Source: an optimization exercise on an open RTL-to-GDS flow (aim: small area). Production flows keep margins and buffers that such runs may drop. Where RTL was checked, it was by simulation tests only, not by an equivalence proof against the original. Not every run is shown, and edits may drop behaviour that the tests do not exercise. No functional check of the RTL was part of runs 2, 3 and 7.

==> run_1/layers.png <==
Scale: 3 px per micron. Only two layers are drawn.
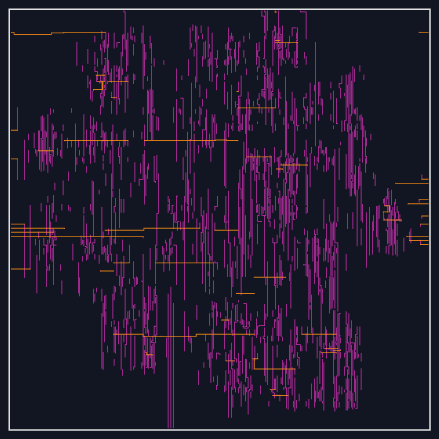
==> run_1/closeup.png <==
Window x 25 to 45, y 25 to 45 microns. Cells in gray, sequential cells in the stronger gray; small squares are vias.
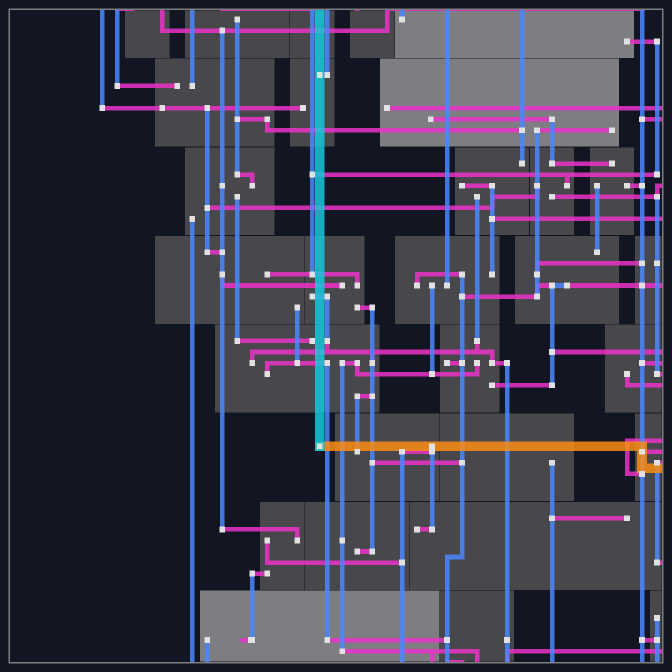
==> run_1/ir_map.png <==
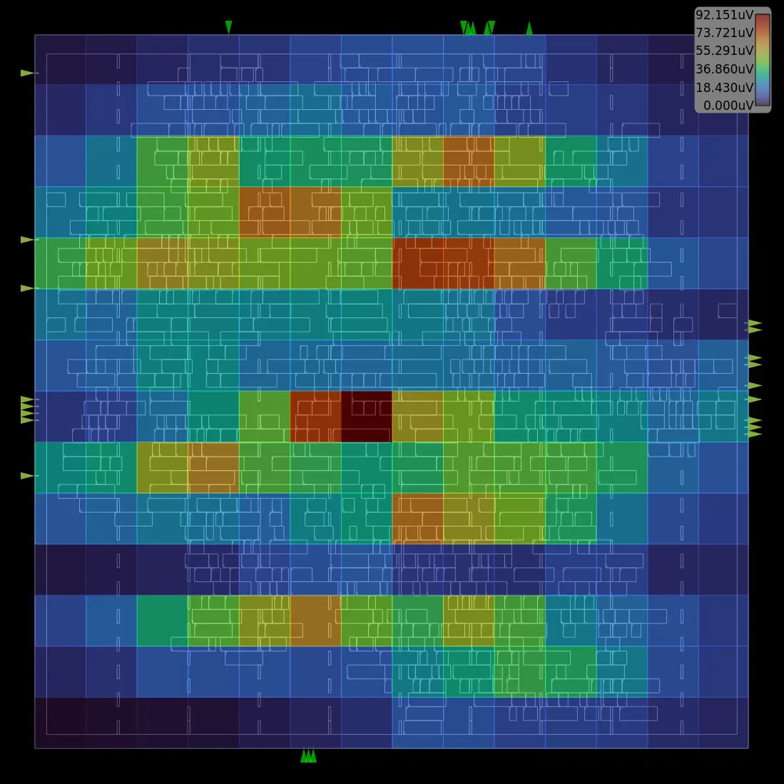
==> run_1/class_map.png <==
Scale: 3 px per micron.
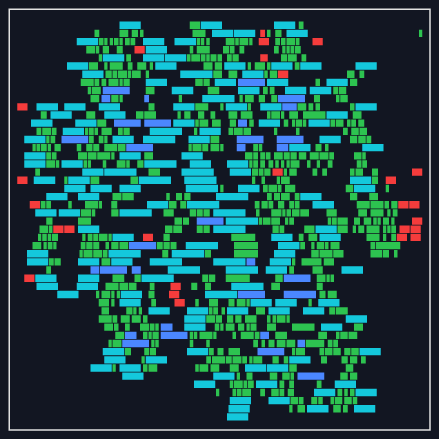
[flow/design.v]
`timescale 1ns / 1ps
module debouncer(input clk, input [4:0]btn, input reset, output [4:0]debounced_btn);
	wire hidden, brake, driver, passenger, reprogram;
	synchronize s1(.clk(clk), .in(btn[1]), .out(hidden));
	synchronize s2 (.clk(clk), .in(btn[3]), .out(brake));
	synchronize s3 (.clk(clk), .in(btn[2]), .out(driver));
	synchronize s4 (.clk(clk), .in(btn[4]), .out(passenger));
	synchronize s5 (.clk(clk), .in(btn[0]), .out(reprogram));
	debounce d1 (.clock_in(clk), .noisy_in(hidden), .clean_out(debounced_btn[1]), .reset_in(reset));
	debounce d2 (.clock_in(clk), .noisy_in(brake), .clean_out(debounced_btn[3]), .reset_in(reset));
	debounce d3 (.clock_in(clk), .noisy_in(driver), .clean_out(debounced_btn[2]), .reset_in(reset));
	debounce d4 (.clock_in(clk), .noisy_in(passenger), .clean_out(debounced_btn[4]), .reset_in(reset));
	debounce d5 (.clock_in(clk), .noisy_in(reprogram), .clean_out(debounced_btn[0]), .reset_in(reset));
endmodule
module synchronize 
#(parameter NSYNC = 3)   
(input clk,in, output reg out);
  reg [NSYNC-2:0] sync;
  always @ (posedge clk)
  begin
    {out,sync} <= {sync[NSYNC-2:0],in};
  end
endmodule
module debounce (input reset_in, clock_in, noisy_in,output reg clean_out);
   reg [9:0] count;
   reg new_input;
   always @(posedge clock_in)
     if (reset_in) begin 
        new_input <= noisy_in; 
        clean_out <= noisy_in; 
        count <= 0; end
     else if (noisy_in != new_input) begin new_input<=noisy_in; count <= 0; end
     else if (count == 1000) clean_out <= new_input;
     else count <= count+1;
endmodule
module time_parameters(input clk, input reset, input [1:0]interval_signal, input reprogram, 
input [1:0]time_parameter_selector, input [3:0]time_value, 
output reg[3:0]delay);
reg [3:0] time_values [0:3];
reg reprogram_q;
always @(*) begin
	delay = time_values[interval_signal];
end
always @(posedge clk) begin
	reprogram_q <= reprogram;
	if (reset) begin
		time_values[0] <= 4'd6;    
		time_values[1] <= 4'd8;    
		time_values[2] <= 4'd15;   
		time_values[3] <= 4'd10;   
	end else if (reprogram && !reprogram_q) begin
		time_values[time_parameter_selector] <= time_value;
	end
end
endmodule
module timer(input clk, input start_timer, input [3:0]countdown_amount, input reset, input sys_reset,
output reg expired_signal, output reg one_hz_enable, output reg [3:0]internal_counter);
reg [26:0]clk_counter;
reg timer_on;
always @ (posedge clk) begin
	if (reset) begin
		internal_counter <= 0;
		clk_counter <= 0;
		timer_on <= 1;
	end
	if (start_timer) begin
		internal_counter <= countdown_amount;
		clk_counter <= 0;
		timer_on <= 1;
	end
	expired_signal <= 0;
	if (timer_on && internal_counter == 4'b0000) begin
		expired_signal <= 1;
		timer_on <= 0;
	end
	clk_counter <= clk_counter + 1'b1;
	one_hz_enable <= 0;
	if (clk_counter == 5 - 1) begin
		clk_counter <= 0;
		one_hz_enable <= 1;
		if (internal_counter != 4'b0000) begin
			internal_counter <= internal_counter - 4'b0001;
		end
	end
	if (sys_reset) begin
		clk_counter <= 0;
		timer_on <= 0;
		expired_signal <= 0;
	end
end
endmodule
module anti_theft_fsm(input clk, input [4:0]btn, input [3:0]time_value, 
input [1:0]time_parameter_selector, input ignition, input reset, output reg[1:0]led, output power, output [6:0]seg, output [3:0]an);
reg [2:0] state;
wire one_hz_enable, expired_signal;
reg start_timer, timer_reset;
wire [3:0]countdown_amount, internal_counter;
timer t(.clk(clk), .start_timer(start_timer), .countdown_amount(countdown_amount), .reset(timer_reset), .sys_reset(reset),
.expired_signal(expired_signal), .one_hz_enable(one_hz_enable), .internal_counter(internal_counter));
wire hidden, brake, driver, passenger, reprogram;
debouncer d(.clk(clk), .btn(btn), .reset(reset), .debounced_btn({passenger, brake, driver, hidden, reprogram}));
reg [1:0]countdown_type;
time_parameters tp(.clk(clk), .reset(reset), .interval_signal(countdown_type), .reprogram(reprogram), 
.time_parameter_selector(time_parameter_selector), .time_value(time_value),
.delay(countdown_amount));
seven_segment_display ssd(.clk(clk), .number({internal_counter, 1'b0, state}), .reset(reset), .anode(an), .seg(seg));
fuel_pump fp(.clk(clk), .reset(reset), .ignition(ignition), .brake(brake), .hidden(hidden), .power(power));
always @(posedge clk) begin
	start_timer <= 1'b0;
	timer_reset <= 1'b0;
	if (reprogram || reset) begin
		timer_reset <= 1'b1;
		state <= 3'b000;
	end
	if (state == 3'b000) begin	 
		if (one_hz_enable) begin
			led[0] <= !led[0];
		end
		led[1] <= 0;
		if (ignition) begin
			state <= 3'b100;
		end
		if (driver || passenger) begin 
			countdown_type <= driver ? 2'd1:2'd2;
			start_timer <= 1'b1;
			state <= 3'b001;
		end
	end
	if (state == 3'b001) begin	 
		led[0] <= 1;
		led[1] <= 0;
		if (ignition) begin
			state <= 3'b100;
			timer_reset <= 1'b1;
		end
		if (expired_signal && !ignition) begin
			state <= 3'b010;
		end
	end
	if (state == 3'b010) begin	 
		led[0] <= 1;
		led[1] <= 1;
		if (!driver && !passenger) begin
			start_timer <= 1'b1;
			countdown_type <= 2'd3;
			state <= 3'b011;
		end
		if (ignition) begin 
			led[1] <= 0;
			state <= 3'b100;
		end
	end
	if (state == 3'b011) begin	 
		if (expired_signal) begin
			led[1] <= 0;
			state <= 3'b000;
		end
	end
	if (state == 3'b100) begin	 
		led[0] <= 0;
		led[1] <= 0;
		if (!ignition) begin
			state <= 3'b101;
		end
	end
	if (state == 3'b101) begin	 
		if (driver) begin
			state <= 3'b110;
		end
	end
	if (state == 3'b110) begin	 
		if (!driver) begin
			countdown_type <= 2'd0;
			start_timer <= 1'b1;
			state <= 3'b111;
		end
	end
	if (state == 3'b111) begin	 
		if (driver) begin
			state <= 3'b110;
		end
		if (expired_signal) begin
			state <= 3'b000;
		end
	end
	if (reset) begin
		state <= 3'b000;
		led <= 2'b00;
	end
end
endmodule
module fuel_pump (input clk, input reset, input ignition, input brake, input hidden, output reg power);
reg [1:0]state;
always @ (posedge clk) begin
	if (state == 2'b00) begin
		power <= 1'b0;
		if (ignition) begin
			state <= 2'b01;
		end
	end
	if (state == 2'b01) begin
		if (hidden && brake) begin
			state <= 2'b10;
		end
	end
	if (state == 2'b10) begin
		power <= 1'b1;
		if (!ignition) begin
			state <= 2'b00;
		end
	end
	if (reset) begin
		state <= 2'b00;
		power <= 1'b0;
	end
end
endmodule
module seven_segment_display(input clk, input [7:0] number, input reset,
output reg [3:0] anode, output reg [6:0] seg);
reg [3:0] LED_BCD;
reg [19:0] refresh_counter;
wire [1:0] LED_activating_counter;
always @(posedge clk)
begin 
  if(reset==1)
		refresh_counter <= 0;
  else
		refresh_counter <= refresh_counter + 1;
end 
assign LED_activating_counter = refresh_counter[19:18];
always @(*)
begin
  case(LED_activating_counter)
  2'b00: begin
		anode = 4'b1110; 
		LED_BCD = number[3:0];
  end
  2'b10: begin
		anode = 4'b1101; 
		LED_BCD = number[7:4];
  end
  default: begin
		anode = 4'b1111; 
		LED_BCD = 4'b0000;
  end
  endcase
end
always @(*)
begin
  case(LED_BCD)
	  4'b0000: seg = 7'b1000000;  
	  4'b0001: seg = 7'b1111001;  
	  4'b0010: seg = 7'b0100100;  
	  4'b0011: seg = 7'b0110000;  
	  4'b0100: seg = 7'b0011001;  
	  4'b0101: seg = 7'b0010010;  
	  4'b0110: seg = 7'b0000010;  
	  4'b0111: seg = 7'b1111000;  
	  4'b1000: seg = 7'b0000000;  
	  4'b1001: seg = 7'b0010000;  
	  4'b1010: seg = 7'b0001000;  
	  4'b1011: seg = 7'b0000000;  
	  4'b1100: seg = 7'b1000110;  
	  4'b1101: seg = 7'b1000000;  
	  4'b1110: seg = 7'b0000110;  
	  4'b1111: seg = 7'b0001110;  
	  default: seg = 7'b1000000;  
  endcase
end
endmodule
[flow/run.sh]
#!/bin/bash
# synth_recipe.tcl (not shown) runs the flow's synth.tcl, then flattens the netlist and writes it again
# the make line also repeats each setting of config.mk as NAME=value (left out here)
make -C /OpenROAD-flow-scripts/flow DESIGN_CONFIG=/design/flow/config.mk WORK_HOME=/design/flow/orfs CLKGATE_MAP_FILE= SYNTH_SCRIPT=/design/flow/synth_recipe.tcl finish
[flow/config.mk]
export PLATFORM = sky130hd
export DESIGN_NAME = anti_theft_fsm
export DESIGN_NICKNAME = anti_theft_fsm
export VERILOG_FILES = /design/flow/design.v
export SDC_FILE = /design/flow/constraint.sdc
export NUM_CORES = 4
export LEC_CHECK = 0
export CAP_MARGIN = 20
export CORE_MARGIN = 2
export CORE_UTILIZATION = 40
export SLEW_MARGIN = 20
[flow/constraint.sdc]
create_clock -name core_clock -period 10.0 [get_ports {clk}]
set_input_delay 2.0000 -clock core_clock [delete_from_list [all_inputs] [get_ports {clk}]]
set_output_delay 2.0000 -clock core_clock [all_outputs]
set_load 0.01 [all_outputs]
==> impl_metrics.csv, run 1 <==
group,metric,value,unit
run_status,outcome,"timing/DRC/antenna clean",
worst_hold_path,hp-class,"reg -> reg",
placed_design,dp_hpwl,9640,microns
placed_design,placed_area,7700,sq um
routing,vias,5388,
setup_path,cp.arrival,2940,ps
setup_path,cp_data_required_time,8000,ps
placed_design,gp_congestion,0.758,
cts,cts_resized,0,
synthesis,synth_edf_count,26,
final_layout,drive_above_1_share,0.0947,
synthesis,ys_seq_area_frac,0.465,
sta,setup_viol,0,
routing,antenna_left,0,
synthesis,syn_area_per_cell,9.54,sq um
routing,drt-vias-per-instance,5.28,
job,drv_cap,0,
final_layout,antenna_cells,0,
cts,path_clk_slew,70,ps
setup_path,critPathMaxFanout,22,
setup_path,r2r_end,"t.clk_counter[14]$_SDFF_PP0_",
sta,hold_violations,0,
setup_path,crit_path_end_kind,"output port",
routing,drtPass1Iterations,4,
cts,cts_sinks,158,
setup_path,ff2ff_setup_slack,7950,ps
grt,grt_pass1_wl,23800,microns
synthesis,netlist_area,7370,sq um
cts,cts_buffers,17,
sta,report.final.slew_viol_count,0,
cts,cts_setup_buffers,0,
synthesis,yosysUniqueCellTypes,63,
sta,finalCritPeriodShare,0.494,
routing,drt_wl_total,13700,microns
synthesis,syn_inst,772,
die,io_pins,28,
routing,drc,0,
sta,final.setup_skew,11.7,ps
cts,htree_levels,4,
die,die-area,19500,sq um
final_layout,final_nets,812,
cts,insertion_delay,430,ps
sta,tns,0,ps
final_layout,fin_area,8300,sq um
synthesis,async_reset_ff_frac,0,
die,start_util,0.409,
setup_path,startpoint_type,"flop",
routing,drt_iter0_markers,245,
grt,grt_max_degree,52,
cts,cts-hold-fix-buffers,0,
cts,cts_tree,"done",
final_layout,mostFrequentLayoutCells,"132 x dfxtp_1, 84 x nor2_1, 44 x a21oi_1",
sta,period_needed,4940,ps
final_layout,final_cells,1021,
final_layout,final_common_cell,"dfxtp_1",
setup_path,rr_startpoint,"t.clk_counter[0]$_SDFF_PP0_",
sta,slew_headroom,0.512,
die,coreArea,18000,sq um
routing,routedWlPerCell,13.4,microns
final_layout,area_growth,12.7,%
synthesis,synth-main-ff-cell,"dfxtp_1",
setup_path,startpoint,"state[1]$_SDFF_PP0_",
die,core.rowCount,49,
final_layout,finish.utilization,0.461,
setup_path,reg2reg_depth,6,
grt,grt.total_usage,0.147,
grt,grt-ovfl-total,0,
cts,clock-root-buffer,"clkbuf_16",
synthesis,synth_area_leaders,"dfxtp_1 36%, edfxtp_1 11%, nor2_1 4.3%",
-- layers.png (at the start) --
color	layer	wire length
orange	M3	487 microns
magenta	M2	6600 microns

-- closeup.png (at the start) --
color	layer
orange	M3
magenta	M1
blue	M2
cyan	M4
cells with their middle in the window	27
netlist names of flops here include	`d.d3.count` (3)
sequential cells in the window	3
most frequent	xnor2_1 (4), nor2_1 (4)

-- ir_map.png (at the start) --

-- class_map.png (at the start) --
color	class	cells	share of their area
cyan	registers	158	43%
red	remaining buffers and delay cells	26	3.2%
green	remaining logic cells	576	47%
blue	clock drivers and dummy loads	32	7.5%

run 1: synthesized netlist by cell type, types with 2 or more instances:
cell and count:
and2_1 8, or2_2 14, buf_4 4, o21bai_1 6
o22ai_1 3, nand2_1 33, buf_2 4, xor2_1 32
ha_1 19, mux2_2 6, o21ai_0 25, nand4b_1 5
nor2_1 84, nand3b_1 5, and3_1 7, nand2b_1 12
or3_1 20, mux2i_1 13, mux4_2 5, dfxtp_1 132
nor3_1 17, nor2b_1 2, o31ai_1 16, nand3_1 40
and4_1 5, and3b_1 4, nand4_1 18, o311ai_0 2
buf_6 4, buf_1 2, nor4b_1 2, edfxtp_1 26
a22o_1 2, nand4_4 2, a41o_1 2, xnor2_1 34
a22oi_1 4, clkbuf_1 23, nor3b_1 5, nor4_1 10
a21oi_1 44, a2111oi_0 2, and4_4 4, or4_1 14
inv_1 33
run 1: through the flow:
stage               hold WS, ps  worst slack, ps
floorplan                   310             5980
CTS                         330             5040
finish                      327             5060
detailed placement          314             5510
global route                334             4850
global placement            311             5590
run 1: area by class of cell:
type                       count  area (sq um)
clock buffer                  19           464
clock inverter                13           138
fill                        1731          9720
inverter                      33           124
multi-input combinational    543          3610
sequential                   158          3420
tap                          229           287
timing repair buffer          26           253
run 1: metal layers:
metal | GRT usage | vias to the layer above | share of wire
met1 | 0.178 | 2538 | 0.47
met4 | 0.0558 | 0 | 0.018
li1 | - | 2753 | -
met2 | 0.249 | 79 | 0.48
met5 | 0 | - | 0
met3 | 0.0403 | 18 | 0.035
run 1: cells by family (layout without fill, tap and decap cells):
family	count (synthesis)	count (layout)	share of synthesized area
other	1	2	0.000509
multiplexers	24	24	0.0421
adder cells (fa/ha/maj)	19	19	0.0323
XOR/XNOR	66	66	0.0785
buffers and inverters	72	91	0.0453
flip-flops	158	158	0.465
AND/OR/NAND/NOR	319	319	0.242
AO/OA/AOI/OAI	113	113	0.0951
run 1: how the worst min path moves through the flow:
stage,start,end,cells after the start
CTS,d.s1.sync[0]$_DFF_P_,d.s1.sync[1]$_DFF_P_,0
detailed placement,d.s5.sync[1]$_DFF_P_,d.s5.out$_DFF_P_,0
global placement,d.s1.sync[1]$_DFF_P_,d.s1.out$_DFF_P_,0
finish,d.s4.sync[0]$_DFF_P_,d.s4.sync[1]$_DFF_P_,0
global route,d.s4.sync[0]$_DFF_P_,d.s4.sync[1]$_DFF_P_,0
floorplan,d.s1.sync[1]$_DFF_P_,d.s1.out$_DFF_P_,0
run 1: worst max-delay path, cell delays in order (launching register included):
cell and delay, ps:
dfxtp_1 730, mux2i_1 160, nor2_1 300, inv_1 110, ha_1 220, or2_2 290, a21oi_1 140, clkdlybuf4s50_1 550
run 1: registers in the layout (all words and copies together), names as in the netlist, 3 cells and up:
| register | cells |
|---|---|
| d.d5.count | 10 |
| d.d1.count | 10 |
| t.clk_counter | 27 |
| d.d2.count | 10 |
| ssd.refresh_counter | 20 |
| d.d3.count | 10 |
| t.internal_counter | 4 |
| tp.time_values | 16 |
| d.d4.count | 10 |
| state | 3 |
## Run 2: files that changed since run 1, shown whole
==> flow/design.v <==
`timescale 1ns / 1ps
module btn_debounce(input clk, input reset, input in, output reg clean);
	reg s0, s1, o;
	reg [9:0] c;
	wire chg = s1 ^ o;
	wire hit = (c == 10'd880);
	always @(posedge clk) begin
		s0 <= in;
		s1 <= s0;
		o  <= s1;
		c  <= chg ? 10'd0 : {~c[8:0], c[9] ^ c[6]};
		if (reset | hit) clean <= o;
	end
endmodule
module time_params(input clk, input reset, input reprogram, input [1:0] sel,
	input [3:0] value, input [1:0] rsel, output reg [3:0] amount);
	reg [3:0] tp0, tp1, tp2, tp3;
	reg rq;
	wire we = reprogram & ~rq;
	always @(posedge clk) begin
		rq <= reprogram;
		if (reset) begin
			tp0 <= 4'd6;
			tp1 <= 4'd8;
			tp2 <= 4'd15;
			tp3 <= 4'd10;
		end else if (we) begin
			case (sel)
				2'd0: tp0 <= value;
				2'd1: tp1 <= value;
				2'd2: tp2 <= value;
				2'd3: tp3 <= value;
			endcase
		end
	end
	always @(*) begin
		case (rsel)
			2'd0: amount = tp0;
			2'd1: amount = tp1;
			2'd2: amount = tp2;
			default: amount = tp3;
		endcase
	end
endmodule
module timer(input clk, input reset, input start_timer, input timer_reset,
	input [3:0] amount, output one_hz, output reg expired, output reg [3:0] ic);
	reg [2:0] dv;
	reg timer_on;
	wire dec_tick = dv[1] & ~dv[0];
	assign one_hz = dv[2] & ~dv[1];
	wire ic_zero = (ic == 4'd0);
	always @(posedge clk) begin
		if (reset) dv <= 3'b000;
		else dv <= {dv[1:0], ~(dv[2] & dv[1])};
		if (dec_tick && !ic_zero) ic <= ic - 4'd1;
		else if (start_timer) ic <= amount;
		else if (timer_reset) ic <= 4'd0;
		if (reset) timer_on <= 1'b0;
		else if (timer_on && ic_zero) timer_on <= 1'b0;
		else if (start_timer || timer_reset) timer_on <= 1'b1;
		expired <= !reset && timer_on && ic_zero;
	end
endmodule
module main_fsm(input clk, input reset, input reprogram, input driver, input passenger,
	input ignition, input one_hz, input expired,
	output reg [2:0] state, output reg [1:0] led, output reg start_timer,
	output reg timer_reset, output reg [1:0] ctype);
	always @(posedge clk) begin
		start_timer <= 1'b0;
		timer_reset <= reprogram | reset;
		ctype[0] <= ~state[2] & (state[1] | driver);
		ctype[1] <= ~state[2] & (state[1] | ~driver);
		if (reprogram || reset)
			state <= 3'b000;
		case (state)
		3'b000: begin
			if (one_hz) led[0] <= !led[0];
			led[1] <= 1'b0;
			if (ignition) state <= 3'b100;
			if (driver || passenger) begin
				start_timer <= 1'b1;
				state <= 3'b001;
			end
		end
		3'b001: begin
			led <= 2'b01;
			if (ignition) begin
				state <= 3'b100;
				timer_reset <= 1'b1;
			end
			if (expired && !ignition) state <= 3'b010;
		end
		3'b010: begin
			led <= 2'b11;
			if (!driver && !passenger) begin
				start_timer <= 1'b1;
				state <= 3'b011;
			end
			if (ignition) begin
				led[1] <= 1'b0;
				state <= 3'b100;
			end
		end
		3'b011: begin
			if (expired) begin
				led[1] <= 1'b0;
				state <= 3'b000;
			end
		end
		3'b100: begin
			led <= 2'b00;
			if (!ignition) state <= 3'b101;
		end
		3'b101: begin
			if (driver) state <= 3'b110;
		end
		3'b110: begin
			if (!driver) begin
				start_timer <= 1'b1;
				state <= 3'b111;
			end
		end
		3'b111: begin
			if (driver) state <= 3'b110;
			if (expired) state <= 3'b000;
		end
		endcase
		if (reset) begin
			state <= 3'b000;
			led <= 2'b00;
		end
	end
endmodule
module fuel_pump(input clk, input reset, input ignition, input hidden, input brake,
	output reg power);
	reg [1:0] fp;
	always @(posedge clk) begin
		power <= !reset && fp[1];
		if (reset) fp <= 2'b00;
		else if (fp[1]) begin
			if (!ignition) fp <= 2'b00;
		end else if (fp[0]) begin
			if (hidden && brake) fp <= 2'b10;
		end else if (ignition) fp <= 2'b01;
	end
endmodule
module refresh(input clk, input reset, output reg [1:0] digit);
	localparam [17:0] RP = 18'b101010101010101010;   
	reg [17:0] rf;
	wire [17:0] rr = rf ^ RP;                   
	wire rz = (rr[16:0] == 17'd0);
	wire wrap = rz & rr[17];                    
	always @(posedge clk) begin
		if (reset) begin
			rf <= RP;
			digit <= 2'b00;
		end else begin
			rf <= {~rf[16:0], RP[0] ^ rr[17] ^ rr[10] ^ rz};
			digit <= digit + wrap;
		end
	end
endmodule
module display(input [1:0] digit, input [2:0] state, input [3:0] ic,
	output [3:0] an, output reg [6:0] seg);
	assign an = {2'b11, ~(digit == 2'b10), ~(digit == 2'b00)};
	reg [3:0] bcd;
	always @(*) begin
		case (digit)
			2'b00: bcd = {1'b0, state};
			2'b10: bcd = ic;
			default: bcd = 4'b0000;
		endcase
	end
	always @(*) begin
		case (bcd)
			4'h0: seg = 7'b1000000;
			4'h1: seg = 7'b1111001;
			4'h2: seg = 7'b0100100;
			4'h3: seg = 7'b0110000;
			4'h4: seg = 7'b0011001;
			4'h5: seg = 7'b0010010;
			4'h6: seg = 7'b0000010;
			4'h7: seg = 7'b1111000;
			4'h8: seg = 7'b0000000;
			4'h9: seg = 7'b0010000;
			4'hA: seg = 7'b0001000;
			4'hB: seg = 7'b0000000;
			4'hC: seg = 7'b1000110;
			4'hD: seg = 7'b1000000;
			4'hE: seg = 7'b0000110;
			default: seg = 7'b0001110;
		endcase
	end
endmodule
module anti_theft_fsm(input clk, input [4:0]btn, input [3:0]time_value,
input [1:0]time_parameter_selector, input ignition, input reset, output [1:0]led, output power, output [6:0]seg, output [3:0]an);
wire reprogram, hidden, driver, brake, passenger;
btn_debounce d0(.clk(clk), .reset(reset), .in(btn[0]), .clean(reprogram));
btn_debounce d1(.clk(clk), .reset(reset), .in(btn[1]), .clean(hidden));
btn_debounce d2(.clk(clk), .reset(reset), .in(btn[2]), .clean(driver));
btn_debounce d3(.clk(clk), .reset(reset), .in(btn[3]), .clean(brake));
btn_debounce d4(.clk(clk), .reset(reset), .in(btn[4]), .clean(passenger));
wire [1:0] ctype;
wire [3:0] amount, ic;
wire [2:0] state;
wire start_timer, timer_reset, one_hz, expired;
wire [1:0] digit;
time_params tp(.clk(clk), .reset(reset), .reprogram(reprogram), .sel(time_parameter_selector),
	.value(time_value), .rsel(ctype), .amount(amount));
timer t(.clk(clk), .reset(reset), .start_timer(start_timer), .timer_reset(timer_reset),
	.amount(amount), .one_hz(one_hz), .expired(expired), .ic(ic));
main_fsm f(.clk(clk), .reset(reset), .reprogram(reprogram), .driver(driver), .passenger(passenger),
	.ignition(ignition), .one_hz(one_hz), .expired(expired), .state(state), .led(led),
	.start_timer(start_timer), .timer_reset(timer_reset), .ctype(ctype));
fuel_pump fp(.clk(clk), .reset(reset), .ignition(ignition), .hidden(hidden), .brake(brake), .power(power));
refresh r(.clk(clk), .reset(reset), .digit(digit));
display ds(.digit(digit), .state(state), .ic(ic), .an(an), .seg(seg));
endmodule
==> flow/config.mk <==
export PLATFORM = sky130hd
export DESIGN_NAME = anti_theft_fsm
export DESIGN_NICKNAME = anti_theft_fsm
export VERILOG_FILES = /design/flow/design.v
export SDC_FILE = /design/flow/constraint.sdc
export NUM_CORES = 4
export LEC_CHECK = 0
export CAP_MARGIN = 20
export CORE_MARGIN = 2
export CORE_UTILIZATION = 70
export CTS_BUF_LIST = sky130_fd_sc_hd__clkbuf_4
export CTS_CLUSTER_DIAMETER = 100
export CTS_CLUSTER_SIZE = 40
export SLEW_MARGIN = 20
==> run 2 against run 1 <==
  * Routed wire length shrank 46%
  * Via count down 43%
  * Sequential cell count is 30 lower
  * Synthesized area down 39%
  * Register-to-register slack gained 20 ps
  * Clock skew grew 2.9 ps
  * Non-clock buffer count unchanged
  * First-iteration DRC count decreased by 30%
  * Design area fell by 38%
  * Critical path type unchanged
==> impl_metrics.csv, run 2 <==
group,metric,value,unit
final_layout,fillers,387,
cts,cts_setup_buffers,0,
setup_path,critPathMaxFanout,18,
grt,first_global_vias,2942,
cts,cts-hold-fix-buffers,0,
synthesis,netlist_area,4520,sq um
setup_path,critPathTopFamily,"flip-flops",
final_layout,final_common_cell,"dfxtp_1",
sta,period_needed,4920,ps
synthesis,yosys_register_bits,128,
grt,grt_max_degree,59,
cts,cts_resized,0,
routing,vias,3045,
routing,drtPass1Iterations,5,
synthesis,synthTopCellsByCount,"119 x dfxtp_1, 84 x nor2_1, 16 x a21oi_1",
grt,grt_pass1_wl,12700,microns
worst_hold_path,hp-class,"reg -> reg",
die,die_h,84.4,microns
placed_design,numPortBuffers,25,
synthesis,yosysUniqueCellTypes,52,
cts,clock-root-buffer,"clkbuf_4",
final_layout,drive_above_1_share,0.0981,
grt,grt-ovfl-total,0,
die,die-width,84.4,microns
synthesis,synth_top_area_frac,0.527,
cts,cts_tree,"done",
sta,report.final.slew_viol_count,0,
final_layout,largest_reg_flops,18,
synthesis,synth-main-ff-cell,"dfxtp_1",
cts,cts_buffers,17,
setup_path,criticalPathCategory,"reg -> out",
setup_path,cp.arrival,2920,ps
setup_path,slowest_stage,"dfxtp_1",
final_layout,final_cells,546,
setup_path,cp_data_required_time,8000,ps
synthesis,synth_edf_count,9,
final_layout,regMostFlops,"r.rf",
synthesis,syn_inst,428,
synthesis,syn_area_per_cell,10.6,sq um
sta,grt_setup_unrepaired,"false",
routing,drt_iter0_markers,172,
cts,path_clk_slew,120,ps
setup_path,startpoint_type,"flop",
final_layout,mostFrequentLayoutCells,"119 x dfxtp_1, 84 x nor2_1, 24 x clkdlybuf4s50_1",
placed_design,dp.cells,514,
placed_design,dp_hpwl,5080,microns
sta,finalCritPeriodShare,0.492,
cts,htree_levels,4,
cts,cts_buffer_depth,2,
sta,tns,0,ps
sta,max_freq,0.203,GHz
setup_path,worst-path-buf-inv,2,
grt,antenna_found_initial,0,
synthesis,ys_seq_area_frac,0.587,
setup_path,slowest_delay,670,ps
die,die-area,7120,sq um
cts,insertion_delay,490,ps
routing,drc,0,
placed_design,placed_area,4790,sq um
cts,cts_sinks,128,
final_layout,final_nets,478,
final_layout,finish.utilization,0.809,
final_layout,fin_area,5110,sq um
routing,routedWlPerCell,13.6,microns
run_status,outcome,"timing/DRC/antenna clean",
routing,drt-vias-per-instance,5.58,
sta,setup_viol,0,
die,core.rowCount,29,
routing,antenna_left,0,
grt,grt.total_usage,0.223,
die,start_util,0.716,
synthesis,yosysMostFrequentCell,"dfxtp_1",
final_layout,antenna_cells,0,
synthesis,synth.largest_area_cell,"dfxtp_1",
routing,drt_wl_total,7440,microns
job,drv_cap,0,
sta,final.setup_skew,14.6,ps
synthesis,async_reset_ff_frac,0,
placed_design,gp_congestion,0.861,
sta,slew_headroom,0.371,
sta,fin_hold_ws,341,ps
synthesis,synth_area_leaders,"dfxtp_1 53%, nor2_1 7.0%, edfxtp_1 6.0%",
setup_path,crit_path_end_kind,"output port",
sta,hold_violations,0,
die,io_pins,28,
setup_path,path_cells,"mux2i_1 -> nor2_1 -> inv_1 -> ha_1 -> mux4_2 -> clkdlybuf4s50_1",
final_layout,area_growth,13.0,%
synthesis,synth_warnings,7,
die,coreArea,6310,sq um
-- run 2: cell types whose count changed in the layout (fill, tap and decap cells not counted), moves of 19 or more --
| cell | before | now |
|---|---|---|
| xnor2_1 | 34 | 10 |
| inv_1 | 33 | 9 |
| or3_1 | 20 | 1 |
| nand3_1 | 40 | 7 |
| a21oi_1 | 44 | 16 |
| xor2_1 | 32 | 5 |
-- run 2: cells by family after synthesis --
kind of cell	Yosys count	share of synthesized area
and+or+nand+nor	175	0.199
DFF	128	0.587
AOI/OAI and AO/OA	57	0.0838
buffers and inverters	27	0.0266
muxes	17	0.0517
xor gates and xnor gates	15	0.0291
adders and majority gates	8	0.0221
other	1	0.000829
-- run 2: final cells by class --
cell class,instances,area (sq um),share of cell area
flip-flops and latches,128,2650,0.519
multi-input cells,274,1750,0.343
repair buffers,26,253,0.0495
clock inverters,15,193,0.0377
clock buffers,17,128,0.0250
well taps,77,96.3,0.0189
inverters,9,33.8,0.00661
-- run 2: path summary, 6_finish.rpt --
kind	from	to	slack (ps)	cells after the start
setup reg to reg	t.ic[0]$_DFFE_PP_	t.ic[0]$_DFFE_PP_	7970	5
setup / recovery	f.state[1]$_SDFF_PP0_	seg[3]	5080	6
hold reg to reg	d2.s0$_DFF_P_	d2.s1$_DFF_P_	340	0
hold / removal	d2.s0$_DFF_P_	d2.s1$_DFF_P_	340	0
-- run 2: stage by stage --
stage | setup slack (ps)
3_5_place_dp | 5600
2_1_floorplan | 6150
5_1_grt | 4860
6_report | 5080
3_3_place_gp | 5680
4_1_cts | 5050
-- run 2: routing by layer --
| metal | wire (microns) | part of all wire | track usage | up-vias |
|---|---|---|---|---|
| met3 | 301 | 0.040 | 0.0718 | 18 |
| met4 | 159 | 0.021 | 0.0981 | 0 |
| met2 | 3580 | 0.48 | 0.370 | 73 |
| li1 | - | - | - | 1543 |
| met5 | 0 | 0 | 0 | - |
| met1 | 3400 | 0.46 | 0.268 | 1411 |
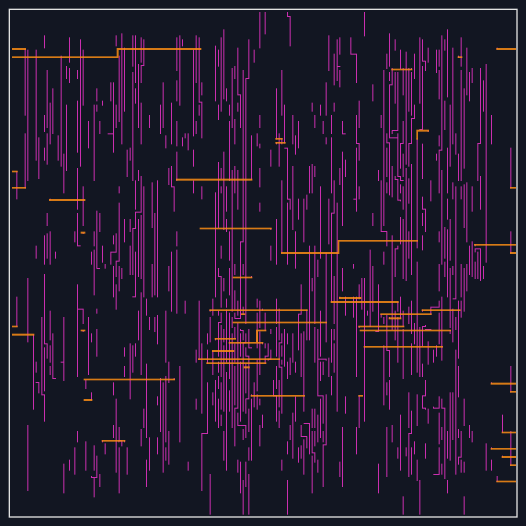
(run_2/layers.png)
Scale: 6 px per micron. Only two layers are drawn.
color	layer	wire length
orange	M3	302 microns
magenta	M2	3580 microns

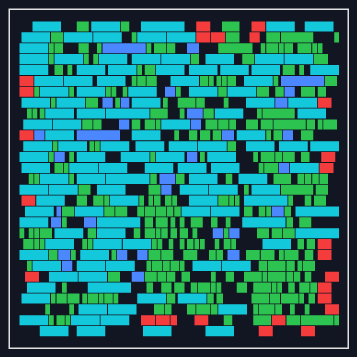
(run_2/class_map.png)
Scale: 4 px per micron.
color	class	cells	share of their area
cyan	registers	128	53%
red	remaining buffers and delay cells	26	5.0%
blue	clock drivers and dummy loads	32	6.4%
green	remaining logic cells	283	36%

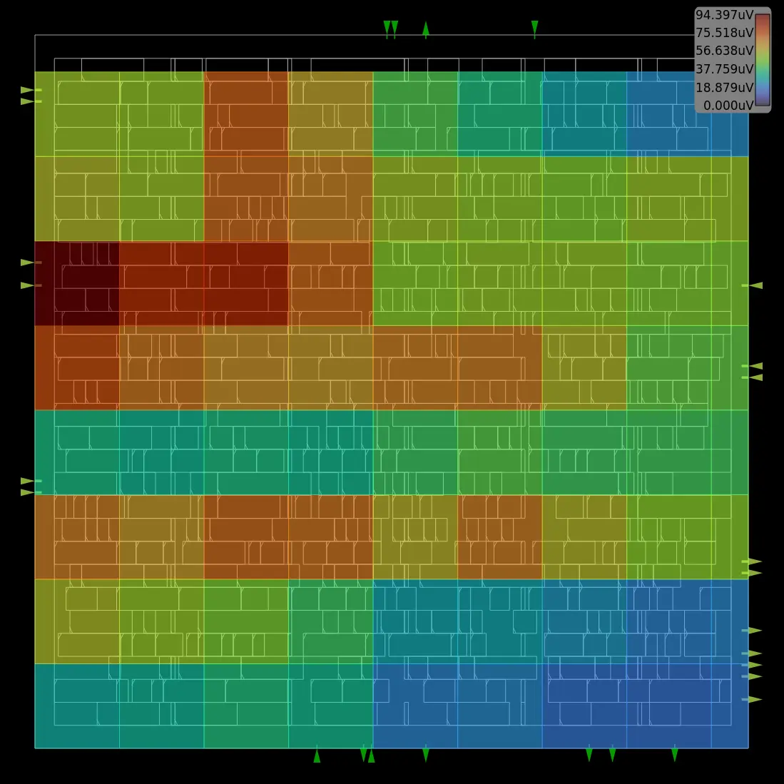
(run_2/ir_map.png)

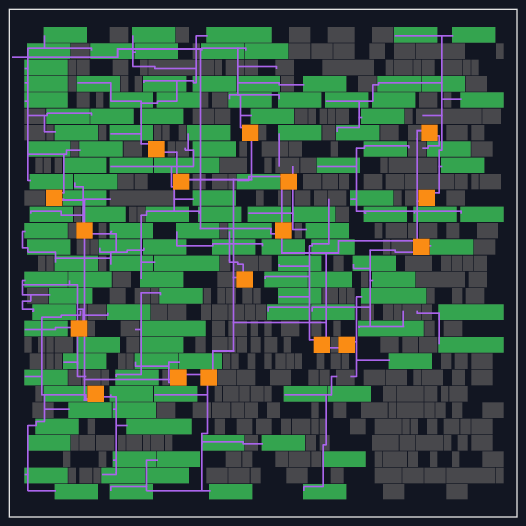
(run_2/clock_wires.png)
Scale: 6 px per micron.
[green] flip-flops | count: 128
[purple] clock wires | length: 1220 microns
[orange] clock-net drivers | count: 17
routed clock nets	18
flops lie	spread over the die

==> run 2 -> run 3 <==
--- a/flow/config.mk
+++ b/flow/config.mk
@@ -9,6 +9,3 @@
 export CORE_MARGIN = 2
-export CORE_UTILIZATION = 70
-export CTS_BUF_LIST = sky130_fd_sc_hd__clkbuf_4
-export CTS_CLUSTER_DIAMETER = 100
-export CTS_CLUSTER_SIZE = 40
+export CORE_UTILIZATION = 40
 export SLEW_MARGIN = 20
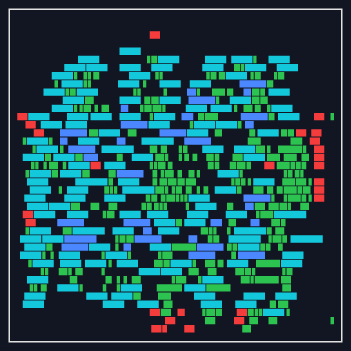
(run_3/class_map.png)
Scale: 3 px per micron.
color	class	cells	share of their area
blue	clock drivers and dummy loads	32	11%
red	remaining buffers and delay cells	26	4.8%
cyan	registers	128	50%
green	remaining logic cells	283	34%

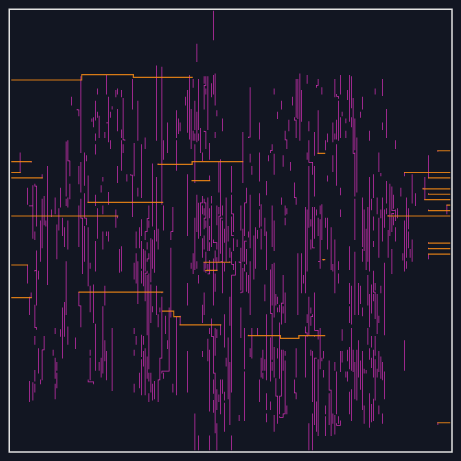
(run_3/layers.png)
Scale: 4 px per micron. Only two layers are drawn.
color	layer	wire length
orange	M3	288 microns
magenta	M2	3570 microns

==> run 3 against run 2 <==
  * Die area up 71%
  * Synthesized area unchanged
  * Routed wire length up 1.0%
  * Clock skew down 0.69 ps
==> impl_metrics.csv, run 3 <==
group,metric,value,unit
routing,routedWlPerCell,12.3,microns
cts,path_clk_slew,60,ps
synthesis,netlist_area,4520,sq um
sta,setup_viol,0,
final_layout,final_common_cell,"dfxtp_1",
final_layout,antenna_cells,0,
setup_path,startpoint_type,"flop",
sta,max_freq,0.207,GHz
worst_hold_path,hold_end,"d1.s1$_DFF_P_",
worst_hold_path,hold_start,"d1.s0$_DFF_P_",
grt,antenna_found_initial,0,
routing,antenna_left,0,
synthesis,yosys_register_bits,128,
routing,drt-vias-per-instance,4.91,
synthesis,yosysMostFrequentCell,"dfxtp_1",
placed_design,dp_hpwl,4990,microns
setup_path,criticalPathCategory,"reg -> out",
job,drv_cap,0,
synthesis,ys_seq_area_frac,0.587,
setup_path,ff2ff_setup_slack,8070,ps
final_layout,largest_reg_flops,18,
setup_path,slowest_delay,640,ps
setup_path,slowest_stage,"dfxtp_1",
sta,period_needed,4830,ps
cts,cts_resized,0,
synthesis,synthTopCellsByCount,"119 x dfxtp_1, 84 x nor2_1, 16 x a21oi_1",
die,coreArea,10900,sq um
cts,cts_sinks,128,
synthesis,synth_top_area_frac,0.527,
final_layout,area_growth,20.5,%
synthesis,synth_warnings,7,
final_layout,fillers,1027,
setup_path,cp_data_required_time,8000,ps
sta,slew_headroom,0.338,
setup_path,cp.arrival,2830,ps
grt,grt.total_usage,0.140,
setup_path,crit_path_end_kind,"output port",
setup_path,critPathTopFamily,"flip-flops",
cts,cts-hold-fix-buffers,0,
grt,grt_max_degree,59,
routing,drt_wl_total,7520,microns
cts,htree_levels,4,
die,core.rowCount,38,
die,die-area,12200,sq um
final_layout,final_nets,478,
placed_design,numPortBuffers,25,
synthesis,synth_area_leaders,"dfxtp_1 53%, nor2_1 7.0%, edfxtp_1 6.0%",
setup_path,path_cells,"mux2i_1 -> nor2_1 -> inv_1 -> ha_1 -> mux4_2 -> clkdlybuf4s50_1",
cts,clock-root-buffer,"clkbuf_16",
setup_path,critPathMaxFanout,18,
sta,hold_violations,0,
placed_design,dp.cells,577,
die,die_h,110,microns
die,die-width,110,microns
grt,grt-ovfl-total,0,
final_layout,drive_above_1_share,0.100,
sta,finalCritPeriodShare,0.483,
die,io_pins,28,
cts,cts_setup_buffers,0,
synthesis,synth-main-ff-cell,"dfxtp_1",
worst_hold_path,whs_path_depth,0,
synthesis,syn_inst,428,
setup_path,rr_startpoint,"t.ic[0]$_DFFE_PP_",
cts,cts_buffers,17,
sta,tns,0,ps
worst_hold_path,hp-class,"reg -> reg",
grt,first_global_vias,2892,
synthesis,async_reset_ff_frac,0,
setup_path,r2r_end,"t.ic[1]$_DFFE_PP_",
cts,cts_tree,"done",
synthesis,synth.largest_area_cell,"dfxtp_1",
die,start_util,0.414,
grt,grt_pass1_wl,13100,microns
routing,drc,0,
final_layout,mostFrequentLayoutCells,"119 x dfxtp_1, 84 x nor2_1, 24 x clkdlybuf4s50_1",
setup_path,worst-path-buf-inv,2,
final_layout,final_cells,609,
final_layout,regMostFlops,"r.rf",
routing,vias,2989,
sta,report.final.slew_viol_count,0,
routing,drt_iter0_markers,121,
run_status,outcome,"timing/DRC/antenna clean",
sta,grt_setup_unrepaired,"false",
cts,cts_buffer_depth,2,
sta,final.setup_skew,13.9,ps
setup_path,reg2reg_depth,5,
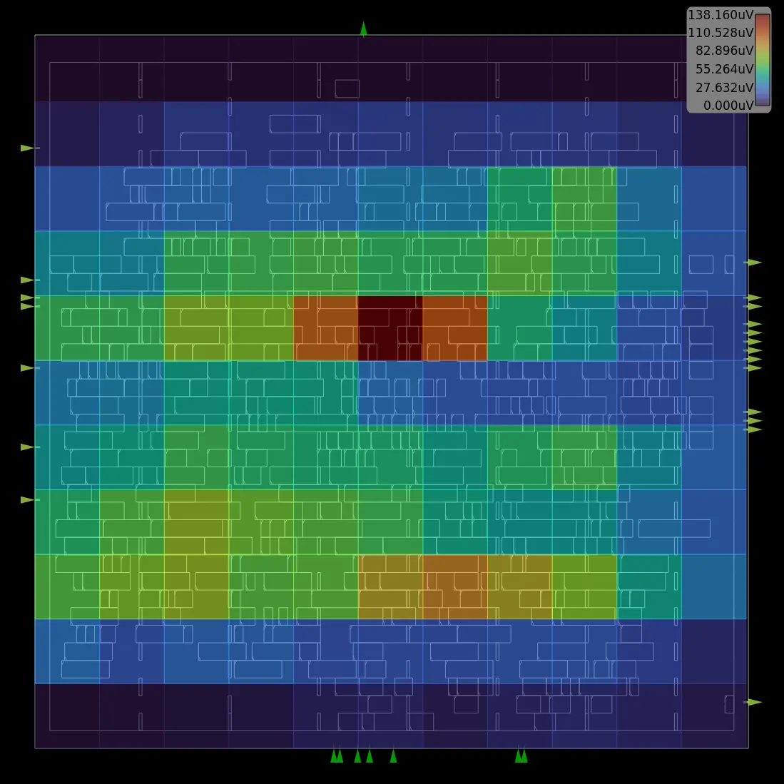
(run_3/ir_map.png)

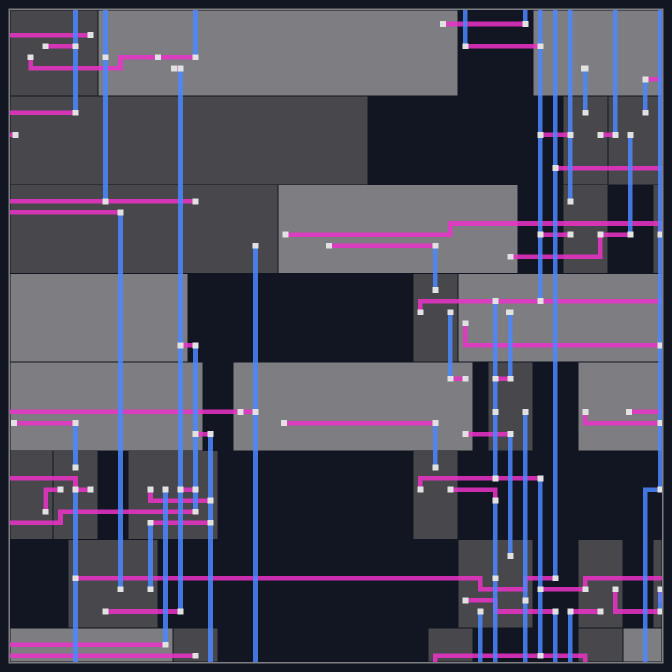
(run_3/closeup.png)
Window x 18 to 38, y 18 to 38 microns. Cells in gray, sequential cells in the stronger gray; small squares are vias.

-- run 3: cell counts after synthesis --
Identical to the previous run, type by type.
-- run 3: cell type report --
class,instances,area (sq um),area share
Tap cell,140,175,0.0321
Clock buffer,18,439,0.0806
Inverter,9,33.8,0.00620
Multi-Input combinational cell,274,1750,0.322
Sequential cell,128,2650,0.487
Clock inverter,14,144,0.0264
Timing Repair Buffer,26,253,0.0464
-- run 3: worst max path at each step --
stage	to	startpoint	cells after the start
CTS	seg[3]	f.state[1]$_SDFF_PP0_	6
global placement	seg[3]	f.state[1]$_SDFF_PP0_	6
detailed placement	seg[3]	f.state[1]$_SDFF_PP0_	6
floorplan	seg[3]	f.state[1]$_SDFF_PP0_	7
global route	seg[3]	f.state[1]$_SDFF_PP0_	6
finish	seg[3]	f.state[1]$_SDFF_PP0_	6
-- run 3: cells by family (layout without fill, tap and decap cells) --
| logic type | Yosys count | in the layout | share of synthesized area |
|---|---|---|---|
| flip-flops | 128 | 128 | 0.587 |
| AND/OR/NAND/NOR | 175 | 175 | 0.199 |
| multiplexers | 17 | 17 | 0.0517 |
| XOR/XNOR | 15 | 15 | 0.0291 |
| buffers and inverters | 27 | 67 | 0.0266 |
| AO/OA/AOI/OAI | 57 | 57 | 0.0838 |
| adder cells (fa/ha/maj) | 8 | 8 | 0.0221 |
| other | 1 | 2 | 0.000829 |
-- run 3: metrics by stage --
step / hold WS, ps / setup WS (ps) / util / cell area (sq um)
after global placement: 312 / 5650 / 0.445 / 4870
after floorplan: 310 / 6150 / - / 4530
after CTS: 326 / 5140 / 0.498 / 5450
after global routing: 342 / 4950 / 0.498 / 5450
final: 326 / 5170 / 0.498 / 5450
after detailed placement: 312 / 5580 / 0.445 / 4870
-- run 3: metal layers --
layer,up-vias,GRT usage,wire length [microns]
met3,8,0.0447,287
met4,0,0.0536,98
met5,-,0,0
li1,1532,-,-
met2,39,0.227,3570
met1,1410,0.174,3560
==> run 3 -> run 4 <==
--- a/flow/design.v
+++ b/flow/design.v
@@ -19,17 +19,14 @@
 	wire we = reprogram & ~rq;
+	wire [3:0] d1 = value | {4{reset}};     
+	wire [3:0] d0 = value & ~{4{reset}};    
+	wire e0 = reset | (we & (sel == 2'd0));
+	wire e1 = reset | (we & (sel == 2'd1));
+	wire e2 = reset | (we & (sel == 2'd2));
+	wire e3 = reset | (we & (sel == 2'd3));
 	always @(posedge clk) begin
 		rq <= reprogram;
-		if (reset) begin
-			tp0 <= 4'd6;
-			tp1 <= 4'd8;
-			tp2 <= 4'd15;
-			tp3 <= 4'd10;
-		end else if (we) begin
-			case (sel)
-				2'd0: tp0 <= value;
-				2'd1: tp1 <= value;
-				2'd2: tp2 <= value;
-				2'd3: tp3 <= value;
-			endcase
-		end
+		if (e0) tp0 <= {d0[3], d1[2], d1[1], d0[0]};   
+		if (e1) tp1 <= {d1[3], d0[2], d0[1], d0[0]};   
+		if (e2) tp2 <= {d1[3], d1[2], d1[1], d1[0]};   
+		if (e3) tp3 <= {d1[3], d0[2], d1[1], d0[0]};   
 	end
@@ -52,4 +49,3 @@
 	always @(posedge clk) begin
-		if (reset) dv <= 3'b000;
-		else dv <= {dv[1:0], ~(dv[2] & dv[1])};
+		dv <= {dv[1:0], ~reset & ~(dv[2] & dv[1])};
 		if (dec_tick && !ic_zero) ic <= ic - 4'd1;
@@ -60,3 +56,3 @@
 		else if (start_timer || timer_reset) timer_on <= 1'b1;
-		expired <= !reset && timer_on && ic_zero;
+		expired <= timer_on && ic_zero;
 	end
@@ -152,10 +148,12 @@
 	wire wrap = rz & rr[17];                    
-	always @(posedge clk) begin
+	wire [17:0] nx = {~rf[16:0], RP[0] ^ rr[17] ^ rr[10] ^ rz};
+	always @(posedge clk) begin
+		rf <= nx;
 		if (reset) begin
-			rf <= RP;
-			digit <= 2'b00;
-		end else begin
-			rf <= {~rf[16:0], RP[0] ^ rr[17] ^ rr[10] ^ rz};
-			digit <= digit + wrap;
-		end
+			rf[0] <= RP[0];
+			rf[8] <= RP[8];
+			rf[16] <= RP[16];
+		end
+		if (reset) digit <= 2'b00;
+		else digit <= digit + wrap;
 	end
--- a/flow/config.mk
+++ b/flow/config.mk
@@ -9,3 +9,4 @@
 export CORE_MARGIN = 2
-export CORE_UTILIZATION = 40
+export CORE_UTILIZATION = 70
+export CTS_BUF_LIST = sky130_fd_sc_hd__clkbuf_4
 export SLEW_MARGIN = 20
==> run 4 against run 3 <==
  * Sequential share of layout area is 7.5 points higher
  * Core utilization is 30 points higher
  * Clock skew hardly changed
==> impl_metrics.csv, run 4 <==
group,metric,value,unit
cts,cts-hold-fix-buffers,0,
job,drv_cap,0,
setup_path,reg2reg_depth,5,
routing,drt_wl_total,7150,microns
grt,first_global_vias,2779,
sta,grt_setup_unrepaired,"false",
sta,setup_viol,0,
grt,grt-ovfl-total,0,
setup_path,cp_data_required_time,8000,ps
die,coreArea,6240,sq um
worst_hold_path,hp-class,"reg -> reg",
final_layout,final_common_cell,"dfxtp_1",
routing,drt-vias-per-instance,5.51,
sta,tns,0,ps
setup_path,cp.arrival,3000,ps
synthesis,synth_top_area_frac,0.463,
grt,grt_pass1_wl,12100,microns
sta,hold_violations,0,
setup_path,slowest_stage,"dfxtp_1",
setup_path,criticalPathCategory,"reg -> out",
final_layout,antenna_cells,0,
synthesis,synth-main-ff-cell,"dfxtp_1",
setup_path,cp.depth,6,
sta,fin_hold_ws,340,ps
synthesis,yosys_register_bits,128,
sta,report.final.slew_viol_count,0,
placed_design,dp_hpwl,4840,microns
setup_path,rr_startpoint,"t.ic[0]$_DFFE_PP_",
worst_hold_path,hold_start,"d1.s0$_DFF_P_",
synthesis,synth_area_leaders,"dfxtp_1 46%, edfxtp_1 17%, nor2_1 5.8%",
die,die_h,83.8,microns
setup_path,slowest_delay,700,ps
die,core.rowCount,29,
sta,slew_headroom,0.523,
run_status,outcome,"timing/DRC/antenna clean",
setup_path,critPathTopFamily,"flip-flops",
sta,finalCritPeriodShare,0.500,
sta,final.setup_skew,14.3,ps
final_layout,mostFrequentLayoutCells,"103 x dfxtp_1, 69 x nor2_1, 25 x edfxtp_1, 25 x clkdlybuf4s50_1, 23 x inv_1",
die,io_pins,28,
setup_path,startpoint_type,"flop",
cts,cts_buffer_depth,2,
routing,antenna_left,0,
die,die-area,7020,sq um
synthesis,synthTopCellsByCount,"103 x dfxtp_1, 69 x nor2_1, 25 x edfxtp_1",
cts,cts_sinks,128,
cts,cts_resized,0,
cts,path_clk_slew,120,ps
routing,drc,0,
synthesis,synth_warnings,7,
sta,period_needed,5000,ps
final_layout,finish.utilization,0.803,
synthesis,synth.largest_area_cell,"dfxtp_1",
setup_path,startpoint,"f.state[1]$_SDFF_PP0_",
setup_path,worst-path-buf-inv,2,
die,start_util,0.714,
synthesis,ys_seq_area_frac,0.631,
grt,grt_max_degree,40,
grt,use_met3,0.0752,
sta,max_freq,0.200,GHz
worst_hold_path,whs_path_depth,0,
final_layout,final_cells,524,
die,die-width,83.8,microns
cts,cts_setup_buffers,0,
setup_path,path_cells,"mux2i_1 -> nor2_1 -> inv_1 -> ha_1 -> mux4_2 -> clkdlybuf4s50_1",
setup_path,crit_path_end_kind,"output port",
final_layout,final_nets,456,
setup_path,critPathMaxFanout,19,
synthesis,async_reset_ff_frac,0,
placed_design,gp_congestion,0.834,
grt,antenna_found_initial,0,
cts,htree_levels,4,
placed_design,numPortBuffers,25,
placed_design,dp.cells,492,
synthesis,yosysMostFrequentCell,"dfxtp_1",
-- run 4: cells by family (layout without fill, tap and decap cells) --
logic type      after synthesis  after routing  share of synthesized area
simple gates                145            145                      0.161
fa+ha+maj                     8              8                     0.0225
other cells                   1              2                   0.000842
mux                           9              9                     0.0346
flops                       128            128                      0.631
xor+xnor                     15             15                     0.0295
buf+inv                      38             81                     0.0343
compound gates               59             59                     0.0860
-- run 4: routing by layer --
layer / part of all wire / wire (microns)
met1: 0.44 / 3170
met2: 0.50 / 3560
met3: 0.047 / 337
met4: 0.013 / 94
met5: 0 / 0
-- run 4: worst register-to-register path, stage by stage (launching register included) --
cell and delay, ps:
edfxtp_1 460, inv_1 90, ha_1 180, or3b_2 480, nand3b_1 270, nand2_1 210
-- run 4: metrics by stage --
stage / instance area [sq um]
final: 5010
after CTS: 5010
after global placement: 4750
after detailed placement: 4750
after global routing: 5010
after floorplan: 4460
-- run 4: path summary, 6_finish.rpt --
kind | to | slack, ps
hold reg to reg | d1.s1$_DFF_P_ | 340
setup / recovery | seg[3] | 5000
hold / removal | d1.s1$_DFF_P_ | 340
setup reg to reg | t.ic[1]$_DFFE_PP_ | 8050
-- run 4: layout make-up --
| cell class | instances | area (sq um) | share of cell area |
|---|---|---|---|
| clock buffers | 18 | 135 | 0.0270 |
| clock inverters | 14 | 129 | 0.0257 |
| inverters | 23 | 86.3 | 0.0172 |
| multi-input cells | 238 | 1490 | 0.298 |
| flip-flops and latches | 128 | 2810 | 0.561 |
| well taps | 77 | 96.3 | 0.0192 |
| repair buffers | 26 | 258 | 0.0514 |
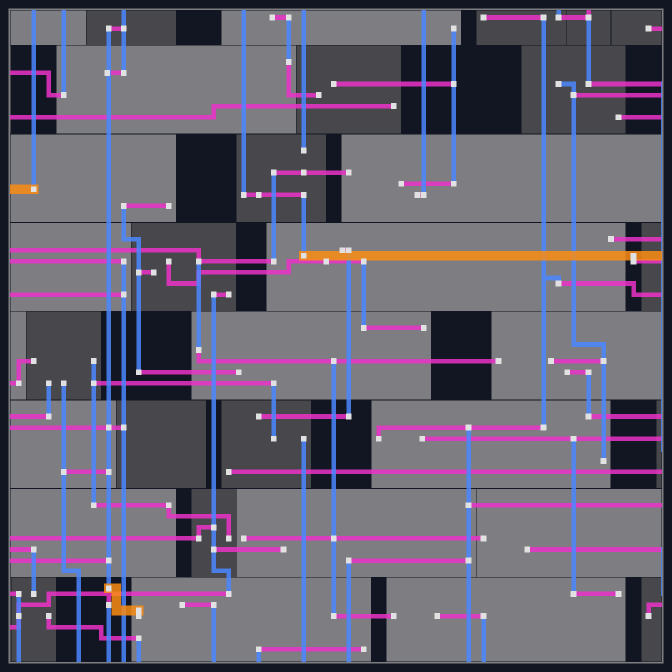
(run_4/closeup.png)
Window x 11 to 31, y 11 to 31 microns. Cells in gray, sequential cells in the stronger gray; small squares are vias.
color	layer
magenta	M1
blue	M2
orange	M3
cells with their middle in the window	21
most frequent	dfxtp_1 (10), xor2_1 (3)
netlist names of flops here include	`d1.c` (4)
sequential cells in the window	12

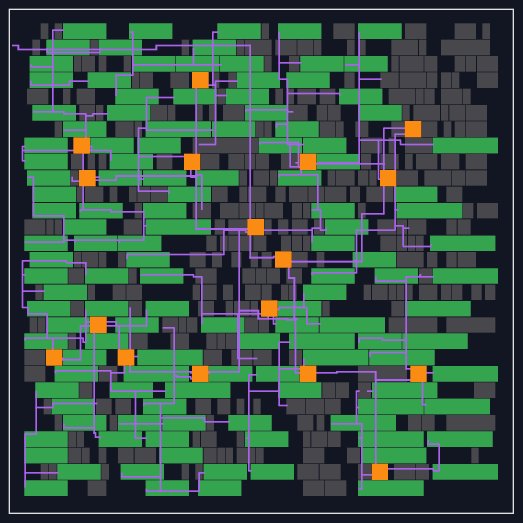
(run_4/clock_wires.png)
Scale: 6 px per micron.
[green] flip-flops | count: 128
[orange] clock-net drivers | count: 17
[purple] clock wires | length: 1290 microns
routed clock nets	18
flops lie	spread over the die

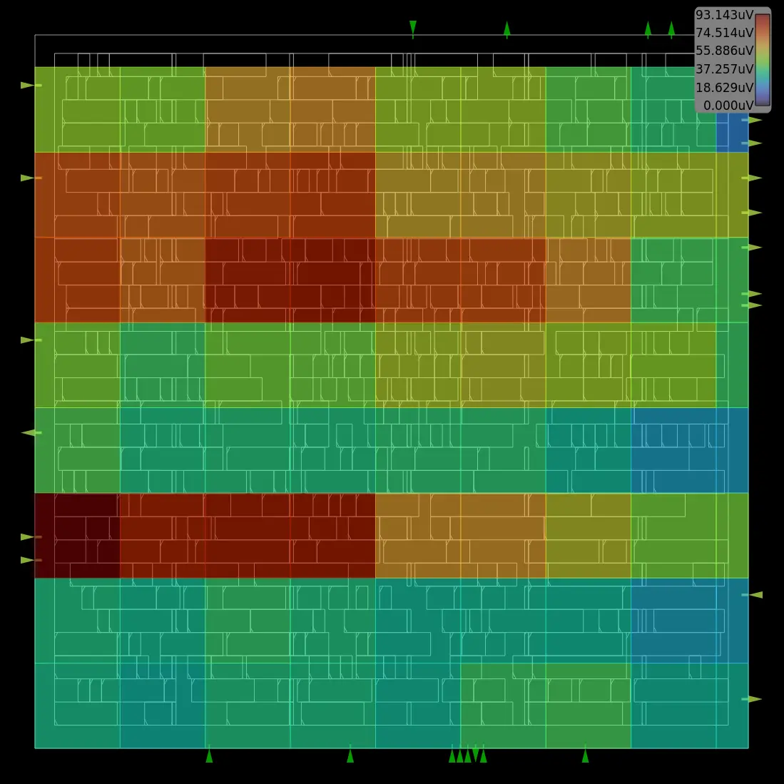
(run_4/ir_map.png)

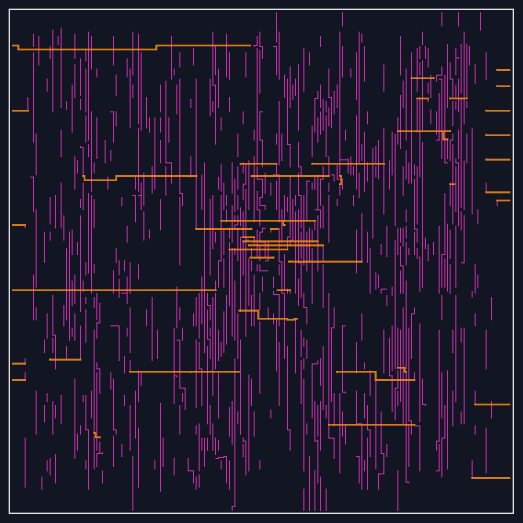
(run_4/layers.png)
Scale: 6 px per micron. Only two layers are drawn.
WL/cell: 13.6 microns
total track usage: 0.220
Via Count: 2888

==> run 4 -> run 5 <==
==> flow/flow/run.sh (new file) <==
#!/bin/bash
# Standard ORFS layout with two changes: the clock tree is built without
# dummy balancing loads from small clock buffers, and the port buffers are
# the smallest buffer. Each tool's output goes to the ORFS logs under orfs/.
set -euo pipefail
export CTS_ARGS="-sink_clustering_enable -repair_clock_nets -dont_use_dummy_load -buf_list sky130_fd_sc_hd__clkbuf_4"
export BUFFER_PORTS_ARGS="-buffer_cell sky130_fd_sc_hd__buf_1"
bash standard.sh > flow_make.log 2>&1
==> flow/standard.sh (new file) <==
#!/bin/bash
# synth_recipe.tcl (not shown) runs the flow's synth.tcl, then flattens the netlist and writes it again
# the make line also repeats each setting of config.mk as NAME=value (left out here)
make -C /OpenROAD-flow-scripts/flow DESIGN_CONFIG=/design/flow/config.mk WORK_HOME=/design/flow/orfs CLKGATE_MAP_FILE= SYNTH_SCRIPT=/design/flow/synth_recipe.tcl "${@:-finish}"
--- a/flow/config.mk
+++ b/flow/config.mk
@@ -10,3 +10,2 @@
 export CORE_UTILIZATION = 70
-export CTS_BUF_LIST = sky130_fd_sc_hd__clkbuf_4
 export SLEW_MARGIN = 20
removed: flow/run.sh
==> run 5 against run 4 <==
  * Still clean on timing, DRC and antenna
  * Count of clock-buffer cells in the layout fell by 1
  * Clock skew up 19 ps
  * Routed wire length shrank 4.7%
  * Maximum frequency up 7.2%
  * Global-route usage shrank 1.0 points
  * Critical path depth unchanged
  * Sequential share of layout area increased by 3.5 points
  * Final cell count shrank 2.9%
  * Sequential cell count did not move
  * Synthesized area did not move
  * Non-clock buffer count stayed put
  * Highest routed layer unchanged
==> impl_metrics.csv, run 5 <==
group,metric,value,unit
synthesis,syn_inst,403,
cts,cts-hold-fix-buffers,0,
sta,report.final.slew_viol_count,0,
sta,finalCritPeriodShare,0.466,
grt,grt_max_degree,40,
die,die-area,7020,sq um
sta,tns,0,ps
final_layout,antenna_cells,0,
cts,cts_sinks,128,
grt,grt-ovfl-total,0,
cts,path_clk_slew,100,ps
cts,insertion_delay,490,ps
sta,setup_viol,0,
synthesis,synth_edf_count,25,
job,drv_cap,0,
final_layout,final_cells,509,
setup_path,startpoint_type,"flop",
synthesis,syn_area_per_cell,11.1,sq um
cts,cts_setup_buffers,0,
routing,drt_iter0_markers,165,
setup_path,crit_path_end_kind,"output port",
grt,grt_pass1_wl,11700,microns
final_layout,mostFrequentLayoutCells,"103 x dfxtp_1, 69 x nor2_1, 25 x edfxtp_1, 25 x buf_1, 23 x inv_1",
synthesis,synth_area_leaders,"dfxtp_1 46%, edfxtp_1 17%, nor2_1 5.8%",
cts,htree_levels,4,
synthesis,synth_warnings,7,
routing,vias,2853,
final_layout,final_nets,456,
synthesis,synth_top_area_frac,0.463,
sta,worstMarginPinSlew,664,ps
placed_design,dp_hpwl,4730,microns
cts,cts_buffer_depth,2,
cts,clock-root-buffer,"clkbuf_4",
synthesis,netlist_area,4450,sq um
setup_path,criticalPathCategory,"reg -> out",
placed_design,place_ws,5840,ps
grt,antenna_found_initial,0,
sta,final.setup_skew,33.0,ps
synthesis,synthTopCellsByCount,"103 x dfxtp_1, 69 x nor2_1, 25 x edfxtp_1",
cts,cts_tree,"done",
die,die-width,83.8,microns
synthesis,ys_seq_area_frac,0.631,
sta,worst_slack,5340,ps
grt,first_global_vias,2709,
run_status,outcome,"timing/DRC/antenna clean",
setup_path,critPathMaxFanout,19,
sta,grt_setup_unrepaired,"false",
die,io_pins,28,
setup_path,cp_data_required_time,8000,ps
placed_design,dp.cells,492,
final_layout,largest_reg_flops,18,
die,start_util,0.714,
synthesis,synth.largest_area_cell,"dfxtp_1",
final_layout,area_growth,5.90,%
placed_design,gp_congestion,0.842,
final_layout,regMostFlops,"r.rf",
synthesis,async_reset_ff_frac,0,
sta,hold_violations,0,
routing,drt-vias-per-instance,5.61,
synthesis,yosysMostFrequentCell,"dfxtp_1",
routing,antenna_left,0,
synthesis,synth-main-ff-cell,"dfxtp_1",
sta,period_needed,4660,ps
routing,drc,0,
synthesis,yosys_register_bits,128,
routing,drtPass1Iterations,5,
setup_path,cp.arrival,2660,ps
cts,cts_resized,0,
final_layout,drive_above_1_share,0.0810,
worst_hold_path,hp-class,"reg -> reg",
die,die_h,83.8,microns
sta,slew_headroom,0.556,
cts,cts_buffers,17,
sta,fin_hold_ws,327,ps
placed_design,numPortBuffers,25,
final_layout,final_common_cell,"dfxtp_1",
sta,max_freq,0.214,GHz
==> run 5: cell types whose count changed in the layout (fill, tap and decap cells not counted), sizes merged, moves of 2 or more <==
cell	change
buf	+25
clkdlybuf4s50	-25
clkinv	-4
clkinvlp	-2
inv	-7
==> run 5: routing by layer <==
metal / global-route usage / wire (microns)
met1: 0.257 / 3120
met4: 0.0748 / 83
met5: 0 / 0
met2: 0.347 / 3320
met3: 0.0692 / 291
==> run 5: through the flow <==
stage | area (sq um)
after global placement | 4590
after global routing | 4720
after detailed placement | 4590
after CTS | 4720
after floorplan | 4460
final | 4720
==> run 5: final timing paths <==
path         depth (start not counted)  slack, ps             startpoint                end
max                                  6       5340  f.state[1]$_SDFF_PP0_             seg[3]
min                                  0        330          d3.s0$_DFF_P_      d3.s1$_DFF_P_
max reg2reg                          5       8110      t.ic[0]$_DFFE_PP_  t.ic[3]$_DFFE_PP_
min reg2reg                          0        330          d3.s0$_DFF_P_      d3.s1$_DFF_P_
==> run 5: kinds of logic (layout without fill, tap and decap cells) <==
kind of cell,after synthesis,count (layout),share of synthesized area
AO/OA/AOI/OAI,59,59,0.0860
XOR/XNOR,15,15,0.0295
adder cells (fa/ha/maj),8,8,0.0225
buffers and inverters,38,66,0.0343
flip-flops,128,128,0.631
multiplexers,9,9,0.0346
other,1,2,0.000842
AND/OR/NAND/NOR,145,145,0.161
==> run 5: area by class of cell <==
type	instances	area (sq um)
Sequential cell	128	2810
Fill cell	457	1520
Multi-Input combinational cell	238	1490
Clock buffer	17	128
Timing Repair Buffer	26	101
Tap cell	77	96.3
Inverter	23	86.3
==> run 5: critical path, stage by stage (launching register included) <==
cell and delay (ps):
dfxtp_1 690, mux2i_1 140, nor2_1 320, inv_1 150, ha_1 270, mux4_2 480, buf_1 140
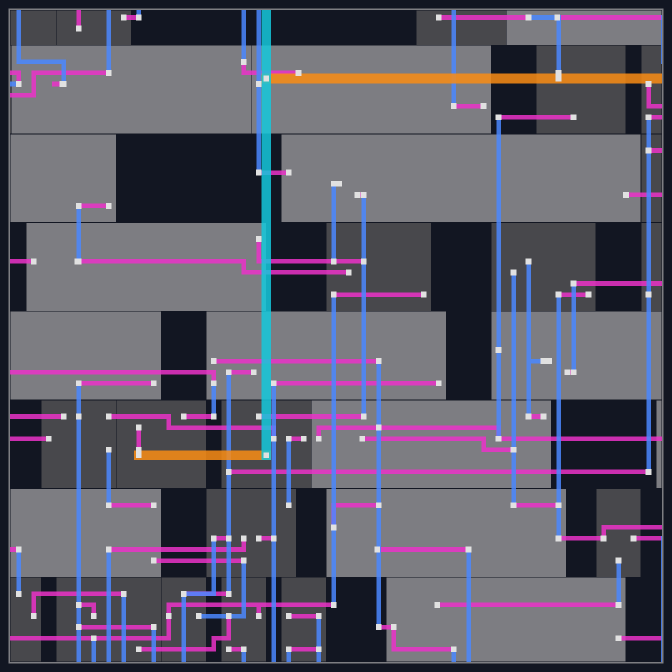
(run_5/closeup.png)
Window x 11 to 31, y 11 to 31 microns. Cells in gray, sequential cells in the stronger gray; small squares are vias.
color	layer
orange	M3
blue	M2
cyan	M4
magenta	M1
sequential cells in the window	10
most frequent	dfxtp_1 (9), nor2_1 (4)
cells with their middle in the window	23
netlist names of flops here include	`d1.c` (3)

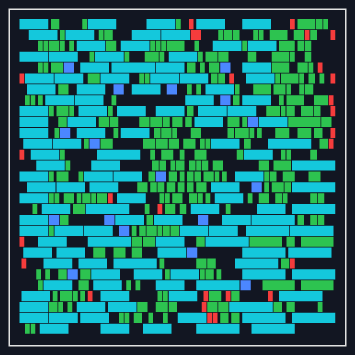
(run_5/class_map.png)
Scale: 4 px per micron.
# rows: 29
core area: 6240 sq um
Seq/total area: 0.596
design area: 4720 sq um
Layout Utilization: 0.756

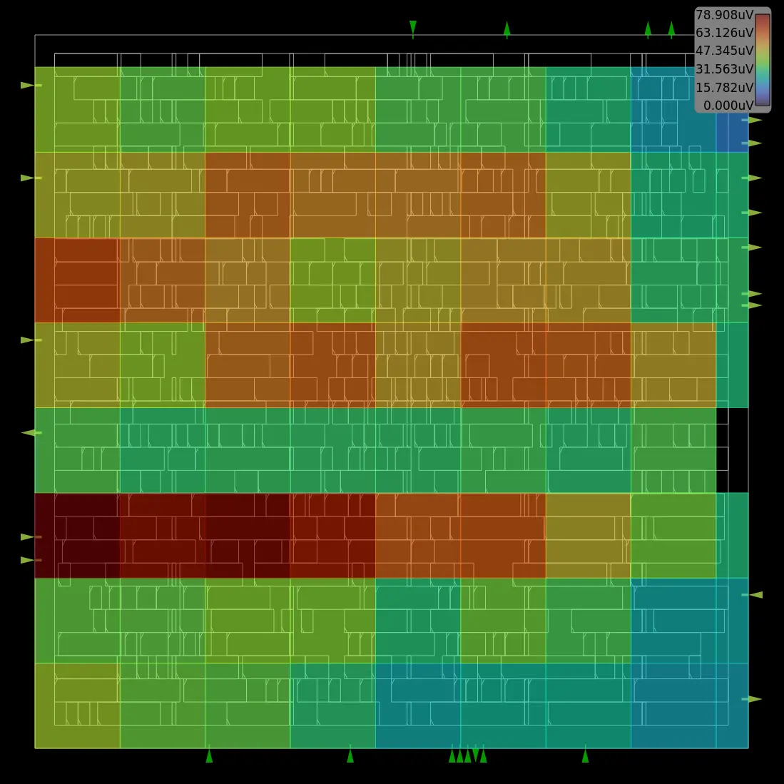
(run_5/ir_map.png)

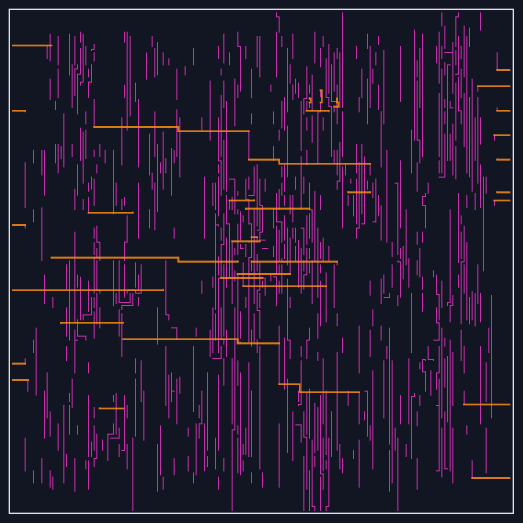
(run_5/layers.png)
Scale: 6 px per micron. Only two layers are drawn.
total routed wirelength: 6810 microns
WL/cell: 13.4 microns
total track usage: 0.209

==> run_5/clock_wires.png <==
Scale: 6 px per micron.
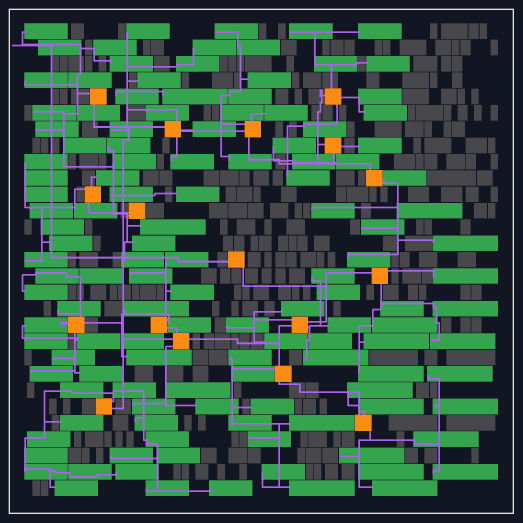

==> run 5 -> run 6 <==
==> flow/flow/run.sh (replaced) <==
#!/bin/bash
# The standard layout (standard.sh) with three changes:
# - synthesis maps logic with an area-oriented ABC script (flow/synth.tcl);
# - port buffers use the smallest buffer;
# - the clock tree uses small clock buffers and no dummy balancing loads.
# make's output goes to flow_make.log; each tool's log is under orfs/logs/.
set -euo pipefail
HERE=$(pwd)
export CTS_ARGS="-sink_clustering_enable -repair_clock_nets -dont_use_dummy_load -buf_list sky130_fd_sc_hd__clkbuf_4"
export BUFFER_PORTS_ARGS="-buffer_cell sky130_fd_sc_hd__buf_1"
sed "s|SYNTH_SCRIPT=[^ ]*|SYNTH_SCRIPT=$HERE/flow/synth.tcl|" standard.sh > own_standard.sh
grep -q "SYNTH_SCRIPT=$HERE/flow/synth.tcl" own_standard.sh
bash own_standard.sh > flow_make.log 2>&1
==> flow/flow/area.abc (new file) <==
strash
&get -n
&st
&syn2
&dch -f
&nf -R 1000
&put
==> flow/flow/synth.tcl (new file) <==
# synth_recipe.tcl with one change: the technology-mapping ABC call uses an
# area-oriented script (flow/area.abc) instead of ORFS's speed script. The
# flip-flops are mapped before ABC runs, so the registers are unchanged.
set ::my_abc_script [file join [file dirname [file normalize [info script]]] area.abc]
proc synth {args} { yosys synth -nofsm -noshare {*}$args }
proc abc {args} {
  set i [lsearch -exact $args -script]
  if { $i >= 0 } { set args [lreplace $args [expr {$i + 1}] [expr {$i + 1}] $::my_abc_script] }
  yosys abc {*}$args
}
source $::env(SCRIPTS_DIR)/synth.tcl
# left out here: clear keep_hierarchy, flatten, clean up, hide names made inside functions, write 1_2_yosys.v
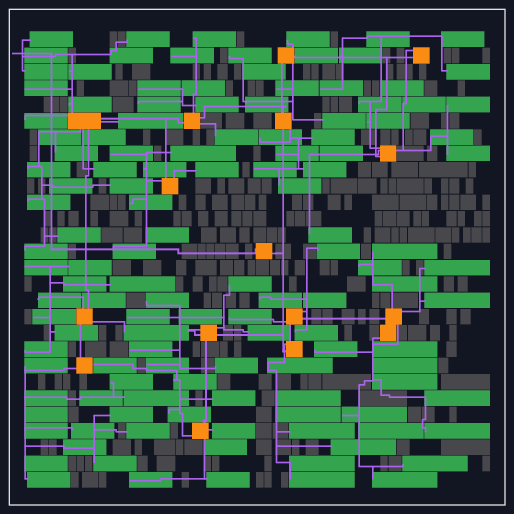
(run_6/clock_wires.png)
Scale: 6 px per micron.
[purple] clock wires | length: 1210 microns
[orange] clock-net drivers | count: 17
[green] flip-flops | count: 128
flops lie	spread over the die
routed clock nets	18

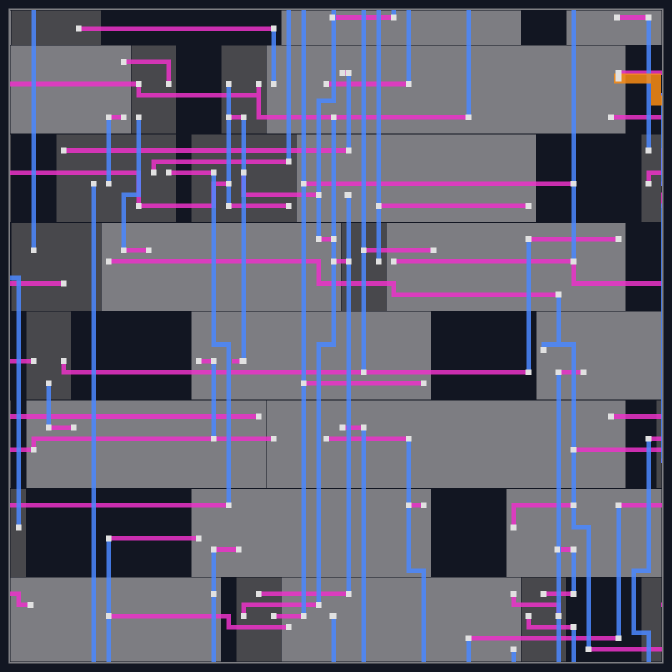
(run_6/closeup.png)
Window x 11 to 31, y 11 to 31 microns. Cells in gray, sequential cells in the stronger gray; small squares are vias.
color	layer
blue	M2
orange	M3
magenta	M1
sequential cells in the window	13
netlist names of flops here include	`d3.c` (6), `d1.c` (3)
most frequent	dfxtp_1 (11), nor2_1 (6), edfxtp_1 (2)
cells with their middle in the window	22

==> run 6 against run 5 <==
  * Sequential cell count is the same
  * Maximum frequency shrank 1.6%
  * Via count shrank 2.8%
  * Hold slack gained 7.2 ps
  * Core utilization grew 2.3 points
  * First-iteration DRC count shrank 54%
  * Synthesized cell count shrank 4.0%
  * Critical path type unchanged
  * Highest routed layer unchanged
==> impl_metrics.csv, run 6 <==
group,metric,value,unit
cts,cts_setup_buffers,0,
run_status,outcome,"timing/DRC/antenna clean",
die,core.rowCount,28,
cts,cts-hold-fix-buffers,0,
setup_path,cp.arrival,2740,ps
setup_path,startpoint_type,"flop",
final_layout,fillers,410,
synthesis,async_reset_ff_frac,0,
cts,cts_sinks,128,
synthesis,synthAdderAreaFrac,0.0233,
placed_design,place_ws,5730,ps
routing,drt_wl_total,6850,microns
routing,drt-vias-per-instance,5.50,
sta,period_needed,4740,ps
setup_path,critPathMaxFanout,6,
die,io_pins,28,
routing,vias,2773,
routing,antenna_left,0,
cts,htree_levels,4,
die,start_util,0.726,
synthesis,synth_top_family_by_area,"simple AND/OR/NAND/NOR gates",
routing,drc,0,
synthesis,synth_warnings,7,
cts,insertion_delay,490,ps
placed_design,numPortBuffers,25,
setup_path,criticalPathCategory,"reg -> out",
sta,hold_violations,0,
sta,worst_slack,5260,ps
sta,report.final.slew_viol_count,0,
final_layout,final_nets,453,
routing,drt_iter0_markers,76,
synthesis,synth-main-ff-cell,"dfxtp_1",
sta,max_freq,0.211,GHz
final_layout,mostFrequentLayoutCells,"103 x dfxtp_1, 73 x nor2_1, 28 x clkinv_1",
synthesis,synth_compound_area_frac,0.0902,
synthesis,synth_top_area_frac,0.479,
placed_design,gp_congestion,0.802,
synthesis,ys_seq_area_frac,0.654,
sta,finalCritPeriodShare,0.474,
die,die-area,6790,sq um
synthesis,yosys_register_bits,128,
grt,grt_max_degree,36,
cts,path_clk_slew,90,ps
grt,antenna_found_initial,0,
final_layout,antenna_cells,0,
sta,grt_setup_unrepaired,"false",
routing,drtPass1Iterations,4,
synthesis,synth_area_leaders,"dfxtp_1 48%, edfxtp_1 17%, nor2_1 6.4%",
final_layout,area_growth,7.24,%
die,coreArea,5920,sq um
die,die-width,82.4,microns
synthesis,synth_simple_gate_area_frac,0.153,
synthesis,syn_inst,387,
synthesis,netlist_area,4300,sq um
die,die_h,82.4,microns
grt,grt-ovfl-total,0,
cts,cts_buffer_depth,2,
synthesis,yosysMostFrequentCell,"dfxtp_1",
sta,setup_viol,0,
setup_path,cp_data_required_time,8000,ps
synthesis,synth_xor_area_frac,0.0244,
final_layout,regMostFlops,"r.rf",
sta,final.setup_skew,37.6,ps
setup_path,crit_path_end_kind,"output port",
synthesis,muxShareOfSynthArea,0.0262,
sta,slew_headroom,0.492,
synthesis,synthTopCellsByCount,"103 x dfxtp_1, 73 x nor2_1, 28 x clkinv_1",
synthesis,synth_edf_count,25,
final_layout,drive_above_1_share,0.0536,
grt,first_global_vias,2634,
cts,cts_resized,0,
synthesis,synth.largest_area_cell,"dfxtp_1",
synthesis,syn_area_per_cell,11.1,sq um
placed_design,dp_hpwl,4800,microns
final_layout,final_common_cell,"dfxtp_1",
sta,worstMarginPinSlew,754,ps
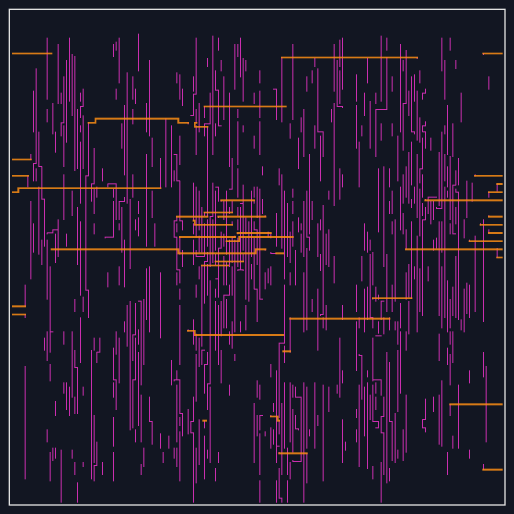
(run_6/layers.png)
Scale: 6 px per micron. Only two layers are drawn.
color	layer	wire length
magenta	M2	3270 microns
orange	M3	314 microns

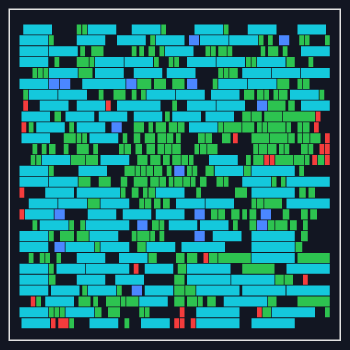
(run_6/class_map.png)
Scale: 4 px per micron.
Layout Utilization: 0.779
design area: 4610 sq um

[run 6: cell count changes in the layout (fill, tap and decap cells not counted), moves of 5 or more]
| cell | previous run | this run |
|---|---|---|
| or2_2 | 8 | 0 |
| nand3b_1 | 7 | 1 |
| nor3_1 | 5 | 14 |
| clkinv_1 | 0 | 28 |
| or2_0 | 0 | 6 |
| inv_1 | 23 | 0 |
| a41o_1 | 0 | 5 |
| a22oi_1 | 0 | 5 |
[run 6: cell type report]
cell class | count | area (sq um) | area share
well taps | 75 | 93.8 | 0.0203
flip-flops and latches | 128 | 2810 | 0.610
clock buffers | 17 | 128 | 0.0277
repair buffers | 26 | 101 | 0.0220
inverters | 28 | 105 | 0.0228
multi-input cells | 230 | 1370 | 0.297
[run 6: critical path: stages (launching register included)]
cell and delay [ps]:
dfxtp_1 360, nor2b_1 350, clkinv_1 150, o22ai_1 340
clkinv_1 230, ha_1 260, mux4_2 460, buf_1 140
[run 6: stage by stage]
step	cells	hold WS (ps)	area, sq um
finish	504	335	4610
global route	504	337	4610
floorplan	388	310	4300
CTS	504	336	4610
detailed placement	487	313	4480
global placement	487	311	4480
[run 6: cell families (layout without fill, tap and decap cells)]
logic type,count (synthesis),count (layout)
muxes,5,5
xor gates and xnor gates,12,12
adders and majority gates,8,8
AOI/OAI and AO/OA,60,60
DFF,128,128
other,1,2
buffers and inverters,30,71
and+or+nand+nor,143,143
[run 6: path summary, 6_finish.rpt]
check	slack, ps	cells after the start	endpoint	start
worst min-delay path	330	0	d0.s1$_DFF_P_	d0.s0$_DFF_P_
worst max register to register	8180	5	r.digit[0]$_SDFF_PP0_	r.rf[11]$_DFF_P_
worst max-delay path	5260	7	seg[3]	r.digit[1]$_SDFF_PP0_
worst min register to register	330	0	d0.s1$_DFF_P_	d0.s0$_DFF_P_
[run 6: layer usage]
layer	wire length, microns	vias to the layer above	track usage
met1	3170	1283	0.265
li1	-	1418	-
met5	0	-	0
met3	314	10	0.0772
met2	3270	62	0.358
met4	94	0	0.0967
==> run 6 -> run 7 <==
--- a/flow/design.v
+++ b/flow/design.v
@@ -63,67 +63,85 @@
 	output reg timer_reset, output reg [1:0] ctype);
-	always @(posedge clk) begin
-		start_timer <= 1'b0;
-		timer_reset <= reprogram | reset;
-		ctype[0] <= ~state[2] & (state[1] | driver);
-		ctype[1] <= ~state[2] & (state[1] | ~driver);
-		if (reprogram || reset)
-			state <= 3'b000;
-		case (state)
-		3'b000: begin
-			if (one_hz) led[0] <= !led[0];
-			led[1] <= 1'b0;
-			if (ignition) state <= 3'b100;
-			if (driver || passenger) begin
-				start_timer <= 1'b1;
-				state <= 3'b001;
-			end
-		end
-		3'b001: begin
-			led <= 2'b01;
-			if (ignition) begin
-				state <= 3'b100;
-				timer_reset <= 1'b1;
-			end
-			if (expired && !ignition) state <= 3'b010;
-		end
-		3'b010: begin
-			led <= 2'b11;
-			if (!driver && !passenger) begin
-				start_timer <= 1'b1;
-				state <= 3'b011;
-			end
-			if (ignition) begin
-				led[1] <= 1'b0;
-				state <= 3'b100;
-			end
-		end
-		3'b011: begin
-			if (expired) begin
-				led[1] <= 1'b0;
-				state <= 3'b000;
-			end
-		end
-		3'b100: begin
-			led <= 2'b00;
-			if (!ignition) state <= 3'b101;
-		end
-		3'b101: begin
-			if (driver) state <= 3'b110;
-		end
-		3'b110: begin
-			if (!driver) begin
-				start_timer <= 1'b1;
-				state <= 3'b111;
-			end
-		end
-		3'b111: begin
-			if (driver) state <= 3'b110;
-			if (expired) state <= 3'b000;
-		end
-		endcase
-		if (reset) begin
-			state <= 3'b000;
-			led <= 2'b00;
-		end
-	end
+	wire [2:0] state_n;
+	wire [1:0] led_n, ctype_n;
+	wire start_n, treset_n;
+	fsm_next nx(.state(state), .led(led), .reset(reset), .reprogram(reprogram),
+		.driver(driver), .passenger(passenger), .ignition(ignition), .one_hz(one_hz),
+		.expired(expired), .state_n(state_n), .led_n(led_n), .start_n(start_n),
+		.treset_n(treset_n), .ctype_n(ctype_n));
+	always @(posedge clk) begin
+		state <= state_n;
+		led <= led_n;
+		start_timer <= start_n;
+		timer_reset <= treset_n;
+		ctype <= ctype_n;
+	end
+endmodule
+module fsm_next(state, led, reset, reprogram, driver, passenger, ignition, one_hz, expired, state_n, led_n, start_n, treset_n, ctype_n);
+	input [2:0] state;
+	input [1:0] led;
+	input reset;
+	input reprogram;
+	input driver;
+	input passenger;
+	input ignition;
+	input one_hz;
+	input expired;
+	output [2:0] state_n;
+	output [1:0] led_n;
+	output start_n;
+	output treset_n;
+	output [1:0] ctype_n;
+	wire _00_;
+	wire _01_;
+	wire _02_;
+	wire _03_;
+	wire _04_;
+	wire _05_;
+	wire _06_;
+	wire _07_;
+	wire _08_;
+	wire _09_;
+	wire _10_;
+	wire _11_;
+	wire _12_;
+	wire _13_;
+	wire _14_;
+	wire _15_;
+	wire _16_;
+	wire _17_;
+	wire _18_;
+	wire _19_;
+	wire _20_;
+	wire _21_;
+	assign _00_ = ~state[2];
+	assign _01_ = ~state[1];
+	assign _02_ = ~(state[0] | state[1]);
+	assign _03_ = ~((passenger | driver) & _02_);
+	assign _04_ = ~(~driver & state[2]);
+	assign _05_ = ~((passenger & _00_) | state[0] | _01_ | driver);
+	assign start_n = ~((state[2] | _03_) & ~_05_);
+	assign _06_ = ~((state[2] | expired) & _04_);
+	assign _07_ = ~((state[2] | expired) & _04_ & state[0]);
+	assign _08_ = ~(state[0] & state[1]);
+	assign _09_ = ~(state[0] & state[1] & expired);
+	assign _10_ = _00_ & ignition & _08_;
+	assign _11_ = ~((state[0] & state[1] & expired) | _10_ | reset);
+	assign _12_ = ~(reprogram & _07_);
+	assign _13_ = ~((start_n | _12_) & _11_);
+	assign state_n[1] = ~((_01_ & _07_) | _13_);
+	assign _14_ = ~(_03_ & _10_);
+	assign _15_ = ~(_00_ | state[0] | state[1] | ignition);
+	assign _16_ = ~((start_n & _14_) | _15_);
+	assign treset_n = (state[0] & _10_) | reprogram | reset;
+	assign _17_ = ~(state[0] & _06_ & _09_);
+	assign state_n[0] = ~((reset | _16_) & (treset_n | _17_));
+	assign _18_ = ~(~one_hz & led[0]);
+	assign _19_ = ~(~led[0] & one_hz);
+	assign led_n[0] = ~((_02_ & _18_ & _19_) | reset | state[2]);
+	assign _20_ = ~((_03_ & _10_) | _15_);
+	assign state_n[2] = ~((_00_ | _13_) & (_20_ | reset));
+	assign led_n[1] = _00_ & state[1] & _11_;
+	assign ctype_n[1] = ~((driver & _01_) | state[2]);
+	assign _21_ = ~(driver | state[1]);
+	assign ctype_n[0] = ~(state[2] | _21_);
 endmodule
@@ -160,33 +178,46 @@
 endmodule
-module display(input [1:0] digit, input [2:0] state, input [3:0] ic,
-	output [3:0] an, output reg [6:0] seg);
-	assign an = {2'b11, ~(digit == 2'b10), ~(digit == 2'b00)};
-	reg [3:0] bcd;
-	always @(*) begin
-		case (digit)
-			2'b00: bcd = {1'b0, state};
-			2'b10: bcd = ic;
-			default: bcd = 4'b0000;
-		endcase
-	end
-	always @(*) begin
-		case (bcd)
-			4'h0: seg = 7'b1000000;
-			4'h1: seg = 7'b1111001;
-			4'h2: seg = 7'b0100100;
-			4'h3: seg = 7'b0110000;
-			4'h4: seg = 7'b0011001;
-			4'h5: seg = 7'b0010010;
-			4'h6: seg = 7'b0000010;
-			4'h7: seg = 7'b1111000;
-			4'h8: seg = 7'b0000000;
-			4'h9: seg = 7'b0010000;
-			4'hA: seg = 7'b0001000;
-			4'hB: seg = 7'b0000000;
-			4'hC: seg = 7'b1000110;
-			4'hD: seg = 7'b1000000;
-			4'hE: seg = 7'b0000110;
-			default: seg = 7'b0001110;
-		endcase
-	end
+module display(digit, state, ic, an, seg);
+	input [1:0] digit;
+	input [2:0] state;
+	input [3:0] ic;
+	output [3:0] an;
+	output [6:0] seg;
+	wire _00_;
+	wire _01_;
+	wire _02_;
+	wire _03_;
+	wire _04_;
+	wire _05_;
+	wire _06_;
+	wire _07_;
+	wire _08_;
+	wire _09_;
+	wire _10_;
+	wire _11_;
+	wire _12_;
+	wire _13_;
+	assign _00_ = ~(digit[1] | digit[0]);
+	assign an[0] = ~_00_;
+	assign _01_ = ~(digit[0] | ~digit[1]);
+	assign an[1] = ~_01_;
+	assign _02_ = ic[3] & _01_;
+	assign _03_ = ~(ic[3] & _01_);
+	assign _04_ = ~((state[2] & _00_) | (_01_ & ic[2]));
+	assign _05_ = ~((state[0] & _00_) | (_01_ & ic[0]));
+	assign _06_ = _04_ ^ _05_;
+	assign _07_ = ~((state[1] & _00_) | (_01_ & ic[1]));
+	assign _08_ = ~(_06_ & _07_);
+	assign seg[0] = ~(_02_ | _08_);
+	assign _09_ = (_03_ & _04_) | _06_ | _07_;
+	assign seg[3] = ~((_02_ | _08_) & _09_);
+	assign _10_ = ~(_02_ | _04_ | _05_ | _07_);
+	assign _11_ = ~(_03_ ^ _04_);
+	assign seg[6] = (_07_ & _11_) | _10_;
+	assign _12_ = ~(_06_ | ~seg[6]);
+	assign _13_ = ~((_02_ | _05_) & _11_);
+	assign seg[2] = ~(_12_ | _13_);
+	assign seg[1] = ~(_04_ | seg[0] | _12_);
+	assign seg[4] = ~((_02_ | _05_) & (_08_ | _11_));
+	assign seg[5] = ~((_05_ & _07_) | seg[1] | _02_);
+	assign an[3:2] = 2'h3;
 endmodule
==> flow/flow/area.abc (replaced) <==
strash
&get -n
&dch -f
&nf -R 1000
&put
==> run 7 against run 6 <==
  * Still clean on timing, DRC and antenna
  * Count of clock-buffer cells in the layout did not move
  * Routed wire length is 7.0% lower
  * First-iteration DRC count up 120%
  * Core utilization up 1.1 points
  * Design area is 4.5% lower
  * Critical path depth up 3
  * Non-clock buffer count unchanged
  * Final cell count down 4.6%
==> impl_metrics.csv, run 7 <==
group,metric,value,unit
routing,drt-vias-per-instance,5.40,
final_layout,mostFrequentLayoutCells,"103 x dfxtp_1, 67 x nor2_1, 28 x clkinv_1",
cts,cts_setup_buffers,0,
synthesis,syn_area_per_cell,11.2,sq um
final_layout,fillers,371,
die,io_pins,28,
cts,cts-hold-fix-buffers,0,
job,drv_cap,0,
sta,slew_headroom,0.534,
setup_path,ff2ff_setup_slack,8110,ps
cts,cts_sinks,128,
cts,cts_buffers,17,
grt,first_global_vias,2517,
die,start_util,0.735,
setup_path,cp.arrival,2790,ps
worst_hold_path,hold_start,"d1.s0$_DFF_P_",
synthesis,netlist_area,4100,sq um
sta,max_freq,0.209,GHz
synthesis,ys_seq_area_frac,0.687,
final_layout,final_cells,481,
cts,path_clk_slew,80,ps
final_layout,antenna_cells,0,
sta,worstMarginPinSlew,697,ps
final_layout,largest_reg_flops,18,
die,core.rowCount,27,
synthesis,yosysMostFrequentCell,"dfxtp_1",
cts,htree_levels,4,
sta,hold_violations,0,
grt,grt.total_usage,0.229,
final_layout,finish.utilization,0.790,
cts,cts_tree,"done",
die,coreArea,5570,sq um
sta,finalCritPeriodShare,0.479,
grt,grt_pass1_wl,10800,microns
grt,antenna_found_initial,0,
synthesis,yosysUniqueCellTypes,37,
sta,grt_setup_unrepaired,"false",
final_layout,multi_input_area,1170,sq um
final_layout,area_growth,7.51,%
synthesis,async_reset_ff_frac,0,
synthesis,syn_inst,367,
final_layout,drive_above_1_share,0.0440,
setup_path,startpoint_type,"flop",
cts,clock-root-buffer,"clkbuf_4",
synthesis,synthTopCellsByCount,"103 x dfxtp_1, 67 x nor2_1, 28 x clkinv_1",
synthesis,synth_area_leaders,"dfxtp_1 50%, edfxtp_1 18%, nor2_1 6.1%",
grt,grt_max_degree,33,
placed_design,dp_hpwl,4470,microns
synthesis,synth_top_area_frac,0.503,
placed_design,gp_congestion,0.867,
routing,drtPass1Iterations,5,
routing,drt_wl_total,6360,microns
cts,cts_resized,0,
synthesis,synth.largest_area_cell,"dfxtp_1",
die,die-width,80.5,microns
placed_design,dp.cells,464,
setup_path,critPathMaxFanout,6,
sta,report.final.slew_viol_count,0,
synthesis,synth_edf_count,25,
setup_path,crit_path_end_kind,"output port",
setup_path,rr_startpoint,"r.rf[13]$_DFF_P_",
final_layout,regMostFlops,"r.rf",
setup_path,startpoint,"r.digit[1]$_SDFF_PP0_",
worst_hold_path,hp-class,"reg -> reg",
final_layout,final_nets,429,
cts,insertion_delay,480,ps
routing,vias,2595,
synthesis,yosys_register_bits,128,
routing,antenna_left,0,
routing,drt_iter0_markers,169,
cts,cts_buffer_depth,2,
die,die_h,80.5,microns
final_layout,final_common_cell,"dfxtp_1",
setup_path,criticalPathCategory,"reg -> out",
sta,tns,0,ps
synthesis,synth_warnings,6,
sta,final.setup_skew,30.6,ps
die,die-area,6480,sq um
synthesis,synth-main-ff-cell,"dfxtp_1",
routing,routedWlPerCell,13.2,microns
final_layout,seq_area,2810,sq um
placed_design,numPortBuffers,25,
setup_path,cp_data_required_time,8000,ps
sta,period_needed,4790,ps
grt,grt-ovfl-total,0,
run_status,outcome,"timing/DRC/antenna clean",
sta,setup_viol,0,
routing,drc,0,
-- run 7: cell types whose count changed after synthesis, sizes merged, moves of 4 or more --
| cell | change |
|---|---|
| nor2 | -6 |
| a31o | +4 |
| nor2b | +5 |
| nand2 | +5 |
| ha | -4 |
| a21oi | -6 |
| nor3 | -4 |
| mux4 | -5 |
-- run 7: stage by stage --
stage | instance area [sq um] | setup slack, ps | hold slack [ps]
after floorplan | 4100 | 5760 | 310
after global placement | 4280 | 5880 | 311
final | 4400 | 5210 | 332
after CTS | 4400 | 5190 | 337
after detailed placement | 4280 | 5720 | 313
after global routing | 4400 | 4880 | 339
-- run 7: layer usage --
metal	share of wire	GRT usage	up-vias
li1	-	-	1328
met1	0.46	0.271	1194
met2	0.48	0.360	66
met3	0.050	0.0798	7
met4	0.012	0.134	0
met5	0	0	-
-- run 7: final timing paths --
| kind | endpoint | cells after the start |
|---|---|---|
| max | seg[5] | 10 |
| min | d1.s1$_DFF_P_ | 0 |
| max reg2reg | r.digit[0]$_SDFF_PP0_ | 7 |
| min reg2reg | d1.s1$_DFF_P_ | 0 |
-- run 7: cell type report --
type / instances / share of cell area
Sequential cell: 128 / 0.639
Multi-Input combinational cell: 210 / 0.265
Clock buffer: 17 / 0.0290
Inverter: 28 / 0.0239
Timing Repair Buffer: 26 / 0.0230
Tap cell: 72 / 0.0205
-- run 7: worst max-delay path: stages (launching register included) --
cell      delay [ps]
dfxtp_1          360
nor2b_1          360
clkinv_1         150
o22ai_1          320
xnor2_1          260
clkinv_1         140
nand2_1          120
a21oi_1           80
a211oi_1         300
a221oi_1          80
buf_1            160
-- run 7: kinds of logic after synthesis --
family          synth area share
fa+ha+maj                 0.0122
mux                      0.00244
compound gates            0.0861
flops                      0.687
simple gates               0.152
xor+xnor                  0.0299
other cells             0.000915
buf+inv                   0.0293
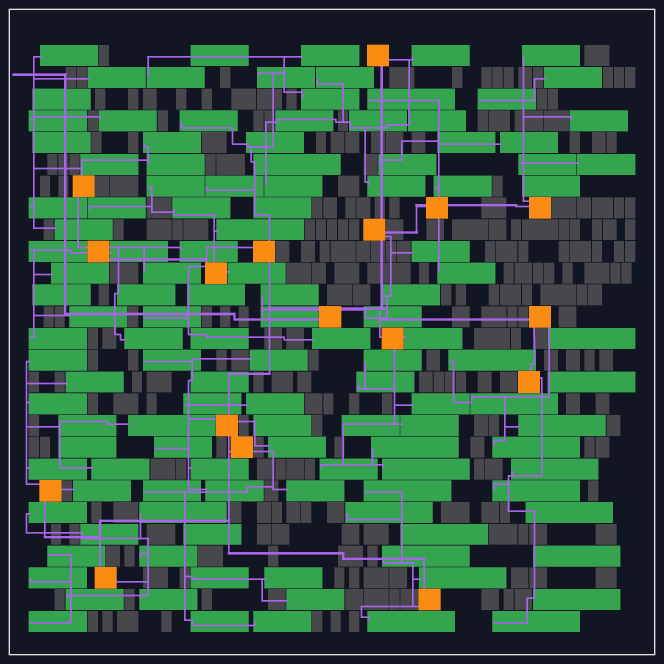
(run_7/clock_wires.png)
Scale: 8 px per micron.
[green] flip-flops | count: 128
[orange] clock-net drivers | count: 17
[purple] clock wires | length: 1180 microns
routed clock nets	18
flops lie	spread over the die

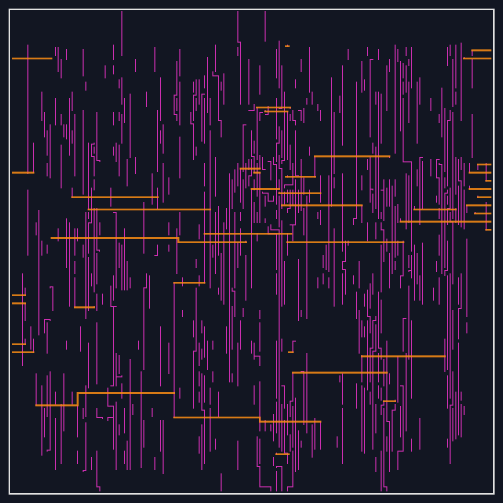
(run_7/layers.png)
Scale: 6 px per micron. Only two layers are drawn.
color	layer	wire length
orange	M3	317 microns
magenta	M2	3060 microns

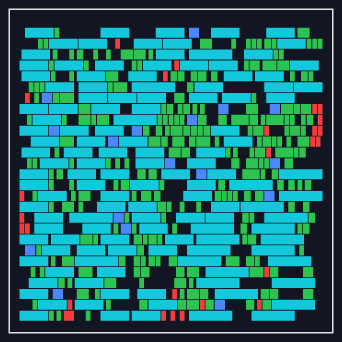
(run_7/class_map.png)
Scale: 4 px per micron.
color	class	cells	share of their area
red	remaining buffers and delay cells	26	2.3%
cyan	registers	128	65%
green	remaining logic cells	238	29%
blue	clock-net drivers	17	3.0%

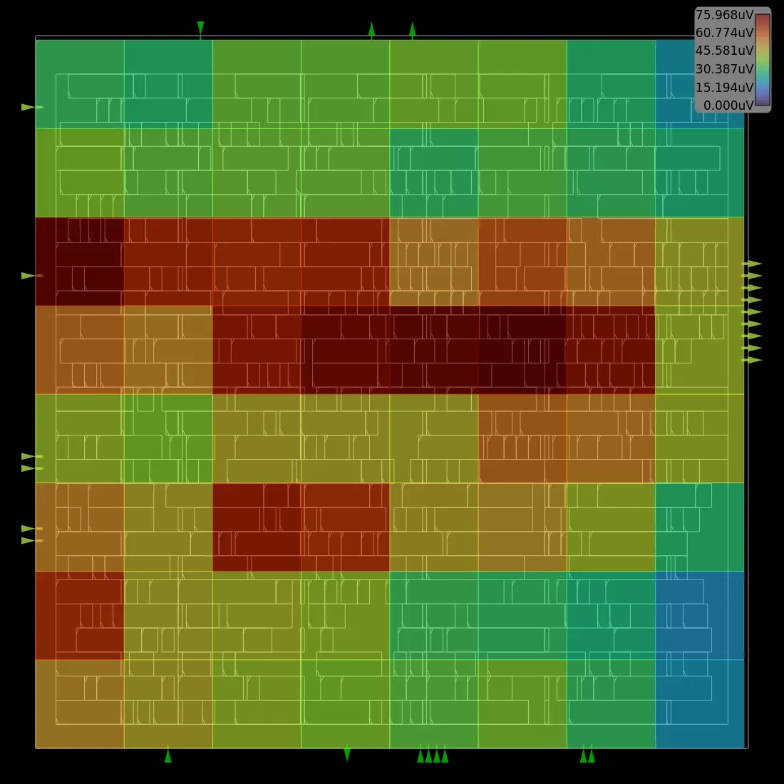
(run_7/ir_map.png)

==> run 7 -> run 8 <==
--- a/flow/design.v
+++ b/flow/design.v
@@ -61,11 +61,8 @@
 	input ignition, input one_hz, input expired,
-	output reg [2:0] state, output reg [1:0] led, output reg start_timer,
-	output reg timer_reset, output reg [1:0] ctype);
-	wire [2:0] state_n;
-	wire [1:0] led_n, ctype_n;
-	wire start_n, treset_n;
+	output reg [2:0] state, output reg [1:0] led, output reg [2:0] tcmd);
+	wire [2:0] state_n, tcmd_n;
+	wire [1:0] led_n;
 	fsm_next nx(.state(state), .led(led), .reset(reset), .reprogram(reprogram),
 		.driver(driver), .passenger(passenger), .ignition(ignition), .one_hz(one_hz),
-		.expired(expired), .state_n(state_n), .led_n(led_n), .start_n(start_n),
-		.treset_n(treset_n), .ctype_n(ctype_n));
+		.expired(expired), .state_n(state_n), .led_n(led_n), .tcmd_n(tcmd_n));
 	always @(posedge clk) begin
@@ -73,8 +70,6 @@
 		led <= led_n;
-		start_timer <= start_n;
-		timer_reset <= treset_n;
-		ctype <= ctype_n;
-	end
-endmodule
-module fsm_next(state, led, reset, reprogram, driver, passenger, ignition, one_hz, expired, state_n, led_n, start_n, treset_n, ctype_n);
+		tcmd <= tcmd_n;
+	end
+endmodule
+module fsm_next(state, led, reset, reprogram, driver, passenger, ignition, one_hz, expired, state_n, led_n, tcmd_n);
 	input [2:0] state;
@@ -90,5 +85,3 @@
 	output [1:0] led_n;
-	output start_n;
-	output treset_n;
-	output [1:0] ctype_n;
+	output [2:0] tcmd_n;
 	wire _00_;
@@ -115,33 +108,40 @@
 	wire _21_;
+	wire _22_;
+	wire _23_;
+	wire _24_;
+	wire _25_;
 	assign _00_ = ~state[2];
 	assign _01_ = ~state[1];
-	assign _02_ = ~(state[0] | state[1]);
-	assign _03_ = ~((passenger | driver) & _02_);
-	assign _04_ = ~(~driver & state[2]);
-	assign _05_ = ~((passenger & _00_) | state[0] | _01_ | driver);
-	assign start_n = ~((state[2] | _03_) & ~_05_);
-	assign _06_ = ~((state[2] | expired) & _04_);
-	assign _07_ = ~((state[2] | expired) & _04_ & state[0]);
-	assign _08_ = ~(state[0] & state[1]);
-	assign _09_ = ~(state[0] & state[1] & expired);
-	assign _10_ = _00_ & ignition & _08_;
-	assign _11_ = ~((state[0] & state[1] & expired) | _10_ | reset);
-	assign _12_ = ~(reprogram & _07_);
-	assign _13_ = ~((start_n | _12_) & _11_);
-	assign state_n[1] = ~((_01_ & _07_) | _13_);
-	assign _14_ = ~(_03_ & _10_);
-	assign _15_ = ~(_00_ | state[0] | state[1] | ignition);
-	assign _16_ = ~((start_n & _14_) | _15_);
-	assign treset_n = (state[0] & _10_) | reprogram | reset;
-	assign _17_ = ~(state[0] & _06_ & _09_);
-	assign state_n[0] = ~((reset | _16_) & (treset_n | _17_));
-	assign _18_ = ~(~one_hz & led[0]);
-	assign _19_ = ~(~led[0] & one_hz);
-	assign led_n[0] = ~((_02_ & _18_ & _19_) | reset | state[2]);
-	assign _20_ = ~((_03_ & _10_) | _15_);
-	assign state_n[2] = ~((_00_ | _13_) & (_20_ | reset));
-	assign led_n[1] = _00_ & state[1] & _11_;
-	assign ctype_n[1] = ~((driver & _01_) | state[2]);
-	assign _21_ = ~(driver | state[1]);
-	assign ctype_n[0] = ~(state[2] | _21_);
+	assign _02_ = ~(passenger & _00_);
+	assign _03_ = ~(driver | state[0]);
+	assign _04_ = ~(state[1] & _02_ & _03_);
+	assign _05_ = ~(state[0] | state[1]);
+	assign _06_ = ~((state[1] | _03_) & _04_);
+	assign _07_ = ~((passenger | _06_) & _05_ & _00_);
+	assign tcmd_n[2] = ~(_04_ & _07_);
+	assign _08_ = state[2] ? driver : expired;
+	assign _09_ = ~(state[0] & _08_);
+	assign _10_ = ~(reset | reprogram);
+	assign _11_ = ~((tcmd_n[2] | _10_) & state[1]);
+	assign _12_ = ~(state[0] & state[1]);
+	assign _13_ = ~(ignition & _12_);
+	assign _14_ = ~((state[0] & state[1] & expired) | reset);
+	assign _15_ = ~((state[2] | _13_) & _14_);
+	assign state_n[1] = ~((_09_ & _11_) | _15_);
+	assign _16_ = ~((state[1] | reset) & _15_);
+	assign _17_ = ~((state[2] | _13_) & state[0]);
+	assign _18_ = ~(state[2] & _05_);
+	assign _19_ = ~((reprogram | _08_ | _17_) & (_18_ | ignition));
+	assign state_n[0] = (tcmd_n[2] | _19_) & _16_;
+	assign _20_ = ~(~one_hz & led[0]);
+	assign _21_ = ~(~led[0] & one_hz);
+	assign led_n[0] = ~((_05_ & _20_ & _21_) | reset | state[2]);
+	assign _22_ = ~(~state_n[0] & ignition);
+	assign _23_ = ~((state[2] & reprogram) | reset);
+	assign _24_ = ~((_12_ & _23_) | state_n[0] | state_n[1]);
+	assign state_n[2] = ~((_00_ & _22_) | _24_);
+	assign led_n[1] = ~(state[2] | _01_ | _15_);
+	assign _25_ = ~(_00_ & _06_ & _17_);
+	assign tcmd_n[0] = ~((tcmd_n[2] | _10_) & _25_);
+	assign tcmd_n[1] = ~((driver & _01_) | state[2]);
 endmodule
@@ -161,14 +161,11 @@
 module refresh(input clk, input reset, output reg [1:0] digit);
-	localparam [17:0] RP = 18'b101010101010101010;   
 	reg [17:0] rf;
-	wire [17:0] rr = rf ^ RP;                   
-	wire rz = (rr[16:0] == 17'd0);
-	wire wrap = rz & rr[17];                    
-	wire [17:0] nx = {~rf[16:0], RP[0] ^ rr[17] ^ rr[10] ^ rz};
-	always @(posedge clk) begin
-		rf <= nx;
+	wire rz = (rf[16:0] == 17'd0);
+	wire wrap = rz & rf[17];                    
+	always @(posedge clk) begin
+		rf <= {rf[16:0], rf[17] ^ rf[10] ^ rz};
 		if (reset) begin
-			rf[0] <= RP[0];
-			rf[8] <= RP[8];
-			rf[16] <= RP[16];
+			rf[0] <= 1'b0;
+			rf[8] <= 1'b0;
+			rf[16] <= 1'b0;
 		end
@@ -231,10 +228,10 @@
 btn_debounce d4(.clk(clk), .reset(reset), .in(btn[4]), .clean(passenger));
-wire [1:0] ctype;
+wire [2:0] tcmd;
 wire [3:0] amount, ic;
 wire [2:0] state;
-wire start_timer, timer_reset, one_hz, expired;
+wire one_hz, expired;
 wire [1:0] digit;
 time_params tp(.clk(clk), .reset(reset), .reprogram(reprogram), .sel(time_parameter_selector),
-	.value(time_value), .rsel(ctype), .amount(amount));
-timer t(.clk(clk), .reset(reset), .start_timer(start_timer), .timer_reset(timer_reset),
+	.value(time_value), .rsel(tcmd[1:0]), .amount(amount));
+timer t(.clk(clk), .reset(reset), .start_timer(tcmd[2]), .timer_reset(tcmd[0]),
 	.amount(amount), .one_hz(one_hz), .expired(expired), .ic(ic));
@@ -242,3 +239,3 @@
 	.ignition(ignition), .one_hz(one_hz), .expired(expired), .state(state), .led(led),
-	.start_timer(start_timer), .timer_reset(timer_reset), .ctype(ctype));
+	.tcmd(tcmd));
 fuel_pump fp(.clk(clk), .reset(reset), .ignition(ignition), .hidden(hidden), .brake(brake), .power(power));
--- a/flow/config.mk
+++ b/flow/config.mk
@@ -9,3 +9,3 @@
 export CORE_MARGIN = 2
-export CORE_UTILIZATION = 70
+export CORE_UTILIZATION = 80
 export SLEW_MARGIN = 20
==> run 8 against run 7 <==
  * Final cell count decreased by 4.4%
  * Still clean
  * Worst setup slack got worse by 180 ps
  * Clock skew increased by 5.2 ps
  * First-iteration DRC count unchanged
  * Die area decreased by 13%
  * Maximum frequency decreased by 3.6%
==> impl_metrics.csv, run 8 <==
group,metric,value,unit
cts,cts_buffer_depth,2,
routing,drc,0,
sta,report.final.slew_viol_count,0,
final_layout,largest_reg_flops,18,
setup_path,startpoint_type,"flop",
cts,htree_levels,4,
setup_path,r2r_end,"f.state[2]$_DFF_P_",
final_layout,final_common_cell,"dfxtp_1",
setup_path,slowest_stage,"o21ai_0",
sta,period_needed,4970,ps
final_layout,final_nets,413,
synthesis,synth_area_leaders,"dfxtp_1 51%, edfxtp_1 19%, nor2_1 6.1%",
job,drv_cap,0,
final_layout,regMostFlops,"r.rf",
grt,first_global_vias,2698,
grt,grt-ovfl-total,0,
worst_hold_path,hp-class,"reg -> reg",
final_layout,area_growth,7.50,%
cts,cts-hold-fix-buffers,0,
final_layout,drive_above_1_share,0.0458,
cts,cts_tree,"done",
setup_path,path_cells,"nor2b_1 -> clkinv_1 -> o21ai_0 -> xor2_1 -> clkinv_1 -> nand2_1 -> a21oi_1 -> a211oi_1 -> a221oi_1 -> buf_1",
cts,cts_resized,0,
cts,cts_setup_buffers,0,
placed_design,gp_congestion,0.833,
synthesis,synth-main-ff-cell,"dfxtp_1",
worst_hold_path,hold_end,"d4.s1$_DFF_P_",
synthesis,yosys_register_bits,127,
setup_path,cp_data_required_time,8000,ps
run_status,outcome,"timing/DRC/antenna clean",
synthesis,async_reset_ff_frac,0,
setup_path,crit_top_cell,"clkinv_1",
die,start_util,0.841,
cts,insertion_delay,510,ps
die,die_h,74.9,microns
sta,max_freq,0.201,GHz
setup_path,crit_path_end_kind,"output port",
sta,tns,0,ps
setup_path,reg2reg_depth,8,
synthesis,yosysUniqueCellTypes,38,
sta,finalCritPeriodShare,0.497,
synthesis,synth.largest_area_cell,"dfxtp_1",
grt,antenna_found_initial,0,
final_layout,mostFrequentLayoutCells,"102 x dfxtp_1, 65 x nor2_1, 25 x edfxtp_1, 25 x buf_1, 24 x nand2_1",
[run 8: changes by cell type after synthesis, sizes merged, moves of 2 or more]
cell    delta
nand3      -2
xnor2      -2
o21ai      +8
nand2      +2
nand4      -2
a21oi      -2
o22ai      -2
nor4       +2
clkinv    -17
nor2       -2
[run 8: how the worst max path moves through the flow]
stage / cells after the start / end / slack [ps] / from
finish: 10 / seg[5] / 5030 / r.digit[1]$_SDFF_PP0_
global route: 10 / seg[5] / 4720 / r.digit[1]$_SDFF_PP0_
floorplan: 9 / seg[5] / 5650 / r.digit[1]$_SDFF_PP0_
CTS: 10 / seg[5] / 5050 / r.digit[1]$_SDFF_PP0_
detailed placement: 10 / seg[5] / 5610 / r.digit[1]$_SDFF_PP0_
global placement: 10 / seg[5] / 5720 / r.digit[1]$_SDFF_PP0_
[run 8: stage by stage]
| stage | worst slack, ps | instances | util | hold WS [ps] |
|---|---|---|---|---|
| 2_1_floorplan | 5650 | 352 | - | 310 |
| 3_3_place_gp | 5720 | 443 | 0.877 | 311 |
| 3_5_place_dp | 5610 | 443 | 0.877 | 315 |
| 4_1_cts | 5050 | 460 | 0.904 | 318 |
| 5_1_grt | 4720 | 460 | 0.904 | 325 |
| 6_report | 5030 | 460 | 0.904 | 320 |
[run 8: per-layer routing]
metal	part of all wire	global-route usage	vias to the layer above
met5	0	0	-
met1	0.41	0.341	1269
met3	0.064	0.106	19
met4	0.018	0.143	0
li1	-	-	1298
met2	0.50	0.499	101
[run 8: area by class of cell]
cell class | count | area (sq um) | area share
Multi-Input combinational cell | 212 | 1180 | 0.272
Inverter | 11 | 41.3 | 0.00955
Clock buffer | 17 | 128 | 0.0295
Timing Repair Buffer | 26 | 101 | 0.0234
Tap cell | 67 | 83.8 | 0.0194
Sequential cell | 127 | 2790 | 0.646
[run 8: cell families (layout without fill, tap and decap cells)]
family          Yosys count  in the layout  share of synthesized area
compound gates           58             58                     0.0949
xor+xnor                 13             13                     0.0283
fa+ha+maj                 4              4                     0.0124
buf+inv                  13             54                     0.0140
flops                   127            127                      0.694
mux                       1              1                    0.00280
other cells               1              2                   0.000932
simple gates            134            134                      0.152
[run 8: critical path, delay by kind of cell, from the launching register on]
kind	cells	cell delay, ps
compound gates	4	880
simple gates	2	480
buf+inv	3	440
flops	1	360
xor+xnor	1	320
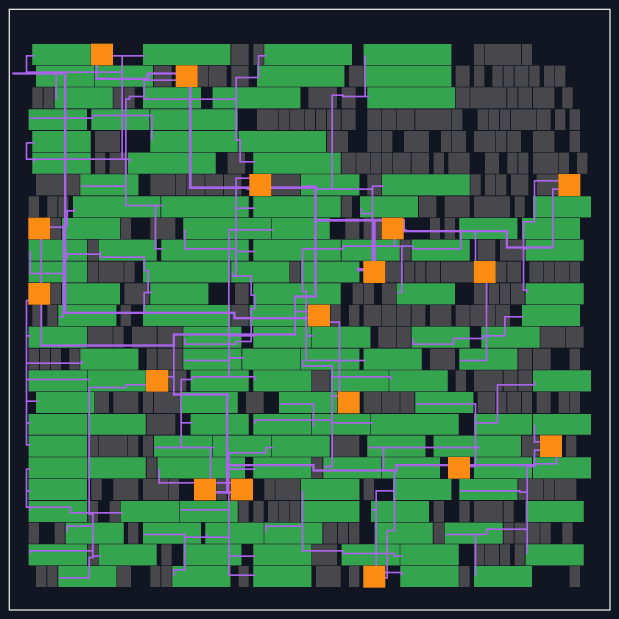
(run_8/clock_wires.png)
Scale: 8 px per micron.
[orange] clock-net drivers | count: 17
[green] flip-flops | count: 127
[purple] clock wires | length: 1170 microns
routed clock nets	18
flops lie	spread over the die

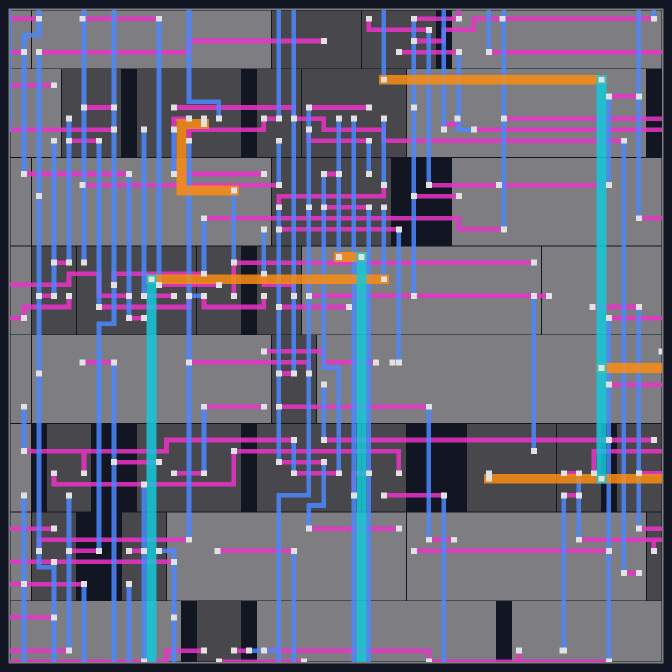
(run_8/closeup.png)
Window x 9 to 29, y 9 to 29 microns. Cells in gray, sequential cells in the stronger gray; small squares are vias.
color	layer
orange	M3
blue	M2
cyan	M4
magenta	M1
sequential cells in the window	14
most frequent	dfxtp_1 (13), nor2_1 (10), clkbuf_4 (3)
cells with their middle in the window	36
netlist names of flops here include	`d4.c` (4), `d2.c` (3), `r.rf` (3)

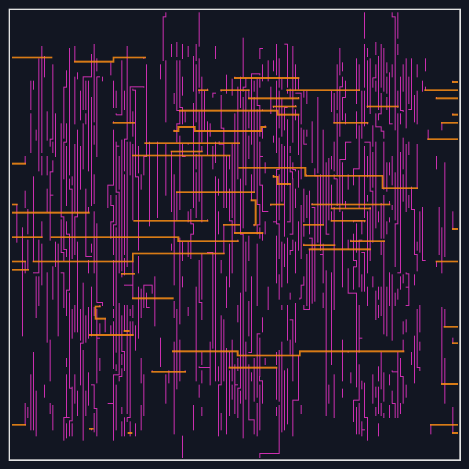
(run_8/layers.png)
Scale: 6 px per micron. Only two layers are drawn.
WL/cell: 16.0 microns
total track usage: 0.298
total routed wirelength: 7350 microns
Via Count: 2687

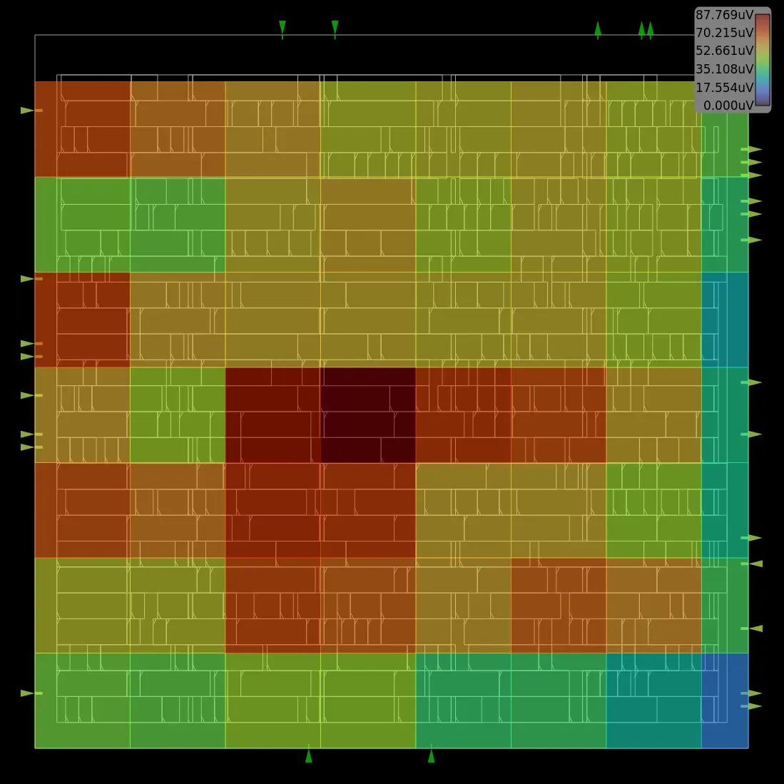
(run_8/ir_map.png)

==> static timing again, ports no longer ideal <==
No port has a modelled driver above. Below, the same layouts with a new extraction and two added sets of constraints.
Step 1 assumes that a clkbuf_16 drives the clock port and a buf_2 every other input.
Step 2 also shifts input and output timing later by t, the mid clock arrival at the registers, as if the neighbouring blocks saw the same clock.
Slacks: ideal / step 1 / step 2; pairs: ideal / step 1.
run	shift t [ns]	setup slack, ns	hold slack, ns	clock arrival spread, ns	cell pins on the clock port's net
run 1	0.468	5.059 / 5.014 / 5.482	0.327 / 0.327 / 0.327	0.012 / 0.012	1
run 2	0.516	5.085 / 5.055 / 5.571	0.341 / 0.341 / 0.341	0.017 / 0.016	1
run 3	0.432	5.170 / 5.135 / 5.567	0.326 / 0.326 / 0.326	0.016 / 0.016	1
run 4	0.522	5.001 / 4.972 / 5.495	0.340 / 0.340 / 0.340	0.017 / 0.017	1
run 5	0.498	5.337 / 5.309 / 5.807	0.327 / 0.327 / 0.327	0.049 / 0.048	1
run 6	0.508	5.259 / 5.229 / 5.737	0.335 / 0.335 / 0.335	0.049 / 0.049	1
run 7	0.495	5.205 / 5.178 / 5.674	0.332 / 0.332 / 0.332	0.032 / 0.031	1
run 8	0.518	5.026 / 4.998 / 5.515	0.320 / 0.320 / 0.320	0.047 / 0.047	1
After both steps setup and hold are still met in every run listed.
